This design comes from an exercise in tuning for a short achievable clock period and few clock cycles on the open sky130 flow, not from production work. In this exercise RTL edits were held to simulation tests only and were not proved equivalent to the original. The series may have gaps, and a smaller design here may also do less where the tests do not look.

**flow/constraint.sdc**
```tcl
create_clock -name core_clock -period 125.0 [get_ports {clk}]
set_input_delay 25.0000 -clock core_clock [delete_from_list [all_inputs] [get_ports {clk}]]
set_output_delay 25.0000 -clock core_clock [all_outputs]
set_load 0.01 [all_outputs]
```
**flow/design.v**
```verilog
`timescale 1ns / 1ps
module ALU(ALU_OP,X,Y,shamt,Result,Result2,equal,overflow);
parameter digit_number=32;  
input [3:0] ALU_OP;
input [digit_number-1:0] X; 
input [digit_number-1:0] Y; 
input [4:0] shamt;
output reg [digit_number-1:0] Result;
output reg [digit_number-1:0] Result2;
output  equal;
output  reg overflow; 
reg sign;
wire signx;
wire signy;
assign equal=((X==Y)? 1:0);
assign signx=X[31];
assign signy=Y[31];
always @(*)
begin
	sign=1'b0;
	overflow=1'b0;
	case(ALU_OP)
	4'b0000: begin
		Result=Y<<shamt;
		Result2=0;
		end
    4'b0001: begin
		Result=$signed(Y)>>>shamt;
		Result2=0;
		end
    4'b0010: begin
		Result=Y>>shamt;
		Result2=0;
		end
    4'b0011: {Result2,Result}=X*Y;
    4'b0100: begin
    	Result=(Y==0)? 32'hffffffff : X/Y;
    	Result2=(Y==0)? X : X%Y;
    	end
    4'b0101: begin
    	{sign,Result}={signx,X}+{signy,Y};
    	Result2=0;
    	overflow=sign^Result[31];
    	end
    4'b0110: begin
    	{sign,Result}={signx,X}-{signy,Y};
    	Result2=0;
    	overflow=sign^Result[31];
    	end
    4'b0111: begin
    	Result=X&Y;
    	Result2=0;
    	end          
    4'b1000: begin
    	Result=X|Y;
    	Result2=0;
    	end
    4'b1001: begin
    	Result=X^Y;
    	Result2=0;
    	end
    4'b1010: begin
    	Result=~(X|Y);
    	Result2=0;
    	end
    4'b1011: begin
    	Result=($signed(X)<$signed(Y))? 1:0;
    	Result2=0;
    	end
    4'b1100: begin
		Result2=0;
		Result = (X < Y) ? 1 : 0;
		end
    default: begin
    	Result=0;
    	Result2=0;
    	end
	endcase
end
endmodule
`timescale 1ns / 1ps
module ALUInputAdapter
#(
    parameter   DATA_BITS = 32
) (
    input   wire    [DATA_BITS - 1:0]   RegOut1,
    input   wire    [DATA_BITS - 1:0]   RegOut2,
    input   wire    [15:0]              Immediate,
    input   wire    [4:0]               ShamtIn,
    input   wire                        AluSrcB,     
    input   wire    [1:0]               ShamtSel,
    input   wire                        SignedExt,
    output  wire    [DATA_BITS - 1:0]   AluA,
    output  reg     [DATA_BITS - 1:0]   AluB,
    output  reg     [4:0]               ShamtOut
);
assign AluA = RegOut1;
wire    [DATA_BITS - 1:0] immediate_extended;
assign immediate_extended = SignedExt ? { {16{Immediate[15]}}, Immediate } : Immediate;
always @ * begin
    case (AluSrcB)
        0:      AluB <= RegOut2;
        1:      AluB <= immediate_extended;
    endcase
end
always @ * begin
    case (ShamtSel)
        0:  ShamtOut <= ShamtIn;
        1:  ShamtOut <= RegOut1[4:0];
        2:  ShamtOut <= 16;
        3:  ShamtOut <= 0;   
    endcase
end
endmodule
`timescale 1ns / 1ps
module ConditionBranch
    #(parameter DATA_BITS = 32)
    (
    input wire Beq,  
    input wire Bne,
    input wire Equal,    
    input wire Bltz,
    input wire Bgtz,
    input wire Blez,
    input wire Bgez,
    input wire [DATA_BITS - 1:0] regfile_out1,     
    output wire pcsel
    );
    wire bltz,bgtz,blez,bgez;
    assign pcsel = (Beq & Equal) | (Bne & (!Equal)) | bltz | bgtz | blez | bgez;
    assign bltz = (Bltz & ( $signed(regfile_out1) < $signed(0) ));
    assign bgtz = (Bgtz & ( $signed(regfile_out1) > $signed(0) ));
    assign blez = (Blez &(( $signed(regfile_out1) < $signed(0) ) | ( $signed(regfile_out1) == $signed(0) )));
    assign bgez = (Bgez &( ( $signed(regfile_out1) > $signed(0) ) | ( $signed(regfile_out1) == $signed(0) )));
endmodule
`timescale 1ns / 1ps
module Controller
(
    input wire [5:0] OP,     
    input wire [5:0] Func,   
    input wire [4:0]Rt,           
    output wire Jmp,         
    output wire Jr,          
    output wire Jal,         
    output wire Beq,         
    output wire Bne,         
    output wire MemToReg,    
    output wire MemWrite,    
    output wire [3:0]AluOP,       
    output wire AluSrcB,     
    output wire RegWrite,    
    output wire RegDst,      
    output wire Syscall,     
    output wire SignedExt,   
    output wire [1:0] ExtrWord,    
    output wire ToLH,        
    output wire ExtrSigned,    
    output wire Sh,
    output wire Sb,
    output wire [1:0] ShamtSel,  
    output wire [1:0] LHToReg,   
    output wire Bltz,
    output wire Blez,
    output wire Bgez,
    output wire Bgtz,
    output wire Load     
);
wire SLL,SRA,SRL,ADD,ADDU,SUB,AND,OR,NOR,SLT,SLTU,JR;
wire SYSCALL,J,JAL,BEQ,BNE,ADDI,ADDIU,SLTI,ANDI,ORI,LW,SRAV,SLTIU,SW;
wire SH,SLLV,SRLV,SUBU,XOR,XORI,LUI,MULTU,DIVU,MFLO,MFHI,LB,LH,LBU,LHU,SB,BLEZ,BGTZ,BGEZ,BLTZ;
wire ShamtSel1,ShamtSel2,LHToReg1,LHToReg2,ExtrWord1,ExtrWord2;
wire S1,S2,S3,S0;
assign SLL = (OP == 6'd0) & (Func == 6'd0);
assign SRA = (OP == 6'd0) & (Func == 6'd3);
assign SRL = (OP == 6'd0) & (Func == 6'd2);
assign ADD = (OP == 6'd0) & (Func == 6'd32);
assign ADDU = (OP == 6'd0) & (Func == 6'd33);
assign SUB = (OP == 6'd0) & (Func == 6'd34);
assign AND = (OP == 6'd0) & (Func == 6'd36);
assign OR = (OP == 6'd0) & (Func == 6'd37);
assign NOR = (OP == 6'd0) & (Func == 6'd39);
assign SLT = (OP == 6'd0) & (Func == 6'd42);
assign SLTU = (OP == 6'd0) & (Func == 6'd43);
assign JR = (OP == 6'd0) & (Func == 6'd8);
assign SYSCALL = (OP == 6'd0) & (Func == 6'd12);
assign J = (OP == 6'd2);
assign JAL = (OP == 6'd3);
assign BEQ = (OP == 6'd4);
assign BNE = (OP == 6'd5);
assign ADDI = (OP == 6'd8);
assign ADDIU = (OP == 6'd9);
assign SLTI = (OP == 6'd10);
assign ANDI = (OP == 6'd12);
assign ORI = (OP == 6'd13);
assign LW = (OP == 6'd35);
assign SW = (OP == 6'd43);
assign SRAV = (OP == 6'd0) & (Func == 6'd7);
assign SLTIU = (OP == 6'd11);
assign SH = (OP == 6'd41);
assign SLLV = (OP == 6'd0) & (Func == 6'd4);
assign SRLV = (OP == 6'd0) & (Func == 6'd6);
assign SUBU = (OP == 6'd0) & (Func == 6'd35);
assign XOR = (OP == 6'd0) & (Func == 6'd38);
assign XORI = (OP == 6'd14);
assign LUI = (OP == 6'd15);
assign MULTU = (OP == 6'd0) & (Func == 6'd25);
assign DIVU = (OP == 6'd0) & (Func == 6'd27);
assign MFLO = (OP == 6'd0) & (Func == 6'd18);
assign MFHI = (OP == 6'd0) & (Func == 6'd16);
assign LB = (OP == 6'd32);
assign LH = (OP == 6'd33);
assign LBU = (OP == 6'd36);
assign LHU = (OP == 6'd37);
assign SB = (OP == 6'd40);
assign BGEZ = (OP == 6'd1) & (Rt == 5'd1);
assign BLEZ = (OP == 6'd6) & (Rt == 5'd0);
assign BGTZ = (OP == 6'd7) & (Rt == 5'd0);
assign BLTZ = (OP == 6'd1) & (Rt == 5'd0);
assign MemToReg = LW | LB | LH | LBU | LHU;
assign MemWrite = SW | SH | SB;
assign AluSrcB = SYSCALL | ADDI | ANDI | ADDIU | SLTI | ORI | LW | SW | SLTIU | SH | XORI | LUI | LB | LH | LBU | LHU | SB;
assign RegWrite = SLL | SRA | SRL | ADD | ADDU | SUB | AND | OR | NOR | SLT | SLTU | JAL | ADDI | ANDI | SLTI | ORI | LW | ADDIU | SRAV | SLTIU | SLLV | SRLV | SUBU | XOR | XORI | LUI | MFLO | MFHI | LB | LH | LBU | LHU;
assign Syscall = SYSCALL;
assign SignedExt = ADDI | ADDIU | SLTI | LW | SW | SLTIU | SH | LB | LH | LBU | LHU | SB;
assign RegDst = SLL | SRA | SRL | ADD | ADDU | SUB | AND | OR | NOR | SLT | SLTU | JAL | SRAV | SLLV | SRLV | SUBU | XOR | MULTU | DIVU | MFLO | MFHI;
assign Beq = BEQ;
assign Bne = BNE;
assign Jr = JR;
assign Jmp = JR | J | JAL;
assign Jal = JAL;
assign ExtrSigned = LB | LH;
assign Sh = SH;
assign Sb = SB;
assign ToLH = MULTU | DIVU;
assign Blez = BLEZ;
assign Bgtz = BGTZ;
assign Bgez = BGEZ;
assign Bltz = BLTZ;
assign ShamtSel1 = SRAV | SLLV | SRLV;
assign ShamtSel2 = LUI;
assign LHToReg1 = MFLO;
assign LHToReg2 = MFHI;
assign ExtrWord1 = LB | LBU;
assign ExtrWord2 =  LH | LHU;
assign ShamtSel = {ShamtSel2, ShamtSel1};
assign LHToReg = {LHToReg2, LHToReg1};
assign ExtrWord = {ExtrWord2, ExtrWord1};
assign Load = LW | LB | LBU | LH | LHU;
assign S3 = OR | NOR | SLT | SLTU | SLTI | ORI | SLTIU | XOR | XORI;
assign S2 = ADD | ADDU | SUB | AND | SLTU | SLTIU | ADDI | ANDI | ADDIU | LW | SW | SH | SUBU | DIVU | LB | LH | LBU | LHU | SB;
assign S1 = SRL | SUB | AND | ANDI | NOR | SLT | SLTI | SUBU | MULTU | SRLV;
assign S0 = SRA | ADD | ADDU | AND | SLT | ADDI | ANDI | ADDIU | SLTI | LW | SW | SRAV | SH | XOR | XORI | MULTU | LB | LH | LBU | LHU | SB;
assign AluOP = {S3,S2,S1,S0};
endmodule
`timescale 1ns / 1ps
module DRegister
#(parameter DATA_BITS = 32)
(
    input wire clk,  
    input wire rst,  
    input wire enable,   
    input wire [DATA_BITS - 1:0] data_in,    
    output wire [DATA_BITS - 1:0] data_out   
);
    reg [DATA_BITS - 1:0] REG;
    assign data_out = REG;
    always @ ( posedge clk ) begin
        if(rst) begin
            REG <= 0;
        end
        else if(enable) begin
            REG <= data_in;
        end
    end
endmodule
`timescale 1ns / 1ps
module InstructionWordSpliter
(
    input   wire    [31:0]      instr_word,  
    output  wire    [5:0]       opcode,      
    output  wire    [4:0]       rs,          
    output  wire    [4:0]       rt,          
    output  wire    [4:0]       rd,          
    output  wire    [4:0]       shamt,       
    output  wire    [5:0]       funct,       
    output  wire    [15:0]      immediate,   
    output  wire    [25:0]      instr_idx    
);
assign opcode   = instr_word[31:26];
assign rs       = instr_word[25:21];
assign rt       = instr_word[20:16];
assign rd       = instr_word[15:11];
assign shamt    = instr_word[10:6];
assign funct    = instr_word[5:0];
assign immediate = instr_word[15:0];
assign instr_idx = instr_word[25:0];
endmodule
`timescale 1ns / 1ps
module LHSpecialRegisters
#(
    parameter   DATA_BITS   = 32
)(
    input   wire                            clk,
    input   wire    [DATA_BITS * 2 - 1:0]   result,      
    input   wire                            ready,       
    output  wire    [DATA_BITS - 1:0]       lo,
    output  wire    [DATA_BITS - 1:0]       hi
);
reg     [DATA_BITS * 2 - 1:0]   hi_lo;
always @ (posedge clk) begin
    if (ready) begin
        hi_lo <= result;
    end
end
assign  lo = hi_lo[DATA_BITS - 1:0];
assign  hi = hi_lo[DATA_BITS * 2 - 1:DATA_BITS];
endmodule
`timescale 1ns / 1ps
module PcInputAdapter
#(parameter ADDR_BITS = 32)
(
    input wire Jmp,      
    input wire Jr,       
    input wire pcsel,    
    input wire [ADDR_BITS - 1:0] pc,     
    input wire [15:0] imm_16,
    input wire [25:0] imm_26,
    input wire [31:0] regfile_out1,  
    output reg [ADDR_BITS - 1:0] pc_next     
);
    wire [1:0]PJ;
    assign PJ = {pcsel, Jmp};
    always @ ( PJ or Jr or imm_16 or imm_26 or regfile_out1 or pc) begin
        case(PJ)
            2'b00:  pc_next <= pc + 4;
            2'b01:  pc_next <= (Jr ? regfile_out1 : {pc[ADDR_BITS - 1:28],imm_26,2'b00} );
            2'b10:  pc_next <= pc + 4 + ( { {( ADDR_BITS - 16){ imm_16[15] } }, imm_16 }<<2 );
            default: pc_next <= pc + 4;
        endcase
    end
endmodule
`timescale 1ns / 1ps
module RamInputAdapter
#(
    parameter  ADDR_BITS = 32,   
    parameter  DATA_BITS = 32    
)
(
    input wire [31:0] result1,   
    input wire [31:0] regfile_out2,  
    input wire Sh,   
    input wire Sb,   
    output wire [ADDR_BITS - 1:0] addr,  
    output reg [DATA_BITS - 1:0] mem_in,     
    output reg [3:0] mem_sel     
);
    wire [1:0] HB;
    assign HB = {Sh, Sb};
    assign addr = (result1 >> 2);
    always @ * begin
        case(HB)
            2'b00:  mem_in <= regfile_out2;
            2'b01:  mem_in <= ( regfile_out2 << (8 * (result1[1:0]) ) );
            2'b10:  mem_in <= ( regfile_out2 << (16 * (result1[1]) ) );
            default: mem_in <= regfile_out2;
        endcase
    end
    always @ * begin
        case(HB)
            2'b00:  mem_sel <= 4'hf;
            2'b01:  mem_sel <= (1 << (result1[1:0]) );
            2'b10:  mem_sel <= (3 << (2 * (result1[1]) ) );
            default: mem_sel <= 4'hf;
        endcase
    end
endmodule
`timescale 1ns / 1ps
module RegfileInputAdapter
#(
    parameter   DATA_BITS   = 32
) (
    input   wire    [4:0]               rs,
    input   wire    [4:0]               rt,
    input   wire    [4:0]               rd,
    input   wire    [DATA_BITS - 1:0]   alu_out,     
    input   wire    [DATA_BITS - 1:0]   mem_out,
    input   wire    [DATA_BITS - 1:0]   lo,          
    input   wire    [DATA_BITS - 1:0]   hi,
    input   wire    [1:0]               addr_byte,   
    input   wire    [DATA_BITS - 1:0]   pc,          
    input   wire                        Jal,
    input   wire                        RegDst,
    input   wire                        MemToReg,
    input   wire    [1:0]               ExtrWord,    
    input   wire                        ExtrSigned,  
    input   wire    [1:0]               LHToReg,     
    output  wire    [4:0]               IR1,
    output  wire    [4:0]               IR2,
    output  reg     [4:0]               W,           
    output  reg     [DATA_BITS - 1:0]   Din          
);
assign IR1 = rs;
assign IR2 = rt;
always @ * begin
    if (Jal) begin
        W <= 31;     
        Din <= pc;
    end else begin
        W <= RegDst ? rd : rt;
        if (MemToReg) begin
            case (ExtrWord)
                0:  Din <= mem_out;
                1:  begin
                    case (addr_byte)
                        0:  Din <= ExtrSigned ? {{24{mem_out[7]}}, mem_out[7:0]} : mem_out[7:0];
                        1:  Din <= ExtrSigned ? {{24{mem_out[15]}}, mem_out[15:8]} : mem_out[15:8];
                        2:  Din <= ExtrSigned ? {{24{mem_out[23]}}, mem_out[23:16]} : mem_out[23:16];
                        3:  Din <= ExtrSigned ? {{24{mem_out[31]}}, mem_out[31:24]} : mem_out[31:24];
                    endcase
                end
                2:  begin
                    case (addr_byte[1])
                        0:  Din <= ExtrSigned ? {{16{mem_out[15]}}, mem_out[15:0]} : mem_out[15:0];
                        1:  Din <= ExtrSigned ? {{16{mem_out[31]}}, mem_out[31:16]} : mem_out[31:16];
                    endcase
                end
                3:  Din <= 0;    
            endcase
        end else if (LHToReg) begin
            case (LHToReg)
                0:  Din <= 0;    
                1:  Din <= lo;
                2:  Din <= hi;
                3:  Din <= 0;    
            endcase
        end else begin
            Din <= alu_out;
        end
    end
end
endmodule
`timescale 1ns / 1ps
module Regfile(
    IR1,IR2,W,Din,WE,CLK,RST,OR1,OR2,a0,v0,ra
    );
    input wire [4:0] IR1;    
    input wire [4:0] IR2;    
    input wire [4:0] W;      
    input wire [31:0] Din;   
    input wire WE;           
    input wire CLK;
    input wire RST;
    output wire [31:0] OR1;  
    output wire [31:0] OR2;  
    output wire [31:0] a0;   
    output wire [31:0] v0;   
    output wire [31:0] ra;   
    reg [31:0] REG [1:31];   
    assign OR1 = (IR1 == 0) ? 32'd0 : REG[IR1];
    assign OR2 = (IR2 == 0) ? 32'd0 : REG[IR2];
    assign a0 = REG[4];
    assign v0 = REG[2];
    assign ra = REG[31];
    always @(posedge CLK) begin
        if(WE & (W != 0)) begin
            REG[W] <= Din;
        end
    end
endmodule
`timescale 1ns / 1ps
module mips_core
#(parameter DATA_BITS = 32)
(
    input  wire        clk,
    input  wire        rst,
    output wire [31:0] imem_addr,
    input  wire [31:0] imem_rdata,
    output wire [31:0] dmem_addr,
    output wire [31:0] dmem_wdata,
    output wire [3:0]  dmem_wstrb,
    output wire        dmem_we,
    input  wire [31:0] dmem_rdata,
    output wire        print_valid,
    output wire [31:0] print_data,
    output wire        halted
);
    wire [DATA_BITS - 1:0] pc;
    wire pcsel, pcen;
    wire [DATA_BITS - 1:0] pc_next;
    wire [5:0] opcode;
    wire [4:0] rs;
    wire [4:0] rt;
    wire [4:0] rd;
    wire [4:0] shamt;
    wire [5:0] funct;
    wire [15:0]imm_16;
    wire [25:0]imm_26;
    wire Jmp, Jr, Jal, Beq, Bne, MemToReg, MemWrite,  AluSrcB, RegWrite, RegDst, Syscall, SignedExt;
    wire ToLH, ExtrSigned, Sh, Sb, Bltz, Blez, Bgez, Bgtz, Equal;
    wire [3:0] AluOP;
    wire [1:0] ExtrWord;
    wire [1:0] ShamtSel;
    wire [1:0] LHToReg;
    wire [DATA_BITS - 1:0] rom_out;
    wire [4:0] IR1;
    wire [4:0] IR2;
    wire [4:0] regfile_w;
    wire [DATA_BITS - 1:0] regfile_in;
    wire [DATA_BITS - 1:0] regfile_out1;
    wire [DATA_BITS - 1:0] regfile_out2;
    wire [DATA_BITS - 1:0] reg_a0;
    wire [DATA_BITS - 1:0] reg_v0;
    wire [DATA_BITS - 1:0] reg_ra;
    wire [DATA_BITS - 1:0] AluA;
    wire [DATA_BITS - 1:0] AluB;
    wire [4:0] ShamtOut;
    wire [DATA_BITS - 1:0] AluResult;
    wire [DATA_BITS - 1:0] AluResult2;
    wire [DATA_BITS - 1:0] mem_in;
    wire [3:0] mem_sel;
    wire [DATA_BITS - 1:0] mem_out;
    wire [DATA_BITS - 1:0] lo;
    wire [DATA_BITS - 1:0] hi;
    wire Load;
    assign pcen = ~( (Syscall) & (reg_v0 != 32'd34) );
    DRegister #(.DATA_BITS(DATA_BITS)) ProcesserCounter(.clk(clk), .rst(rst), .enable(pcen), .data_in(pc_next), .data_out(pc));
    PcInputAdapter #(.ADDR_BITS(DATA_BITS)) PcInput(.Jmp(Jmp), .Jr(Jr), .pcsel(pcsel), .pc(pc), .imm_16(imm_16), .imm_26(imm_26), .regfile_out1(regfile_out1), .pc_next(pc_next));
    InstructionWordSpliter InsWorSpl(.instr_word(rom_out), .opcode(opcode), .rs(rs), .rt(rt), .rd(rd), .shamt(shamt), .funct(funct), .immediate(imm_16), .instr_idx(imm_26));
    Controller  controller (.OP(opcode), .Func(funct), .Rt(rt), .Jmp(Jmp), .Jr(Jr), .Jal(Jal), .Beq(Beq), .Bne(Bne), .MemToReg(MemToReg), .MemWrite(MemWrite), .AluOP(AluOP), .AluSrcB(AluSrcB), .RegWrite(RegWrite),.RegDst(RegDst), .Syscall(Syscall), .SignedExt(SignedExt), .ExtrWord(ExtrWord), .ToLH(ToLH), .ExtrSigned(ExtrSigned), .Sh(Sh), .Sb(Sb), .ShamtSel(ShamtSel), .LHToReg(LHToReg), .Bltz(Bltz), .Blez(Blez), .Bgez(Bgez), .Bgtz(Bgtz), .Load(Load));
    assign imem_addr = pc;
    assign rom_out = imem_rdata;
    RegfileInputAdapter #(.DATA_BITS(DATA_BITS)) regfileinput( .rs(rs), .rt(rt),.rd(rd), .alu_out(AluResult), .mem_out(mem_out), .lo(lo), .hi(hi), .addr_byte(AluResult[1:0]), .pc(pc+4), .Jal(Jal), .RegDst(RegDst), .MemToReg(MemToReg), .ExtrWord(ExtrWord), .ExtrSigned(ExtrSigned), .LHToReg(LHToReg), .IR1(IR1), .IR2(IR2), .W(regfile_w), .Din(regfile_in) );
    Regfile regfile (.IR1(IR1), .IR2(IR2), .W(regfile_w), .Din(regfile_in), .WE(RegWrite), .CLK(clk), .RST(rst), .OR1(regfile_out1), .OR2(regfile_out2), .a0(reg_a0), .v0(reg_v0), .ra(reg_ra));
    ALUInputAdapter #(.DATA_BITS(DATA_BITS)) aluinput(.RegOut1(regfile_out1), .RegOut2(regfile_out2), .Immediate(imm_16), .ShamtIn(shamt), .AluSrcB(AluSrcB), .ShamtSel(ShamtSel), .SignedExt(SignedExt), .AluA(AluA), .AluB(AluB), .ShamtOut(ShamtOut));
    ALU alu(.ALU_OP(AluOP), .X(AluA), .Y(AluB), .shamt(ShamtOut), .Result(AluResult), .Result2(AluResult2), .equal(Equal), .overflow());
    ConditionBranch #(.DATA_BITS(DATA_BITS)) conbra(.Beq(Beq), .Bne(Bne), .Equal(Equal), .Bltz(Bltz), .Bgtz(Bgtz), .Blez(Blez), .Bgez(Bgez), .regfile_out1(regfile_out1), .pcsel(pcsel));
    RamInputAdapter #(.ADDR_BITS(DATA_BITS), .DATA_BITS(DATA_BITS)) raminput(.result1(AluResult), .regfile_out2(regfile_out2), .Sh(Sh), .Sb(Sb), .addr(), .mem_in(mem_in), .mem_sel(mem_sel));
    assign dmem_addr  = AluResult;
    assign dmem_wdata = mem_in;
    assign dmem_wstrb = mem_sel;
    assign dmem_we    = MemWrite;
    assign mem_out    = dmem_rdata;
    LHSpecialRegisters #(.DATA_BITS(DATA_BITS)) lhreg(.clk(clk), .result({AluResult2,AluResult}), .ready(ToLH), .lo(lo), .hi(hi));
    assign print_valid = Syscall && (reg_v0 == 32'd34);
    assign print_data  = reg_a0;
    assign halted      = ~pcen;
endmodule
```
**flow/run.sh**
```bash
#!/bin/bash
# synth_recipe.tcl (not shown) runs the flow's synth.tcl, then flattens the netlist and writes it again
# the make line also repeats each setting of config.mk as NAME=value (left out here)
make -C /OpenROAD-flow-scripts/flow DESIGN_CONFIG=/design/flow/config.mk WORK_HOME=/design/flow/orfs CLKGATE_MAP_FILE= SYNTH_SCRIPT=/design/flow/synth_recipe.tcl finish
```
**flow/config.mk**
```make
export PLATFORM = sky130hd
export DESIGN_NAME = mips_core
export DESIGN_NICKNAME = mips_core
export VERILOG_FILES = /design/flow/design.v
export SDC_FILE = /design/flow/constraint.sdc
export NUM_CORES = 4
export LEC_CHECK = 0
export CAP_MARGIN = 20
export CORE_MARGIN = 2
export CORE_UTILIZATION = 40
export SLEW_MARGIN = 20
```
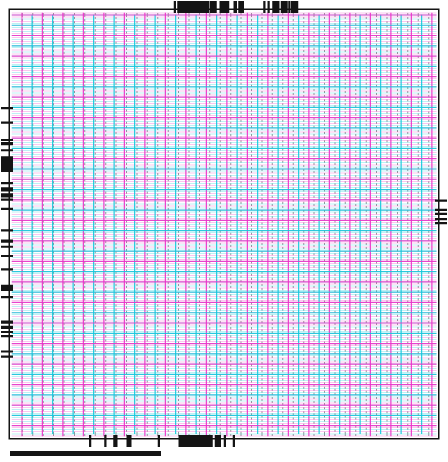
Figure 1: run 1, floorplan with the power grid.
Bar = 200 µm. Pins as bars on the die edge. Tap cells in gray.
VSS -> magenta
VDD -> cyan
signal pins = 201
rows = 206
met4 straps = 41
met1 rails = 207

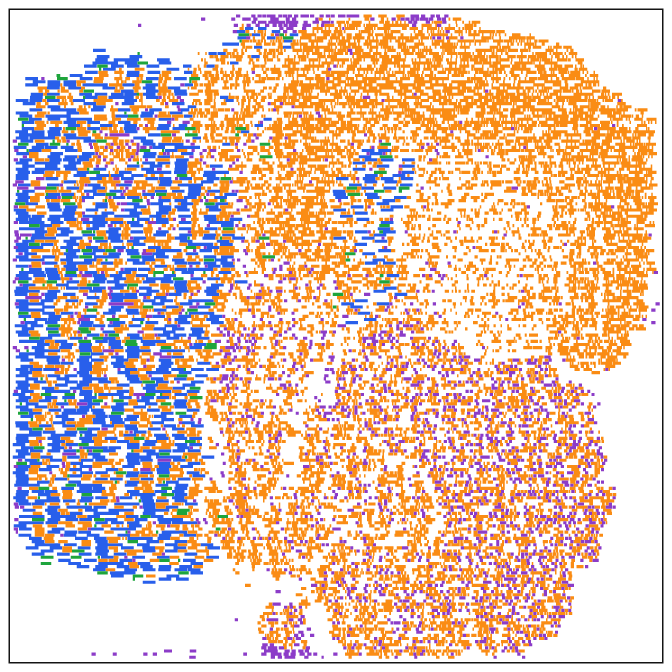
Figure 2: run 1, cells colored by class.
clock drivers and dummy loads -> green  # cells 201, share of their area 2.5%
combinational and other logic -> orange  # cells 11521, share of their area 64%
other buffers and delay cells -> purple  # cells 2122, share of their area 12%
flops -> blue  # cells 1088, share of their area 22%

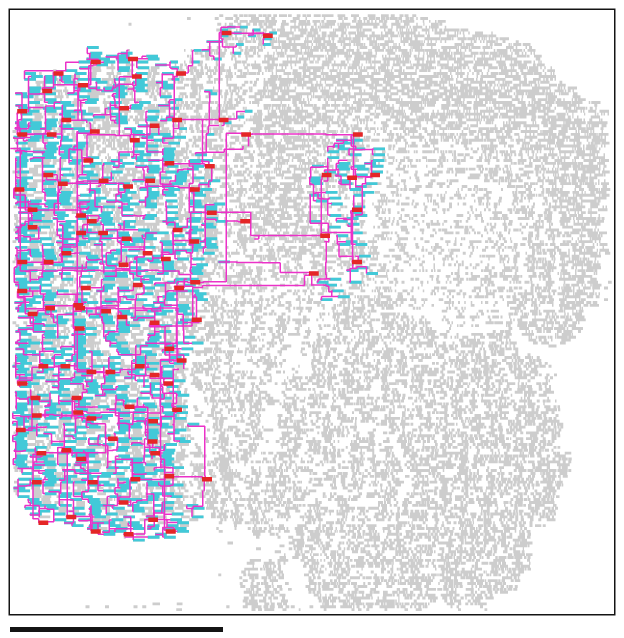
Figure 3: run 1, routed clock nets over the placement.
Bar = 200 µm.
clock wires -> magenta  # length 13700 µm
flip-flops -> cyan  # count 1088
clock drivers -> red  # count 106
routed clock nets = 107

==> flow_summary.yaml, run 1 <==
yosys:
  synth.distinct_cells: 138
  synthesis.area_um2: 126700
  synthTopCellsByArea: "edfxtp_1 (25%), fa_1 (14%), ha_1 (9.1%)"
  ys_seq_elements: 1088
  syn_area_per_cell_um2: 9.496
  yosysSeqAreaShare_pct: 25.52
  synthCells: 13350
  ys_dominant_reg_cell: "edfxtp_1"
finish:
  inverters_excl_clock: 1305
  seq_cell_count: 1088
  regMostFlops: "regfile.REG"
  stdcell_area_um2: 152300
  seq_area_um2: 32350
  multi_input_area_share_pct: 58.44
  most-common-layout-cells: "buf_4 (1871), nand2_1 (1583), inv_1 (1263)"
clocking:
  cts_max_path_buffers: 3
  post-cts-setup-buffer-count: 10
  htreeDepth: 3
setup_path:
  r2r_slack_ps: 50680
  cp.arrival_ps: 97280
  r2r-start: "regfile.REG[4][23]$_DFFE_PP_"
  path_max_fanout: 19
global_route:
  use_met2_pct: 57.82
sta:
  worst_pin_slew_ps: 1319
  setup_violations: 0
drt:
  drc_errors: 0
  wl_per_cell_um: 32.97
  drt-pass1-iter-count: 7
status:
  status: "complete, no violations"
worst_hold_path:
  hold_depth: 2
  worst_hold_path_type: "register to register"
floorplan:
  dieWidth_um: 566.9
Testbench counts for the RTL of run 1, summed over its fixed seeds: cycles 41,192.
==> run 2: a larger rewrite; changed files in full <==
removed: flow/run.sh
==> flow/design.v <==
`timescale 1ns / 1ps
module mips_exu
(
    input  wire [31:0] ir,
    input  wire [31:0] a,
    input  wire [31:0] b,
    input  wire [31:0] hi,
    input  wire [31:0] lo,
    input  wire [31:0] pc4,
    output reg  [31:0] res,
    output wire        wen,       
    output wire [4:0]  widx
);
    wire [5:0]  op = ir[31:26];
    wire [4:0]  rt = ir[20:16];
    wire [4:0]  rd = ir[15:11];
    wire [4:0]  sh = ir[10:6];
    wire [5:0]  fn = ir[5:0];
    wire [31:0] simm = {{16{ir[15]}}, ir[15:0]};
    wire [31:0] zimm = {16'd0, ir[15:0]};
    wire isR     = (op == 6'd0);
    wire i_sll   = isR & (fn == 6'd0);
    wire i_srl   = isR & (fn == 6'd2);
    wire i_sra   = isR & (fn == 6'd3);
    wire i_sllv  = isR & (fn == 6'd4);
    wire i_srlv  = isR & (fn == 6'd6);
    wire i_srav  = isR & (fn == 6'd7);
    wire i_mfhi  = isR & (fn == 6'd16);
    wire i_mflo  = isR & (fn == 6'd18);
    wire i_add   = isR & ((fn == 6'd32) | (fn == 6'd33));
    wire i_sub   = isR & ((fn == 6'd34) | (fn == 6'd35));
    wire i_and   = isR & (fn == 6'd36);
    wire i_or    = isR & (fn == 6'd37);
    wire i_xor   = isR & (fn == 6'd38);
    wire i_nor   = isR & (fn == 6'd39);
    wire i_slt   = isR & (fn == 6'd42);
    wire i_sltu  = isR & (fn == 6'd43);
    wire i_jal   = (op == 6'd3);
    wire i_addi  = (op == 6'd8) | (op == 6'd9);
    wire i_slti  = (op == 6'd10);
    wire i_sltiu = (op == 6'd11);
    wire i_andi  = (op == 6'd12);
    wire i_ori   = (op == 6'd13);
    wire i_xori  = (op == 6'd14);
    wire i_lui   = (op == 6'd15);
    wire i_alu3 = i_sll | i_srl | i_sra | i_sllv | i_srlv | i_srav | i_add | i_sub | i_and
                | i_or | i_xor | i_nor | i_slt | i_sltu | i_mfhi | i_mflo;
    wire i_imm  = i_addi | i_slti | i_sltiu | i_andi | i_ori | i_xori | i_lui;
    wire [31:0] opb   = i_imm ? simm : b;
    wire [31:0] sum   = a + opb;
    wire [31:0] diff  = a - b;
    wire        lt_s  = ($signed(a) < $signed(opb));
    wire        lt_u  = (a < opb);
    wire [4:0]  shamt = (i_sllv | i_srlv | i_srav) ? a[4:0] : sh;
    wire [31:0] shl   = b << shamt;
    wire [31:0] shr   = b >> shamt;
    wire [31:0] sar   = $signed(b) >>> shamt;
    always @(*) begin
        res = 32'd0;
        if (i_sll | i_sllv)         res = shl;
        else if (i_srl | i_srlv)    res = shr;
        else if (i_sra | i_srav)    res = sar;
        else if (i_add | i_addi)    res = sum;
        else if (i_sub)             res = diff;
        else if (i_and)             res = a & b;
        else if (i_or)              res = a | b;
        else if (i_xor)             res = a ^ b;
        else if (i_nor)             res = ~(a | b);
        else if (i_slt | i_slti)    res = {31'd0, lt_s};
        else if (i_sltu | i_sltiu)  res = {31'd0, lt_u};
        else if (i_andi)            res = a & zimm;
        else if (i_ori)             res = a | zimm;
        else if (i_xori)            res = a ^ zimm;
        else if (i_lui)             res = {ir[15:0], 16'd0};
        else if (i_mfhi)            res = hi;
        else if (i_mflo)            res = lo;
        else if (i_jal)             res = pc4;
    end
    assign wen  = i_alu3 | i_imm | i_jal;
    assign widx = i_jal ? 5'd31 : (i_alu3 ? rd : rt);
endmodule
module mips_core
#(parameter DATA_BITS = 32,
  parameter DIV_R4 = 4)          
(
    input  wire        clk,
    input  wire        rst,
    output wire [31:0] imem_addr,
    input  wire [31:0] imem_rdata,
    output wire [31:0] dmem_addr,
    output wire [31:0] dmem_wdata,
    output wire [3:0]  dmem_wstrb,
    output wire        dmem_we,
    input  wire [31:0] dmem_rdata,
    output wire        print_valid,
    output wire [31:0] print_data,
    output wire        halted
);
    integer k;
    reg        rst_r;           
    reg [31:0] pcF;
    reg        vE;
    reg [31:0] irE;
    reg [31:0] pcE;
    reg        halt_r;
    reg [31:0] REG [1:31];
    reg [31:0] hi, lo;
    reg        mLd;
    reg [4:0]  mRt;
    reg [2:0]  mOp;             
    reg [31:0] daddr_r;
    reg [31:0] dwdata_r;
    reg [3:0]  dwstrb_r;
    reg        dwe_r;
    reg        pv_r;
    reg [31:0] pd_r;
    reg        e2v;
    reg [31:0] ir2;
    assign imem_addr   = pcF;
    assign dmem_addr   = daddr_r;
    assign dmem_wdata  = dwdata_r;
    assign dmem_wstrb  = dwstrb_r;
    assign dmem_we     = dwe_r;
    assign print_valid = pv_r;
    assign print_data  = pd_r;
    assign halted      = halt_r;
    wire [4:0]  rs2 = ir2[25:21];
    wire [4:0]  rt2 = ir2[20:16];
    wire [31:0] a2  = (rs2 == 5'd0) ? 32'd0 : REG[rs2];
    wire [31:0] b2  = (rt2 == 5'd0) ? 32'd0 : REG[rt2];
    wire        md2_mul = (ir2[31:26] == 6'd0) & (ir2[5:0] == 6'd25);
    wire        md2_div = (ir2[31:26] == 6'd0) & (ir2[5:0] == 6'd27);
    wire [31:0] res2;
    wire        wen2;
    wire [4:0]  widx2;
    mips_exu exu2(.ir(ir2), .a(a2), .b(b2), .hi(hi), .lo(lo), .pc4(32'd0),
                  .res(res2), .wen(wen2), .widx(widx2));
    wire        go2 = e2v & ~rst_r;
    wire [5:0]  op2 = ir2[31:26];
    wire        ld2 = (op2 == 6'd32) | (op2 == 6'd33) | (op2 == 6'd35) | (op2 == 6'd36) | (op2 == 6'd37);
    wire        st2 = (op2 == 6'd40) | (op2 == 6'd41) | (op2 == 6'd43);
    wire        e2mem = e2v & (ld2 | st2);       
    wire        e2ld  = e2v & ld2 & (rt2 != 5'd0);
    wire        w2  = go2 & wen2 & (widx2 != 5'd0);
    wire [5:0]  op = irE[31:26];
    wire [4:0]  rs = irE[25:21];
    wire [4:0]  rt = irE[20:16];
    wire [5:0]  fn = irE[5:0];
    wire [31:0] simm = {{16{irE[15]}}, irE[15:0]};
    wire isR     = (op == 6'd0);
    wire i_sll   = isR & (fn == 6'd0);
    wire i_srl   = isR & (fn == 6'd2);
    wire i_sra   = isR & (fn == 6'd3);
    wire i_sllv  = isR & (fn == 6'd4);
    wire i_srlv  = isR & (fn == 6'd6);
    wire i_srav  = isR & (fn == 6'd7);
    wire i_jr    = isR & (fn == 6'd8);
    wire i_sys   = isR & (fn == 6'd12);
    wire i_mfhi  = isR & (fn == 6'd16);
    wire i_mflo  = isR & (fn == 6'd18);
    wire i_multu = isR & (fn == 6'd25);
    wire i_divu  = isR & (fn == 6'd27);
    wire i_r3    = isR & ((fn[5:3] == 3'd4) | (fn == 6'd42) | (fn == 6'd43));   
    wire i_bltz  = (op == 6'd1) & (rt == 5'd0);
    wire i_bgez  = (op == 6'd1) & (rt == 5'd1);
    wire i_j     = (op == 6'd2);
    wire i_jal   = (op == 6'd3);
    wire i_beq   = (op == 6'd4);
    wire i_bne   = (op == 6'd5);
    wire i_blez  = (op == 6'd6) & (rt == 5'd0);
    wire i_bgtz  = (op == 6'd7) & (rt == 5'd0);
    wire i_immrs = (op[5:3] == 3'd1) & (op != 6'd15);    
    wire i_load  = (op == 6'd32) | (op == 6'd33) | (op == 6'd35) | (op == 6'd36) | (op == 6'd37);
    wire i_sb    = (op == 6'd40);
    wire i_sh    = (op == 6'd41);
    wire i_sw    = (op == 6'd43);
    wire i_store = i_sb | i_sh | i_sw;
    wire i_shift  = i_sll | i_srl | i_sra | i_sllv | i_srlv | i_srav;
    wire i_branch = i_bltz | i_bgez | i_beq | i_bne | i_blez | i_bgtz;
    wire uses_rs = i_sllv | i_srlv | i_srav | i_jr | i_multu | i_divu | i_r3 | i_branch
                 | i_immrs | i_load | i_store;
    wire uses_rt = i_shift | i_multu | i_divu | i_r3 | i_beq | i_bne | i_store;
    wire defer_ok = i_shift | i_r3 | i_immrs | i_multu | i_divu | i_load | i_store;
    wire [31:0] a  = (rs == 5'd0) ? 32'd0 : (w2 & (widx2 == rs)) ? res2 : REG[rs];
    wire [31:0] b  = (rt == 5'd0) ? 32'd0 : (w2 & (widx2 == rt)) ? res2 : REG[rt];
    wire [31:0] v0 = (w2 & (widx2 == 5'd2)) ? res2 : REG[2];
    wire [31:0] a0 = (w2 & (widx2 == 5'd4)) ? res2 : REG[4];
    wire [31:0] pc4 = pcE + 32'd4;
    wire [31:0] res;
    wire        wen1;
    wire [4:0]  wA_idx;
    mips_exu exu1(.ir(irE), .a(a), .b(b), .hi(hi), .lo(lo), .pc4(pc4),
                  .res(res), .wen(wen1), .widx(wA_idx));
    wire [31:0] btarget = pc4 + {simm[29:0], 2'b00};
    wire [31:0] jtarget = {pcE[31:28], irE[25:0], 2'b00};
    wire        a_zero  = (a == 32'd0);
    wire        a_neg   = a[31];
    wire        taken   = (i_beq & (a == b)) | (i_bne & (a != b))
                        | (i_bltz & a_neg) | (i_bgez & ~a_neg)
                        | (i_blez & (a_neg | a_zero)) | (i_bgtz & ~(a_neg | a_zero));
    wire        sys_print = (v0 == 32'd34);
    wire        sys_halt  = i_sys & ~sys_print;
    wire [31:0] npcE = (i_j | i_jal) ? jtarget
                     : i_jr          ? a
                     : taken         ? btarget
                     : sys_halt      ? pcE
                     : pc4;
    reg  div_busy;
    wire md2       = e2v & (md2_mul | md2_div);
    wire ld_hazard = mLd & (mRt != 5'd0) &
                     ((uses_rs & (rs == mRt)) | (uses_rt & (rt == mRt)) |
                      (i_sys & ((mRt == 5'd2) | (mRt == 5'd4))));
    wire md_hazard = ((div_busy | md2) & (i_mfhi | i_mflo)) | (md2 & (i_multu | i_divu));
    wire defer     = ld_hazard & defer_ok;
    wire e2_hazard = (e2mem & (i_load | i_store | i_sys)) |
                     (e2ld & ((uses_rs & (rs == rt2)) | (uses_rt & (rt == rt2)) |
                              (wen1 & (wA_idx == rt2))));
    wire stall     = vE & ((ld_hazard & ~defer_ok) | md_hazard | e2_hazard);
    wire go        = vE & ~stall & ~halt_r & ~rst_r;    
    wire ex1       = go & ~defer;                       
    wire mispred   = go & (npcE != pcF);
    wire wA        = ex1 & wen1 & (wA_idx != 5'd0);
    wire wB        = mLd & (mRt != 5'd0);
    wire [31:0] pcF4 = pcF + 32'd4;
    wire        res_z  = (res == 32'd0);
    wire        res2_z = (res2 == 32'd0);
    reg  [31:0] flN, flZ, flU;
    reg  [383:0] curlo;    
    reg  [383:0] curh;     
    function [11:0] hash12(input [31:0] v);
        hash12 = v[11:0] ^ v[23:12] ^ {4'd0, v[31:24]};
    endfunction
    integer kf;
    always @(*) begin
        flN[0] = 1'b0; flZ[0] = 1'b1; flU[0] = 1'b0; curlo[11:0] = 12'd0; curh[11:0] = 12'd0;
        for (kf = 1; kf < 32; kf = kf + 1) begin
            if (wA & (wA_idx == kf)) begin
                flN[kf] = res[31];
                flZ[kf] = res_z;
                curlo[12*kf +: 12] = res[11:0];
                curh[12*kf +: 12]  = hash12(res);
            end else if (w2 & (widx2 == kf)) begin
                flN[kf] = res2[31];
                flZ[kf] = res2_z;
                curlo[12*kf +: 12] = res2[11:0];
                curh[12*kf +: 12]  = hash12(res2);
            end else begin
                flN[kf] = REG[kf][31];
                flZ[kf] = (REG[kf] == 32'd0);
                curlo[12*kf +: 12] = REG[kf][11:0];
                curh[12*kf +: 12]  = hash12(REG[kf]);
            end
            flU[kf] = (mLd & (mRt == kf)) | (vE & i_load & (rt == kf)) | (e2ld & (rt2 == kf))
                    | (go & defer & wen1 & (wA_idx == kf));
        end
    end
    wire [31:0] pcF_next;
    mips_fpred fpred(.w(imem_rdata), .pcF(pcF), .pcF4(pcF4), .flN(flN), .flZ(flZ), .flU(flU),
                     .curlo(curlo), .curh(curh), .rst(rst), .rst_r(rst_r), .hold(stall | halt_r),
                     .mispred(mispred), .npcE(npcE), .pcF_next(pcF_next));
    always @(posedge clk) begin
        rst_r <= rst;
        if (rst) halt_r <= 1'b0;
        else if (ex1 & sys_halt) halt_r <= 1'b1;
        pcF <= pcF_next;
        if (rst_r | ~(stall | halt_r)) begin
            if (mispred) begin
                vE  <= 1'b0;
            end else begin
                vE  <= 1'b1;
                irE <= imem_rdata;
                pcE <= pcF;
            end
        end
        if (rst_r) e2v <= 1'b0;
        else       e2v <= go & defer;
        ir2 <= irE;
    end
    wire [31:0] eaddr = a + simm;
    wire [31:0] eaddr2 = a2 + {{16{ir2[15]}}, ir2[15:0]};
    wire        msel2  = e2mem;                   
    wire [31:0] maddr  = msel2 ? eaddr2 : eaddr;
    wire [31:0] mdat   = msel2 ? b2 : b;
    wire [5:0]  mop6   = msel2 ? op2 : op;
    always @(posedge clk) begin
        daddr_r  <= maddr;
        dwdata_r <= (mop6[1:0] == 2'd3) ? mdat : (mop6[1:0] == 2'd1) ? {2{mdat[15:0]}} : {4{mdat[7:0]}};
        dwstrb_r <= (mop6[1:0] == 2'd3) ? 4'b1111
                  : (mop6[1:0] == 2'd1) ? (maddr[1] ? 4'b1100 : 4'b0011)
                  : (4'b0001 << maddr[1:0]);
        mRt <= msel2 ? rt2 : rt;
        mOp <= mop6[2:0];
        mLd <= ~rst_r & ((ex1 & i_load) | (go2 & ld2));
        dwe_r <= ~rst & ((ex1 & i_store) | (go2 & st2));
        pv_r  <= ~rst & ex1 & i_sys & sys_print;
        pd_r  <= a0;
    end
    wire [31:0] wdB;
    mips_ldx ldx(.rdata(dmem_rdata), .la(daddr_r[1:0]), .mop(mOp), .e2(go2), .res2(res2), .wd(wdB));
    always @(posedge clk) begin
        for (k = 1; k < 32; k = k + 1) begin
            if (wA & (wA_idx == k))                          REG[k] <= res;
            else if ((w2 & (widx2 == k)) | (wB & (mRt == k)))  REG[k] <= wdB;
        end
    end
    wire        mul1 = ex1 & i_multu;
    wire        div1 = ex1 & i_divu;
    wire        mul2 = go2 & md2_mul;
    wire        div2 = go2 & md2_div;
    wire [31:0] ma = md2 ? a2 : a;
    wire [31:0] mb = md2 ? b2 : b;
    wire [63:0] prod;
    mips_mul mul(.a(ma), .b(mb), .p(prod));
    localparam NCYC = 16 / DIV_R4;
    reg [31:0] dv_d;        
    reg [33:0] dv_d3;       
    reg [31:0] dv_r;        
    reg [31:0] dv_q;        
    reg [4:0]  dv_cnt;
    wire [31:0] nr, nq;
    mips_div4 #(.STEPS(DIV_R4)) div(.r(dv_r), .q(dv_q), .d(dv_d), .d3(dv_d3), .nr(nr), .nq(nq));
    always @(posedge clk) begin
        if (rst_r)
            div_busy <= 1'b0;
        else if (mul1 | mul2)
            div_busy <= 1'b0;
        else if (div1 | div2)
            div_busy <= 1'b1;
        else if (div_busy & (dv_cnt == NCYC - 1))
            div_busy <= 1'b0;
        if (mul1 | mul2) begin
            hi <= prod[63:32];
            lo <= prod[31:0];
        end else if (div1 | div2) begin
            dv_d   <= mb;
            dv_d3  <= {2'b00, mb} + {1'b0, mb, 1'b0};
            dv_r   <= 32'd0;
            dv_q   <= ma;
            dv_cnt <= 5'd0;
        end else if (div_busy) begin
            dv_r   <= nr;
            dv_q   <= nq;
            dv_cnt <= dv_cnt + 5'd1;
            if (dv_cnt == NCYC - 1) begin
                hi <= nr;
                lo <= nq;
            end
        end
    end
endmodule
module mips_fpred
(
    input  wire [31:0]  w,
    input  wire [31:0]  pcF,
    input  wire [31:0]  pcF4,
    input  wire [31:0]  flN,
    input  wire [31:0]  flZ,
    input  wire [31:0]  flU,
    input  wire [383:0] curlo,
    input  wire [383:0] curh,
    input  wire         rst,
    input  wire         rst_r,
    input  wire         hold,
    input  wire         mispred,
    input  wire [31:0]  npcE,
    output wire [31:0]  pcF_next
);
    wire [5:0]  fop  = w[31:26];
    wire [4:0]  frs  = w[25:21];
    wire [4:0]  frt  = w[20:16];
    wire        fj   = (fop == 6'd2) | (fop == 6'd3);
    wire        fbr1 = (fop == 6'd1) & (frt[4:1] == 4'd0);
    wire        fbr0 = ((fop == 6'd6) | (fop == 6'd7)) & (frt == 5'd0);
    wire        fbeq = (fop == 6'd4) | (fop == 6'd5);
    wire        fbt  = (fbr1 | fbr0 | fbeq) & (w[15] | (fop == 6'd5));
    wire [9:0]  fbtgt = pcF4[11:2] + w[9:0];
    wire [31:0] fbtgt32 = {pcF4[31:12], fbtgt, 2'b00};
    wire [31:0] fguess = fj  ? {pcF[31:28], w[25:0], 2'b00}
                       : fbt ? fbtgt32
                       : pcF4;
    wire        fN  = flN[frs];
    wire        fZ  = flZ[frs];
    wire        fUs = flU[frs];
    wire        fUt = flU[frt];
    wire [11:0] fva = curlo[12*frs +: 12];
    wire [11:0] fha = curh[12*frs +: 12];
    wire [11:0] fhb = curh[12*frt +: 12];
    wire        fjr = (fop == 6'd0) & (w[5:0] == 6'd8) & ~fUs;
    wire        feq = (fha == fhb);
    wire fknown = ~fUs & (fbr1 | fbr0 | (fbeq & ~fUt));
    wire ftk = (fop == 6'd1) ? (fN ^ frt[0])
             : (fop == 6'd6) ? (fN | fZ)
             : (fop == 6'd7) ? ~(fN | fZ)
             : (fop == 6'd4) ? feq
             : ~feq;
    wire [31:0] fpred = fjr    ? {pcF4[31:12], fva[11:2], 2'b00}
                      : fknown ? (ftk ? fbtgt32 : pcF4)
                      : fguess;
    assign pcF_next = rst     ? 32'd0
                    : rst_r   ? pcF4
                    : hold    ? pcF
                    : mispred ? npcE
                    : fpred;
endmodule
module mips_ldx
(
    input  wire [31:0] rdata,
    input  wire [1:0]  la,
    input  wire [2:0]  mop,
    input  wire        e2,
    input  wire [31:0] res2,
    output wire [31:0] wd
);
    wire [7:0]  lbyte = la[1] ? (la[0] ? rdata[31:24] : rdata[23:16])
                              : (la[0] ? rdata[15:8]  : rdata[7:0]);
    wire [15:0] lhalf = la[1] ? rdata[31:16] : rdata[15:0];
    wire [31:0] ldata = (mop[1:0] == 2'd3) ? rdata
                      : (mop[1:0] == 2'd1) ? {{16{lhalf[15] & ~mop[2]}}, lhalf}
                      : {{24{lbyte[7] & ~mop[2]}}, lbyte};
    assign wd = e2 ? res2 : ldata;
endmodule
module mips_mul
(
    input  wire [31:0] a,
    input  wire [31:0] b,
    output wire [63:0] p
);
    assign p = a * b;
endmodule
module mips_div4
#(parameter STEPS = 8)
(
    input  wire [31:0] r,
    input  wire [31:0] q,
    input  wire [31:0] d,
    input  wire [33:0] d3,
    output reg  [31:0] nr,
    output reg  [31:0] nq
);
    reg [34:0] x, t1, t2, t3;
    integer s;
    always @(*) begin
        nr = r;
        nq = q;
        for (s = 0; s < STEPS; s = s + 1) begin
            x  = {1'b0, nr, nq[31:30]};
            t1 = x - {3'b000, d};
            t2 = x - {2'b00, d, 1'b0};
            t3 = x - {1'b0, d3};
            if (~t3[34]) begin
                nr = t3[31:0]; nq = {nq[29:0], 2'd3};
            end else if (~t2[34]) begin
                nr = t2[31:0]; nq = {nq[29:0], 2'd2};
            end else if (~t1[34]) begin
                nr = t1[31:0]; nq = {nq[29:0], 2'd1};
            end else begin
                nr = x[31:0];  nq = {nq[29:0], 2'd0};
            end
        end
    end
endmodule
==> flow/flow/run.sh <==
#!/bin/bash
# Own flow: the standard synthesis and layout, except that timing repair
# (floorplan, CTS and global-route repair_timing) is asked to reach a setup
# slack of MARGIN ns at the design's clock period instead of 0, so the tools
# keep speeding up the paths that set the achieved period. Constraints, clock
# and period are the design's, unchanged. Each make call's output goes to its
# own log here; ORFS keeps each step's log under orfs/logs.
set -euo pipefail
MARGIN=${MARGIN:-98.4}
bash standard.sh synth > synth.log 2>&1
bash standard.sh SETUP_SLACK_MARGIN=$MARGIN finish > layout.log 2>&1
==> flow/standard.sh <==
#!/bin/bash
# synth_recipe.tcl (not shown) runs the flow's synth.tcl, then flattens the netlist and writes it again
# the make line also repeats each setting of config.mk as NAME=value (left out here)
make -C /OpenROAD-flow-scripts/flow DESIGN_CONFIG=/design/flow/config.mk WORK_HOME=/design/flow/orfs CLKGATE_MAP_FILE= SYNTH_SCRIPT=/design/flow/synth_recipe.tcl "${@:-finish}"
==> flow/config.mk <==
export PLATFORM = sky130hd
export DESIGN_NAME = mips_core
export DESIGN_NICKNAME = mips_core
export VERILOG_FILES = /design/flow/design.v
export SDC_FILE = /design/flow/constraint.sdc
export NUM_CORES = 4
export LEC_CHECK = 0
export ABC_CLOCK_PERIOD_IN_PS = 2000
export CAP_MARGIN = 20
export CORE_MARGIN = 2
export CORE_UTILIZATION = 40
export SLEW_MARGIN = 20
export SYNTH_HIERARCHICAL = 1
==> run 2 against run 1 <==
The flow now stops in global routing. Area after synthesis up 68%. Synthesized cell count up 100%.
==> flow_summary.yaml, run 2 <==
status:
  status: "stopped before the end"
  stop_stage: "global routing"
  stop_error: "[ERROR GRT-0116] Global routing finished with congestion. Check the congestion regions in the DRC Viewer."
floorplan:
  dieWidth_um: 732.6
  rows: 267
  fp.dieH_um: 732.6
  io_pins: 201
  initial_utilization_pct: 40.16
placed_design:
  post-place-ws_ps: 93780
  dp.cells: 33730
  placed_area_um2: 232500
clocking:
  clock-sinks: 1434
  htreeDepth: 4
  cts_made_buffers: 191
  cts_max_path_buffers: 4
  ctsHoldBuffers: 0
  cts_resized: 514
  post-cts-setup-buffer-count: 89
global_route:
  track_usage_pct: 87.63
  grt_max_degree: 74
  grt_pass1_wl_um: 3234000
  busiest_layer: "met2"
  grt-ovfl-total: 4714
  met1_usage_pct: 90.29
  grt_pass1_vias: 298700
  grt_util_met3_pct: 82.60
  use_met2_pct: 94.15
yosys:
  syn_area_per_cell_um2: 7.836
  synthCells: 27100
  synthesis.area_um2: 212400
Testbench counts for the RTL of run 2, summed over its fixed seeds: cycles 41,566.
--- run 3 (diff from run 2) ---
--- a/flow/design.v
+++ b/flow/design.v
@@ -116,6 +116,9 @@
     reg [31:0] pd_r;
     reg        e2v;
     reg [31:0] ir2;
+    reg [31:0] a_d, b_d;        
+    reg        fA, fB;          
+    reg [31:0] ld_r;            
     assign imem_addr   = pcF;
     assign dmem_addr   = daddr_r;
     assign dmem_wdata  = dwdata_r;
@@ -124,10 +127,9 @@
     assign print_valid = pv_r;
     assign print_data  = pd_r;
     assign halted      = halt_r;
-    wire [4:0]  rs2 = ir2[25:21];
     wire [4:0]  rt2 = ir2[20:16];
-    wire [31:0] a2  = (rs2 == 5'd0) ? 32'd0 : REG[rs2];
-    wire [31:0] b2  = (rt2 == 5'd0) ? 32'd0 : REG[rt2];
+    wire [31:0] a2  = fA ? ld_r : a_d;
+    wire [31:0] b2  = fB ? ld_r : b_d;
     wire        md2_mul = (ir2[31:26] == 6'd0) & (ir2[5:0] == 6'd25);
     wire        md2_div = (ir2[31:26] == 6'd0) & (ir2[5:0] == 6'd27);
     wire [31:0] res2;
@@ -193,6 +195,10 @@
                   .res(res), .wen(wen1), .widx(wA_idx));
     wire [31:0] btarget = pc4 + {simm[29:0], 2'b00};
     wire [31:0] jtarget = {pcE[31:28], irE[25:0], 2'b00};
+    wire [31:0] wdB;
+    mips_ldx ldx(.rdata(dmem_rdata), .la(daddr_r[1:0]), .mop(mOp), .e2(go2), .res2(res2), .wd(wdB));
+    wire        fwdA    = mLd & (mRt != 5'd0) & (rs == mRt);
+    wire        fwdB    = mLd & (mRt != 5'd0) & (rt == mRt);
     wire        a_zero  = (a == 32'd0);
     wire        a_neg   = a[31];
     wire        taken   = (i_beq & (a == b)) | (i_bne & (a != b))
@@ -200,11 +206,11 @@
                         | (i_blez & (a_neg | a_zero)) | (i_bgtz & ~(a_neg | a_zero));
     wire        sys_print = (v0 == 32'd34);
     wire        sys_halt  = i_sys & ~sys_print;
-    wire [31:0] npcE = (i_j | i_jal) ? jtarget
-                     : i_jr          ? a
-                     : taken         ? btarget
-                     : sys_halt      ? pcE
-                     : pc4;
+    wire [31:0] npc_nb  = (i_j | i_jal) ? jtarget
+                        : i_jr          ? a
+                        : sys_halt      ? pcE
+                        : pc4;
+    wire [31:0] npcE    = (i_branch & taken) ? btarget : npc_nb;
     reg  div_busy;
     wire md2       = e2v & (md2_mul | md2_div);
     wire ld_hazard = mLd & (mRt != 5'd0) &
@@ -218,37 +224,27 @@
     wire stall     = vE & ((ld_hazard & ~defer_ok) | md_hazard | e2_hazard);
     wire go        = vE & ~stall & ~halt_r & ~rst_r;    
     wire ex1       = go & ~defer;                       
-    wire mispred   = go & (npcE != pcF);
+    wire mispred   = go & (i_branch ? (taken ? (btarget != pcF) : (pc4 != pcF))
+                                    : (npc_nb != pcF));
     wire wA        = ex1 & wen1 & (wA_idx != 5'd0);
     wire wB        = mLd & (mRt != 5'd0);
     wire [31:0] pcF4 = pcF + 32'd4;
     wire        res_z  = (res == 32'd0);
     wire        res2_z = (res2 == 32'd0);
     reg  [31:0] flN, flZ, flU;
-    reg  [383:0] curlo;    
-    reg  [383:0] curh;     
-    function [11:0] hash12(input [31:0] v);
-        hash12 = v[11:0] ^ v[23:12] ^ {4'd0, v[31:24]};
-    endfunction
     integer kf;
     always @(*) begin
-        flN[0] = 1'b0; flZ[0] = 1'b1; flU[0] = 1'b0; curlo[11:0] = 12'd0; curh[11:0] = 12'd0;
+        flN[0] = 1'b0; flZ[0] = 1'b1; flU[0] = 1'b0;
         for (kf = 1; kf < 32; kf = kf + 1) begin
             if (wA & (wA_idx == kf)) begin
                 flN[kf] = res[31];
                 flZ[kf] = res_z;
-                curlo[12*kf +: 12] = res[11:0];
-                curh[12*kf +: 12]  = hash12(res);
             end else if (w2 & (widx2 == kf)) begin
                 flN[kf] = res2[31];
                 flZ[kf] = res2_z;
-                curlo[12*kf +: 12] = res2[11:0];
-                curh[12*kf +: 12]  = hash12(res2);
             end else begin
                 flN[kf] = REG[kf][31];
                 flZ[kf] = (REG[kf] == 32'd0);
-                curlo[12*kf +: 12] = REG[kf][11:0];
-                curh[12*kf +: 12]  = hash12(REG[kf]);
             end
             flU[kf] = (mLd & (mRt == kf)) | (vE & i_load & (rt == kf)) | (e2ld & (rt2 == kf))
                     | (go & defer & wen1 & (wA_idx == kf));
@@ -256,7 +252,7 @@
     end
     wire [31:0] pcF_next;
     mips_fpred fpred(.w(imem_rdata), .pcF(pcF), .pcF4(pcF4), .flN(flN), .flZ(flZ), .flU(flU),
-                     .curlo(curlo), .curh(curh), .rst(rst), .rst_r(rst_r), .hold(stall | halt_r),
+                     .rst(rst), .rst_r(rst_r), .hold(stall | halt_r),
                      .mispred(mispred), .npcE(npcE), .pcF_next(pcF_next));
     always @(posedge clk) begin
         rst_r <= rst;
@@ -275,6 +271,11 @@
         if (rst_r) e2v <= 1'b0;
         else       e2v <= go & defer;
         ir2 <= irE;
+        a_d <= a;
+        b_d <= b;
+        fA  <= fwdA;
+        fB  <= fwdB;
+        ld_r <= wdB;
     end
     wire [31:0] eaddr = a + simm;
     wire [31:0] eaddr2 = a2 + {{16{ir2[15]}}, ir2[15:0]};
@@ -295,8 +296,6 @@
         pv_r  <= ~rst & ex1 & i_sys & sys_print;
         pd_r  <= a0;
     end
-    wire [31:0] wdB;
-    mips_ldx ldx(.rdata(dmem_rdata), .la(daddr_r[1:0]), .mop(mOp), .e2(go2), .res2(res2), .wd(wdB));
     always @(posedge clk) begin
         for (k = 1; k < 32; k = k + 1) begin
             if (wA & (wA_idx == k))                          REG[k] <= res;
@@ -311,14 +310,17 @@
     wire [31:0] mb = md2 ? b2 : b;
     wire [63:0] prod;
     mips_mul mul(.a(ma), .b(mb), .p(prod));
-    localparam NCYC = 16 / DIV_R4;
-    reg [31:0] dv_d;        
-    reg [33:0] dv_d3;       
-    reg [31:0] dv_r;        
-    reg [31:0] dv_q;        
-    reg [4:0]  dv_cnt;
-    wire [31:0] nr, nq;
-    mips_div4 #(.STEPS(DIV_R4)) div(.r(dv_r), .q(dv_q), .d(dv_d), .d3(dv_d3), .nr(nr), .nq(nq));
+    localparam NCYC = (16 + DIV_R4 - 1) / DIV_R4;
+    localparam PAD  = NCYC * DIV_R4 - 16;
+    localparam QW   = 32 + 2 * PAD;
+    reg [31:0]   dv_d;      
+    reg [33:0]   dv_d3;     
+    reg [31:0]   dv_r;      
+    reg [QW-1:0] dv_q;      
+    reg [4:0]    dv_cnt;
+    wire [31:0]   nr;
+    wire [QW-1:0] nq;
+    mips_div4 #(.STEPS(DIV_R4), .QW(QW)) div(.r(dv_r), .q(dv_q), .d(dv_d), .d3(dv_d3), .nr(nr), .nq(nq));
     always @(posedge clk) begin
         if (rst_r)
             div_busy <= 1'b0;
@@ -335,7 +337,7 @@
             dv_d   <= mb;
             dv_d3  <= {2'b00, mb} + {1'b0, mb, 1'b0};
             dv_r   <= 32'd0;
-            dv_q   <= ma;
+            dv_q   <= {{(QW-32){1'b0}}, ma};
             dv_cnt <= 5'd0;
         end else if (div_busy) begin
             dv_r   <= nr;
@@ -343,7 +345,7 @@
             dv_cnt <= dv_cnt + 5'd1;
             if (dv_cnt == NCYC - 1) begin
                 hi <= nr;
-                lo <= nq;
+                lo <= nq[31:0];
             end
         end
     end
@@ -356,8 +358,6 @@
     input  wire [31:0]  flN,
     input  wire [31:0]  flZ,
     input  wire [31:0]  flU,
-    input  wire [383:0] curlo,
-    input  wire [383:0] curh,
     input  wire         rst,
     input  wire         rst_r,
     input  wire         hold,
@@ -381,21 +381,16 @@
     wire        fN  = flN[frs];
     wire        fZ  = flZ[frs];
     wire        fUs = flU[frs];
-    wire        fUt = flU[frt];
-    wire [11:0] fva = curlo[12*frs +: 12];
-    wire [11:0] fha = curh[12*frs +: 12];
-    wire [11:0] fhb = curh[12*frt +: 12];
-    wire        fjr = (fop == 6'd0) & (w[5:0] == 6'd8) & ~fUs;
-    wire        feq = (fha == fhb);
-    wire fknown = ~fUs & (fbr1 | fbr0 | (fbeq & ~fUt));
+    wire        fsame = (frs == frt);
+    wire        feq = fsame | fZ;
+    wire fknown = (~fUs & (fbr1 | fbr0 | (fbeq & (frt == 5'd0)))) | (fbeq & fsame);
     wire ftk = (fop == 6'd1) ? (fN ^ frt[0])
              : (fop == 6'd6) ? (fN | fZ)
              : (fop == 6'd7) ? ~(fN | fZ)
              : (fop == 6'd4) ? feq
              : ~feq;
-    wire [31:0] fpred = fjr    ? {pcF4[31:12], fva[11:2], 2'b00}
-                      : fknown ? (ftk ? fbtgt32 : pcF4)
-                      : fguess;
+    wire [31:0] fbase = fknown ? pcF4 : fguess;
+    wire [31:0] fpred = (fknown & ftk) ? fbtgt32 : fbase;
     assign pcF_next = rst     ? 32'd0
                     : rst_r   ? pcF4
                     : hold    ? pcF
@@ -428,14 +423,15 @@
     assign p = a * b;
 endmodule
 module mips_div4
-#(parameter STEPS = 8)
+#(parameter STEPS = 8,
+  parameter QW = 32)
 (
-    input  wire [31:0] r,
-    input  wire [31:0] q,
-    input  wire [31:0] d,
-    input  wire [33:0] d3,
-    output reg  [31:0] nr,
-    output reg  [31:0] nq
+    input  wire [31:0]   r,
+    input  wire [QW-1:0] q,
+    input  wire [31:0]   d,
+    input  wire [33:0]   d3,
+    output reg  [31:0]   nr,
+    output reg  [QW-1:0] nq
 );
     reg [34:0] x, t1, t2, t3;
     integer s;
@@ -443,18 +439,18 @@
         nr = r;
         nq = q;
         for (s = 0; s < STEPS; s = s + 1) begin
-            x  = {1'b0, nr, nq[31:30]};
+            x  = {1'b0, nr, nq[QW-1:QW-2]};
             t1 = x - {3'b000, d};
             t2 = x - {2'b00, d, 1'b0};
             t3 = x - {1'b0, d3};
             if (~t3[34]) begin
-                nr = t3[31:0]; nq = {nq[29:0], 2'd3};
+                nr = t3[31:0]; nq = {nq[QW-3:0], 2'd3};
             end else if (~t2[34]) begin
-                nr = t2[31:0]; nq = {nq[29:0], 2'd2};
+                nr = t2[31:0]; nq = {nq[QW-3:0], 2'd2};
             end else if (~t1[34]) begin
-                nr = t1[31:0]; nq = {nq[29:0], 2'd1};
+                nr = t1[31:0]; nq = {nq[QW-3:0], 2'd1};
             end else begin
-                nr = x[31:0];  nq = {nq[29:0], 2'd0};
+                nr = x[31:0];  nq = {nq[QW-3:0], 2'd0};
             end
         end
     end
--- a/flow/config.mk
+++ b/flow/config.mk
@@ -8,6 +8,7 @@
 export ABC_CLOCK_PERIOD_IN_PS = 2000
 export CAP_MARGIN = 20
 export CORE_MARGIN = 2
-export CORE_UTILIZATION = 40
+export CORE_UTILIZATION = 35
+export PLACE_DENSITY = 0.55
 export SLEW_MARGIN = 20
 export SYNTH_HIERARCHICAL = 1
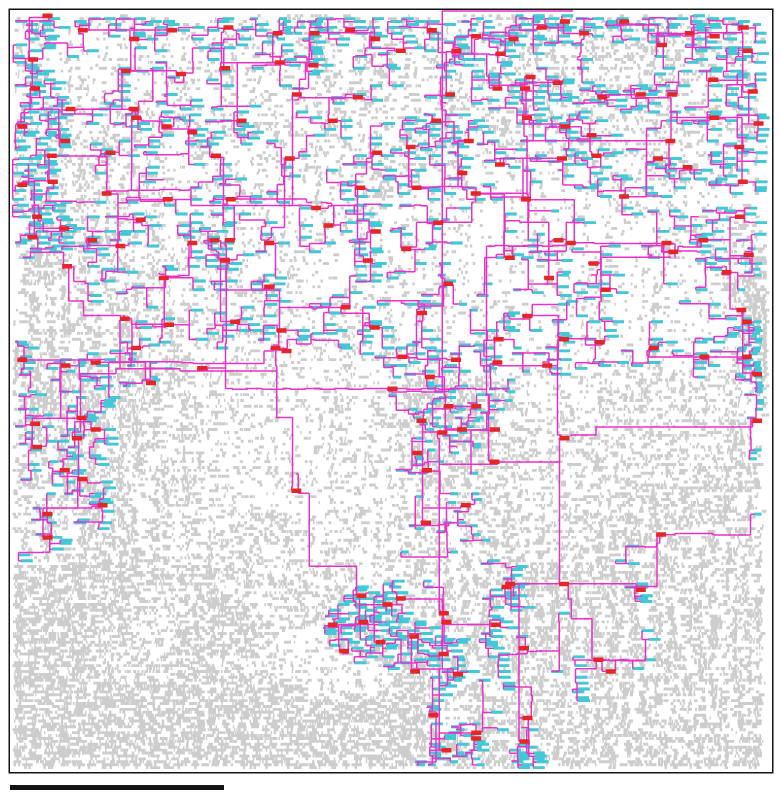
Figure 4: run 3, routed clock nets over the placement.
Bar = 200 µm.
flip-flops -> cyan  # count 1527
clock drivers -> red  # count 200
clock wires -> magenta  # length 29.7 mm
flops lie = spread over the die

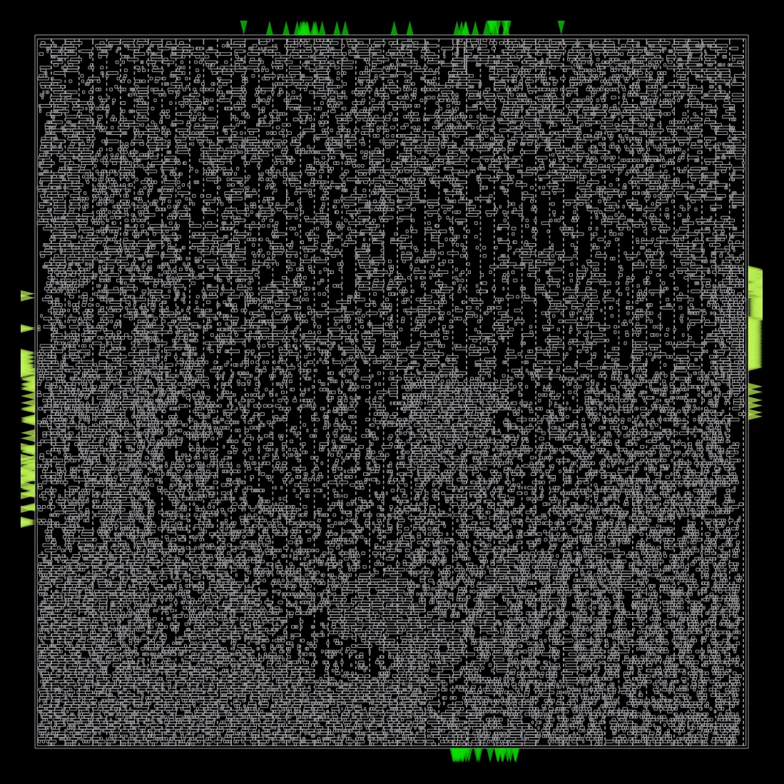
Figure 5: run 3, cell placement.
fin cells: 27.52k
fraction of area in registers: 21.76%

==> run 3 against run 2 <==
The layout now fails its checks (max-capacitance violations, max-slew violations). Area after synthesis shrank 18%. Synthesized cell count shrank 25%.
==> flow_summary.yaml, run 3 <==
drt:
  routed_wl_um: 1335000
yosys:
  synthesis.area_um2: 175000
  synthCells: 20360
  syn_area_per_cell_um2: 8.598
sta:
  fmax_ghz: 0.03725
  drv_slew: 1
  holdWs_ps: 505.9
  fin_skew_ps: 175.4
  hold_viol: 0
clocking:
  htreeDepth: 4
  clock-sinks: 1527
  cts_made_buffers: 200
  post-cts-setup-buffer-count: 48
  cts_max_path_buffers: 4
  cts_resized: 425
  ctsHoldBuffers: 0
global_route:
  grt_util_met3_pct: 25.73
  use_met2_pct: 64.65
  grt_pass1_vias: 173100
  grt-ovfl-total: 0
  busiest_layer: "met1"
  met1_usage_pct: 66.64
  track_usage_pct: 50.40
floorplan:
  dieWidth_um: 711.2
  io_pins: 201
  fp.dieH_um: 711.2
  rows: 259
  initial_utilization_pct: 35.17
setup_path:
  critPathCapture: "pcF[1]$_DFF_P_"
placed_design:
  placed_area_um2: 189900
  post-place-ws_ps: 96350
  dp.cells: 26800
finish:
  final-clk-cell-share_pct: 3.429
  drive_gt1_share_pct: 14.37
worst_hold_path:
  hold_depth: 0
status:
  violatedChecks: "max-capacitance violations, max-slew violations"
  status: "finished with violations"
run:
  cap_violations: 1
Testbench counts for the RTL of run 3, summed over its fixed seeds: cycles 41,811.
--- run 4 (diff from run 3) ---
--- a/flow/design.v
+++ b/flow/design.v
@@ -231,27 +231,44 @@
     wire [31:0] pcF4 = pcF + 32'd4;
     wire        res_z  = (res == 32'd0);
     wire        res2_z = (res2 == 32'd0);
-    reg  [31:0] flN, flZ, flU;
+    reg         fN, fZ, fU;
+    reg  [191:0] fdec;
     integer kf;
     always @(*) begin
-        flN[0] = 1'b0; flZ[0] = 1'b1; flU[0] = 1'b0;
+        fdec[5:0] = 6'b010110;    
         for (kf = 1; kf < 32; kf = kf + 1) begin
             if (wA & (wA_idx == kf)) begin
-                flN[kf] = res[31];
-                flZ[kf] = res_z;
+                fN = res[31];
+                fZ = res_z;
             end else if (w2 & (widx2 == kf)) begin
-                flN[kf] = res2[31];
-                flZ[kf] = res2_z;
+                fN = res2[31];
+                fZ = res2_z;
             end else begin
-                flN[kf] = REG[kf][31];
-                flZ[kf] = (REG[kf] == 32'd0);
+                fN = REG[kf][31];
+                fZ = (REG[kf] == 32'd0);
             end
-            flU[kf] = (mLd & (mRt == kf)) | (vE & i_load & (rt == kf)) | (e2ld & (rt2 == kf))
-                    | (go & defer & wen1 & (wA_idx == kf));
+            fU = (mLd & (mRt == kf)) | (vE & i_load & (rt == kf)) | (e2ld & (rt2 == kf))
+               | (go & defer & wen1 & (wA_idx == kf));
+            fdec[6*kf +: 6] = {~fU & ~fZ, ~fU & fZ, ~fU & ~(fN | fZ), ~fU & (fN | fZ),
+                               ~fU & ~fN, ~fU & fN};
+        end
+    end
+    reg        jc_v   [0:15];
+    reg [5:0]  jc_tag [0:15];
+    reg [9:0]  jc_tgt [0:15];
+    wire       jc_hit = jc_v[pcF[5:2]] & (jc_tag[pcF[5:2]] == pcF[11:6]);
+    wire [31:0] jc_pc = {pcF4[31:12], jc_tgt[pcF[5:2]], 2'b00};
+    always @(posedge clk) begin
+        if (rst_r) begin
+            for (k = 0; k < 16; k = k + 1) jc_v[k] <= 1'b0;
+        end else if (ex1 & i_jr) begin
+            jc_v[pcE[5:2]]   <= 1'b1;
+            jc_tag[pcE[5:2]] <= pcE[11:6];
+            jc_tgt[pcE[5:2]] <= a[11:2];
         end
     end
     wire [31:0] pcF_next;
-    mips_fpred fpred(.w(imem_rdata), .pcF(pcF), .pcF4(pcF4), .flN(flN), .flZ(flZ), .flU(flU),
+    mips_fpred fpred(.jc_hit(jc_hit), .jc_pc(jc_pc), .w(imem_rdata), .pcF(pcF), .pcF4(pcF4), .fdec(fdec),
                      .rst(rst), .rst_r(rst_r), .hold(stall | halt_r),
                      .mispred(mispred), .npcE(npcE), .pcF_next(pcF_next));
     always @(posedge clk) begin
@@ -355,9 +372,9 @@
     input  wire [31:0]  w,
     input  wire [31:0]  pcF,
     input  wire [31:0]  pcF4,
-    input  wire [31:0]  flN,
-    input  wire [31:0]  flZ,
-    input  wire [31:0]  flU,
+    input  wire [191:0] fdec,
+    input  wire         jc_hit,
+    input  wire [31:0]  jc_pc,
     input  wire         rst,
     input  wire         rst_r,
     input  wire         hold,
@@ -375,22 +392,24 @@
     wire        fbt  = (fbr1 | fbr0 | fbeq) & (w[15] | (fop == 6'd5));
     wire [9:0]  fbtgt = pcF4[11:2] + w[9:0];
     wire [31:0] fbtgt32 = {pcF4[31:12], fbtgt, 2'b00};
-    wire [31:0] fguess = fj  ? {pcF[31:28], w[25:0], 2'b00}
-                       : fbt ? fbtgt32
+    wire [31:0] fguess = jc_hit ? jc_pc
+                       : fj     ? {pcF[31:28], w[25:0], 2'b00}
+                       : fbt    ? fbtgt32
                        : pcF4;
-    wire        fN  = flN[frs];
-    wire        fZ  = flZ[frs];
-    wire        fUs = flU[frs];
+    wire [5:0]  dk   = fdec[6*frs +: 6];
+    wire        z0   = (frt == 5'd0);
+    wire        t_ltz = (fop == 6'd1) & z0;
+    wire        t_gez = (fop == 6'd1) & (frt == 5'd1);
+    wire        t_lez = (fop == 6'd6) & z0;
+    wire        t_gtz = (fop == 6'd7) & z0;
+    wire        t_eq0 = (fop == 6'd4) & z0;
+    wire        t_ne0 = (fop == 6'd5) & z0;
     wire        fsame = (frs == frt);
-    wire        feq = fsame | fZ;
-    wire fknown = (~fUs & (fbr1 | fbr0 | (fbeq & (frt == 5'd0)))) | (fbeq & fsame);
-    wire ftk = (fop == 6'd1) ? (fN ^ frt[0])
-             : (fop == 6'd6) ? (fN | fZ)
-             : (fop == 6'd7) ? ~(fN | fZ)
-             : (fop == 6'd4) ? feq
-             : ~feq;
-    wire [31:0] fbase = fknown ? pcF4 : fguess;
-    wire [31:0] fpred = (fknown & ftk) ? fbtgt32 : fbase;
+    wire        selT = (t_ltz & dk[0]) | (t_gez & dk[1]) | (t_lez & dk[2]) | (t_gtz & dk[3])
+                     | (t_eq0 & dk[4]) | (t_ne0 & dk[5]) | ((fop == 6'd4) & fsame);
+    wire        selN = (t_ltz & dk[1]) | (t_gez & dk[0]) | (t_lez & dk[3]) | (t_gtz & dk[2])
+                     | (t_eq0 & dk[5]) | (t_ne0 & dk[4]) | ((fop == 6'd5) & fsame);
+    wire [31:0] fpred = selT ? fbtgt32 : selN ? pcF4 : fguess;
     assign pcF_next = rst     ? 32'd0
                     : rst_r   ? pcF4
                     : hold    ? pcF
==> flow/flow/run.sh (replaced) <==
#!/bin/bash
# Own flow: the standard synthesis and layout, except that timing repair
# (floorplan, CTS and global-route repair_timing) is asked to reach a setup
# slack of MARGIN ns at the design's clock period instead of 0, so the tools
# keep speeding up the paths that set the achieved period. Constraints, clock
# and period are the design's, unchanged. The global-route repair aims a
# little lower (MARGIN_GRT) to bound its run time. Each make call's output
# goes to its own log here; ORFS keeps each step's log under orfs/logs.
set -euo pipefail
MARGIN=${MARGIN:-98.8}
MARGIN_GRT=${MARGIN_GRT:-98.6}
bash standard.sh synth > synth.log 2>&1
bash standard.sh SETUP_SLACK_MARGIN=$MARGIN cts > place_cts.log 2>&1
bash standard.sh SETUP_SLACK_MARGIN=$MARGIN_GRT finish > route.log 2>&1
--- a/flow/config.mk
+++ b/flow/config.mk
@@ -6,9 +6,9 @@
 export NUM_CORES = 4
 export LEC_CHECK = 0
 export ABC_CLOCK_PERIOD_IN_PS = 2000
-export CAP_MARGIN = 20
+export CAP_MARGIN = 40
 export CORE_MARGIN = 2
-export CORE_UTILIZATION = 35
-export PLACE_DENSITY = 0.55
-export SLEW_MARGIN = 20
+export CORE_UTILIZATION = 28
+export PLACE_DENSITY = 0.45
+export SLEW_MARGIN = 40
 export SYNTH_HIERARCHICAL = 1
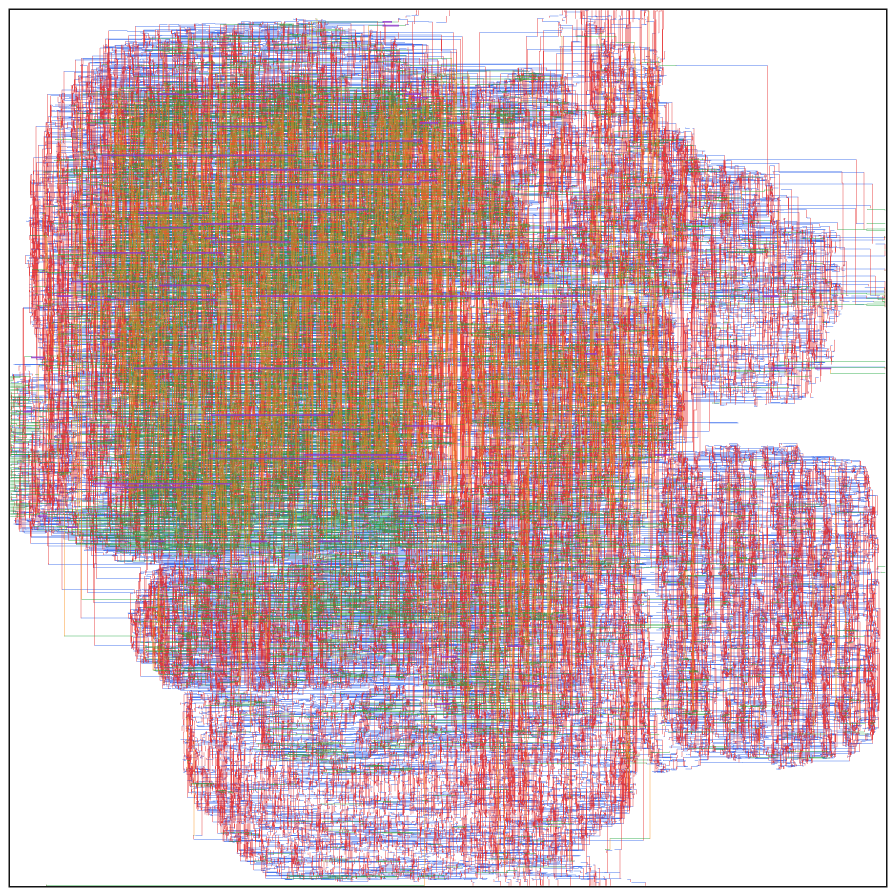
Figure 6: run 4, wiring by layer.
metal 3 -> green  # wire length 171 mm
metal 4 -> orange  # wire length 106 mm
metal 5 -> purple  # wire length 3460 µm
metal 2 -> red  # wire length 501 mm
metal 1 -> blue  # wire length 503 mm

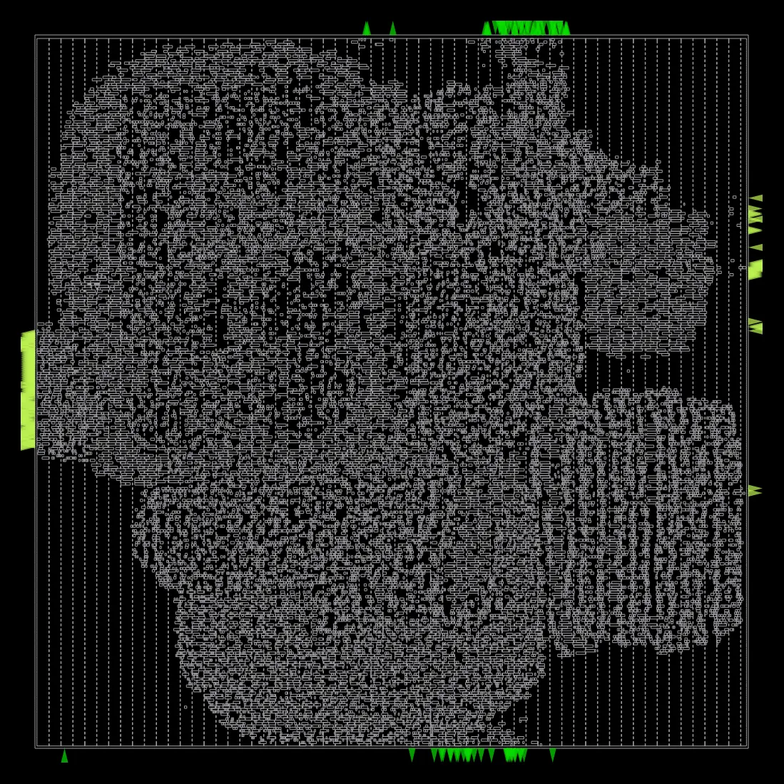
Figure 7: run 4, cell placement.
Fillers: 69.80k
Core ar.: 672300 µm²
fraction of area in registers: 23.30%
FFs & Latches: 1799

==> run 4 against run 3 <==
Area after synthesis increased by 8.0%. Via count increased by 0.13%. Fails layout checks on antenna violations. Die area increased by 35%.
==> flow_summary.yaml, run 4 <==
sta:
  holdWs_ps: 451.5
  hold_viol: 0
  drv_slew: 0
  worst_pin_slew_ps: 1160
  fin_skew_ps: 272.0
  fmax_ghz: 0.03723
worst_hold_path:
  hp-start: "jc_v[2]$_DFF_P_"
  hold_depth: 1
drt:
  routed_wl_um: 1284000
  drc_errors: 0
  drtAntennaViolNets: 1
clocking:
  cts_root_buffer: "clkbuf_16"
  ctsHoldBuffers: 0
  cts_resized: 895
  cts_made_buffers: 230
  post-cts-setup-buffer-count: 83
  cts_max_path_buffers: 4
yosys:
  synthCells: 20470
floorplan:
  dieWidth_um: 825.6
  tapCellCount: 8938
  initial_utilization_pct: 28.11
  rows: 301
global_route:
  use_met2_pct: 49.42
  met1_usage_pct: 45.21
  grt_util_met3_pct: 16.04
  grt-ovfl-total: 0
  busiest_layer: "met2"
  track_usage_pct: 36.02
  grt_pass1_vias: 177500
status:
  status: "finished with violations"
  violatedChecks: "antenna violations"
finish:
  final-clk-cell-share_pct: 3.617
  drive_gt1_share_pct: 19.10
setup_path:
  max_stage_delay_ps: 490
placed_design:
  dp.cells: 29110
Testbench counts for the RTL of run 4, summed over its fixed seeds: cycles 41,732.

==> afterwards: timing with drivers on the ports <==
Ports are ideal in the flow. The routed layouts listed here were re-timed in OpenROAD. Step 1, drivers: a clkbuf_16 drives clk and a buf_2 each remaining input, both assumed. Step 2, shift: input delay + t, output delay - t, t = (earliest + latest rising clock arrival at the registers) / 2. This alone moves slack from input paths to output paths. Three values: no drivers, after step 1, after step 2; two values: the first two.
run | shift t [ns] | setup WS [ns] | slew at the worst register clock pin (ns) | worst data-port slew with drivers (ns)
run 1 | 0.839 | 2.722 / 2.484 / 2.484 | 0.07 / 0.07 | 0.42
run 3 | 1.077 | 98.156 / 98.033 / 96.957 | 0.10 / 0.10 | 0.27
run 4 | 1.170 | 98.139 / 98.122 / 96.952 | 0.08 / 0.08 | 0.18
The setup slack of run 3, which loses most, moves by -0.123 ns with the drivers and by -1.199 ns with both steps.
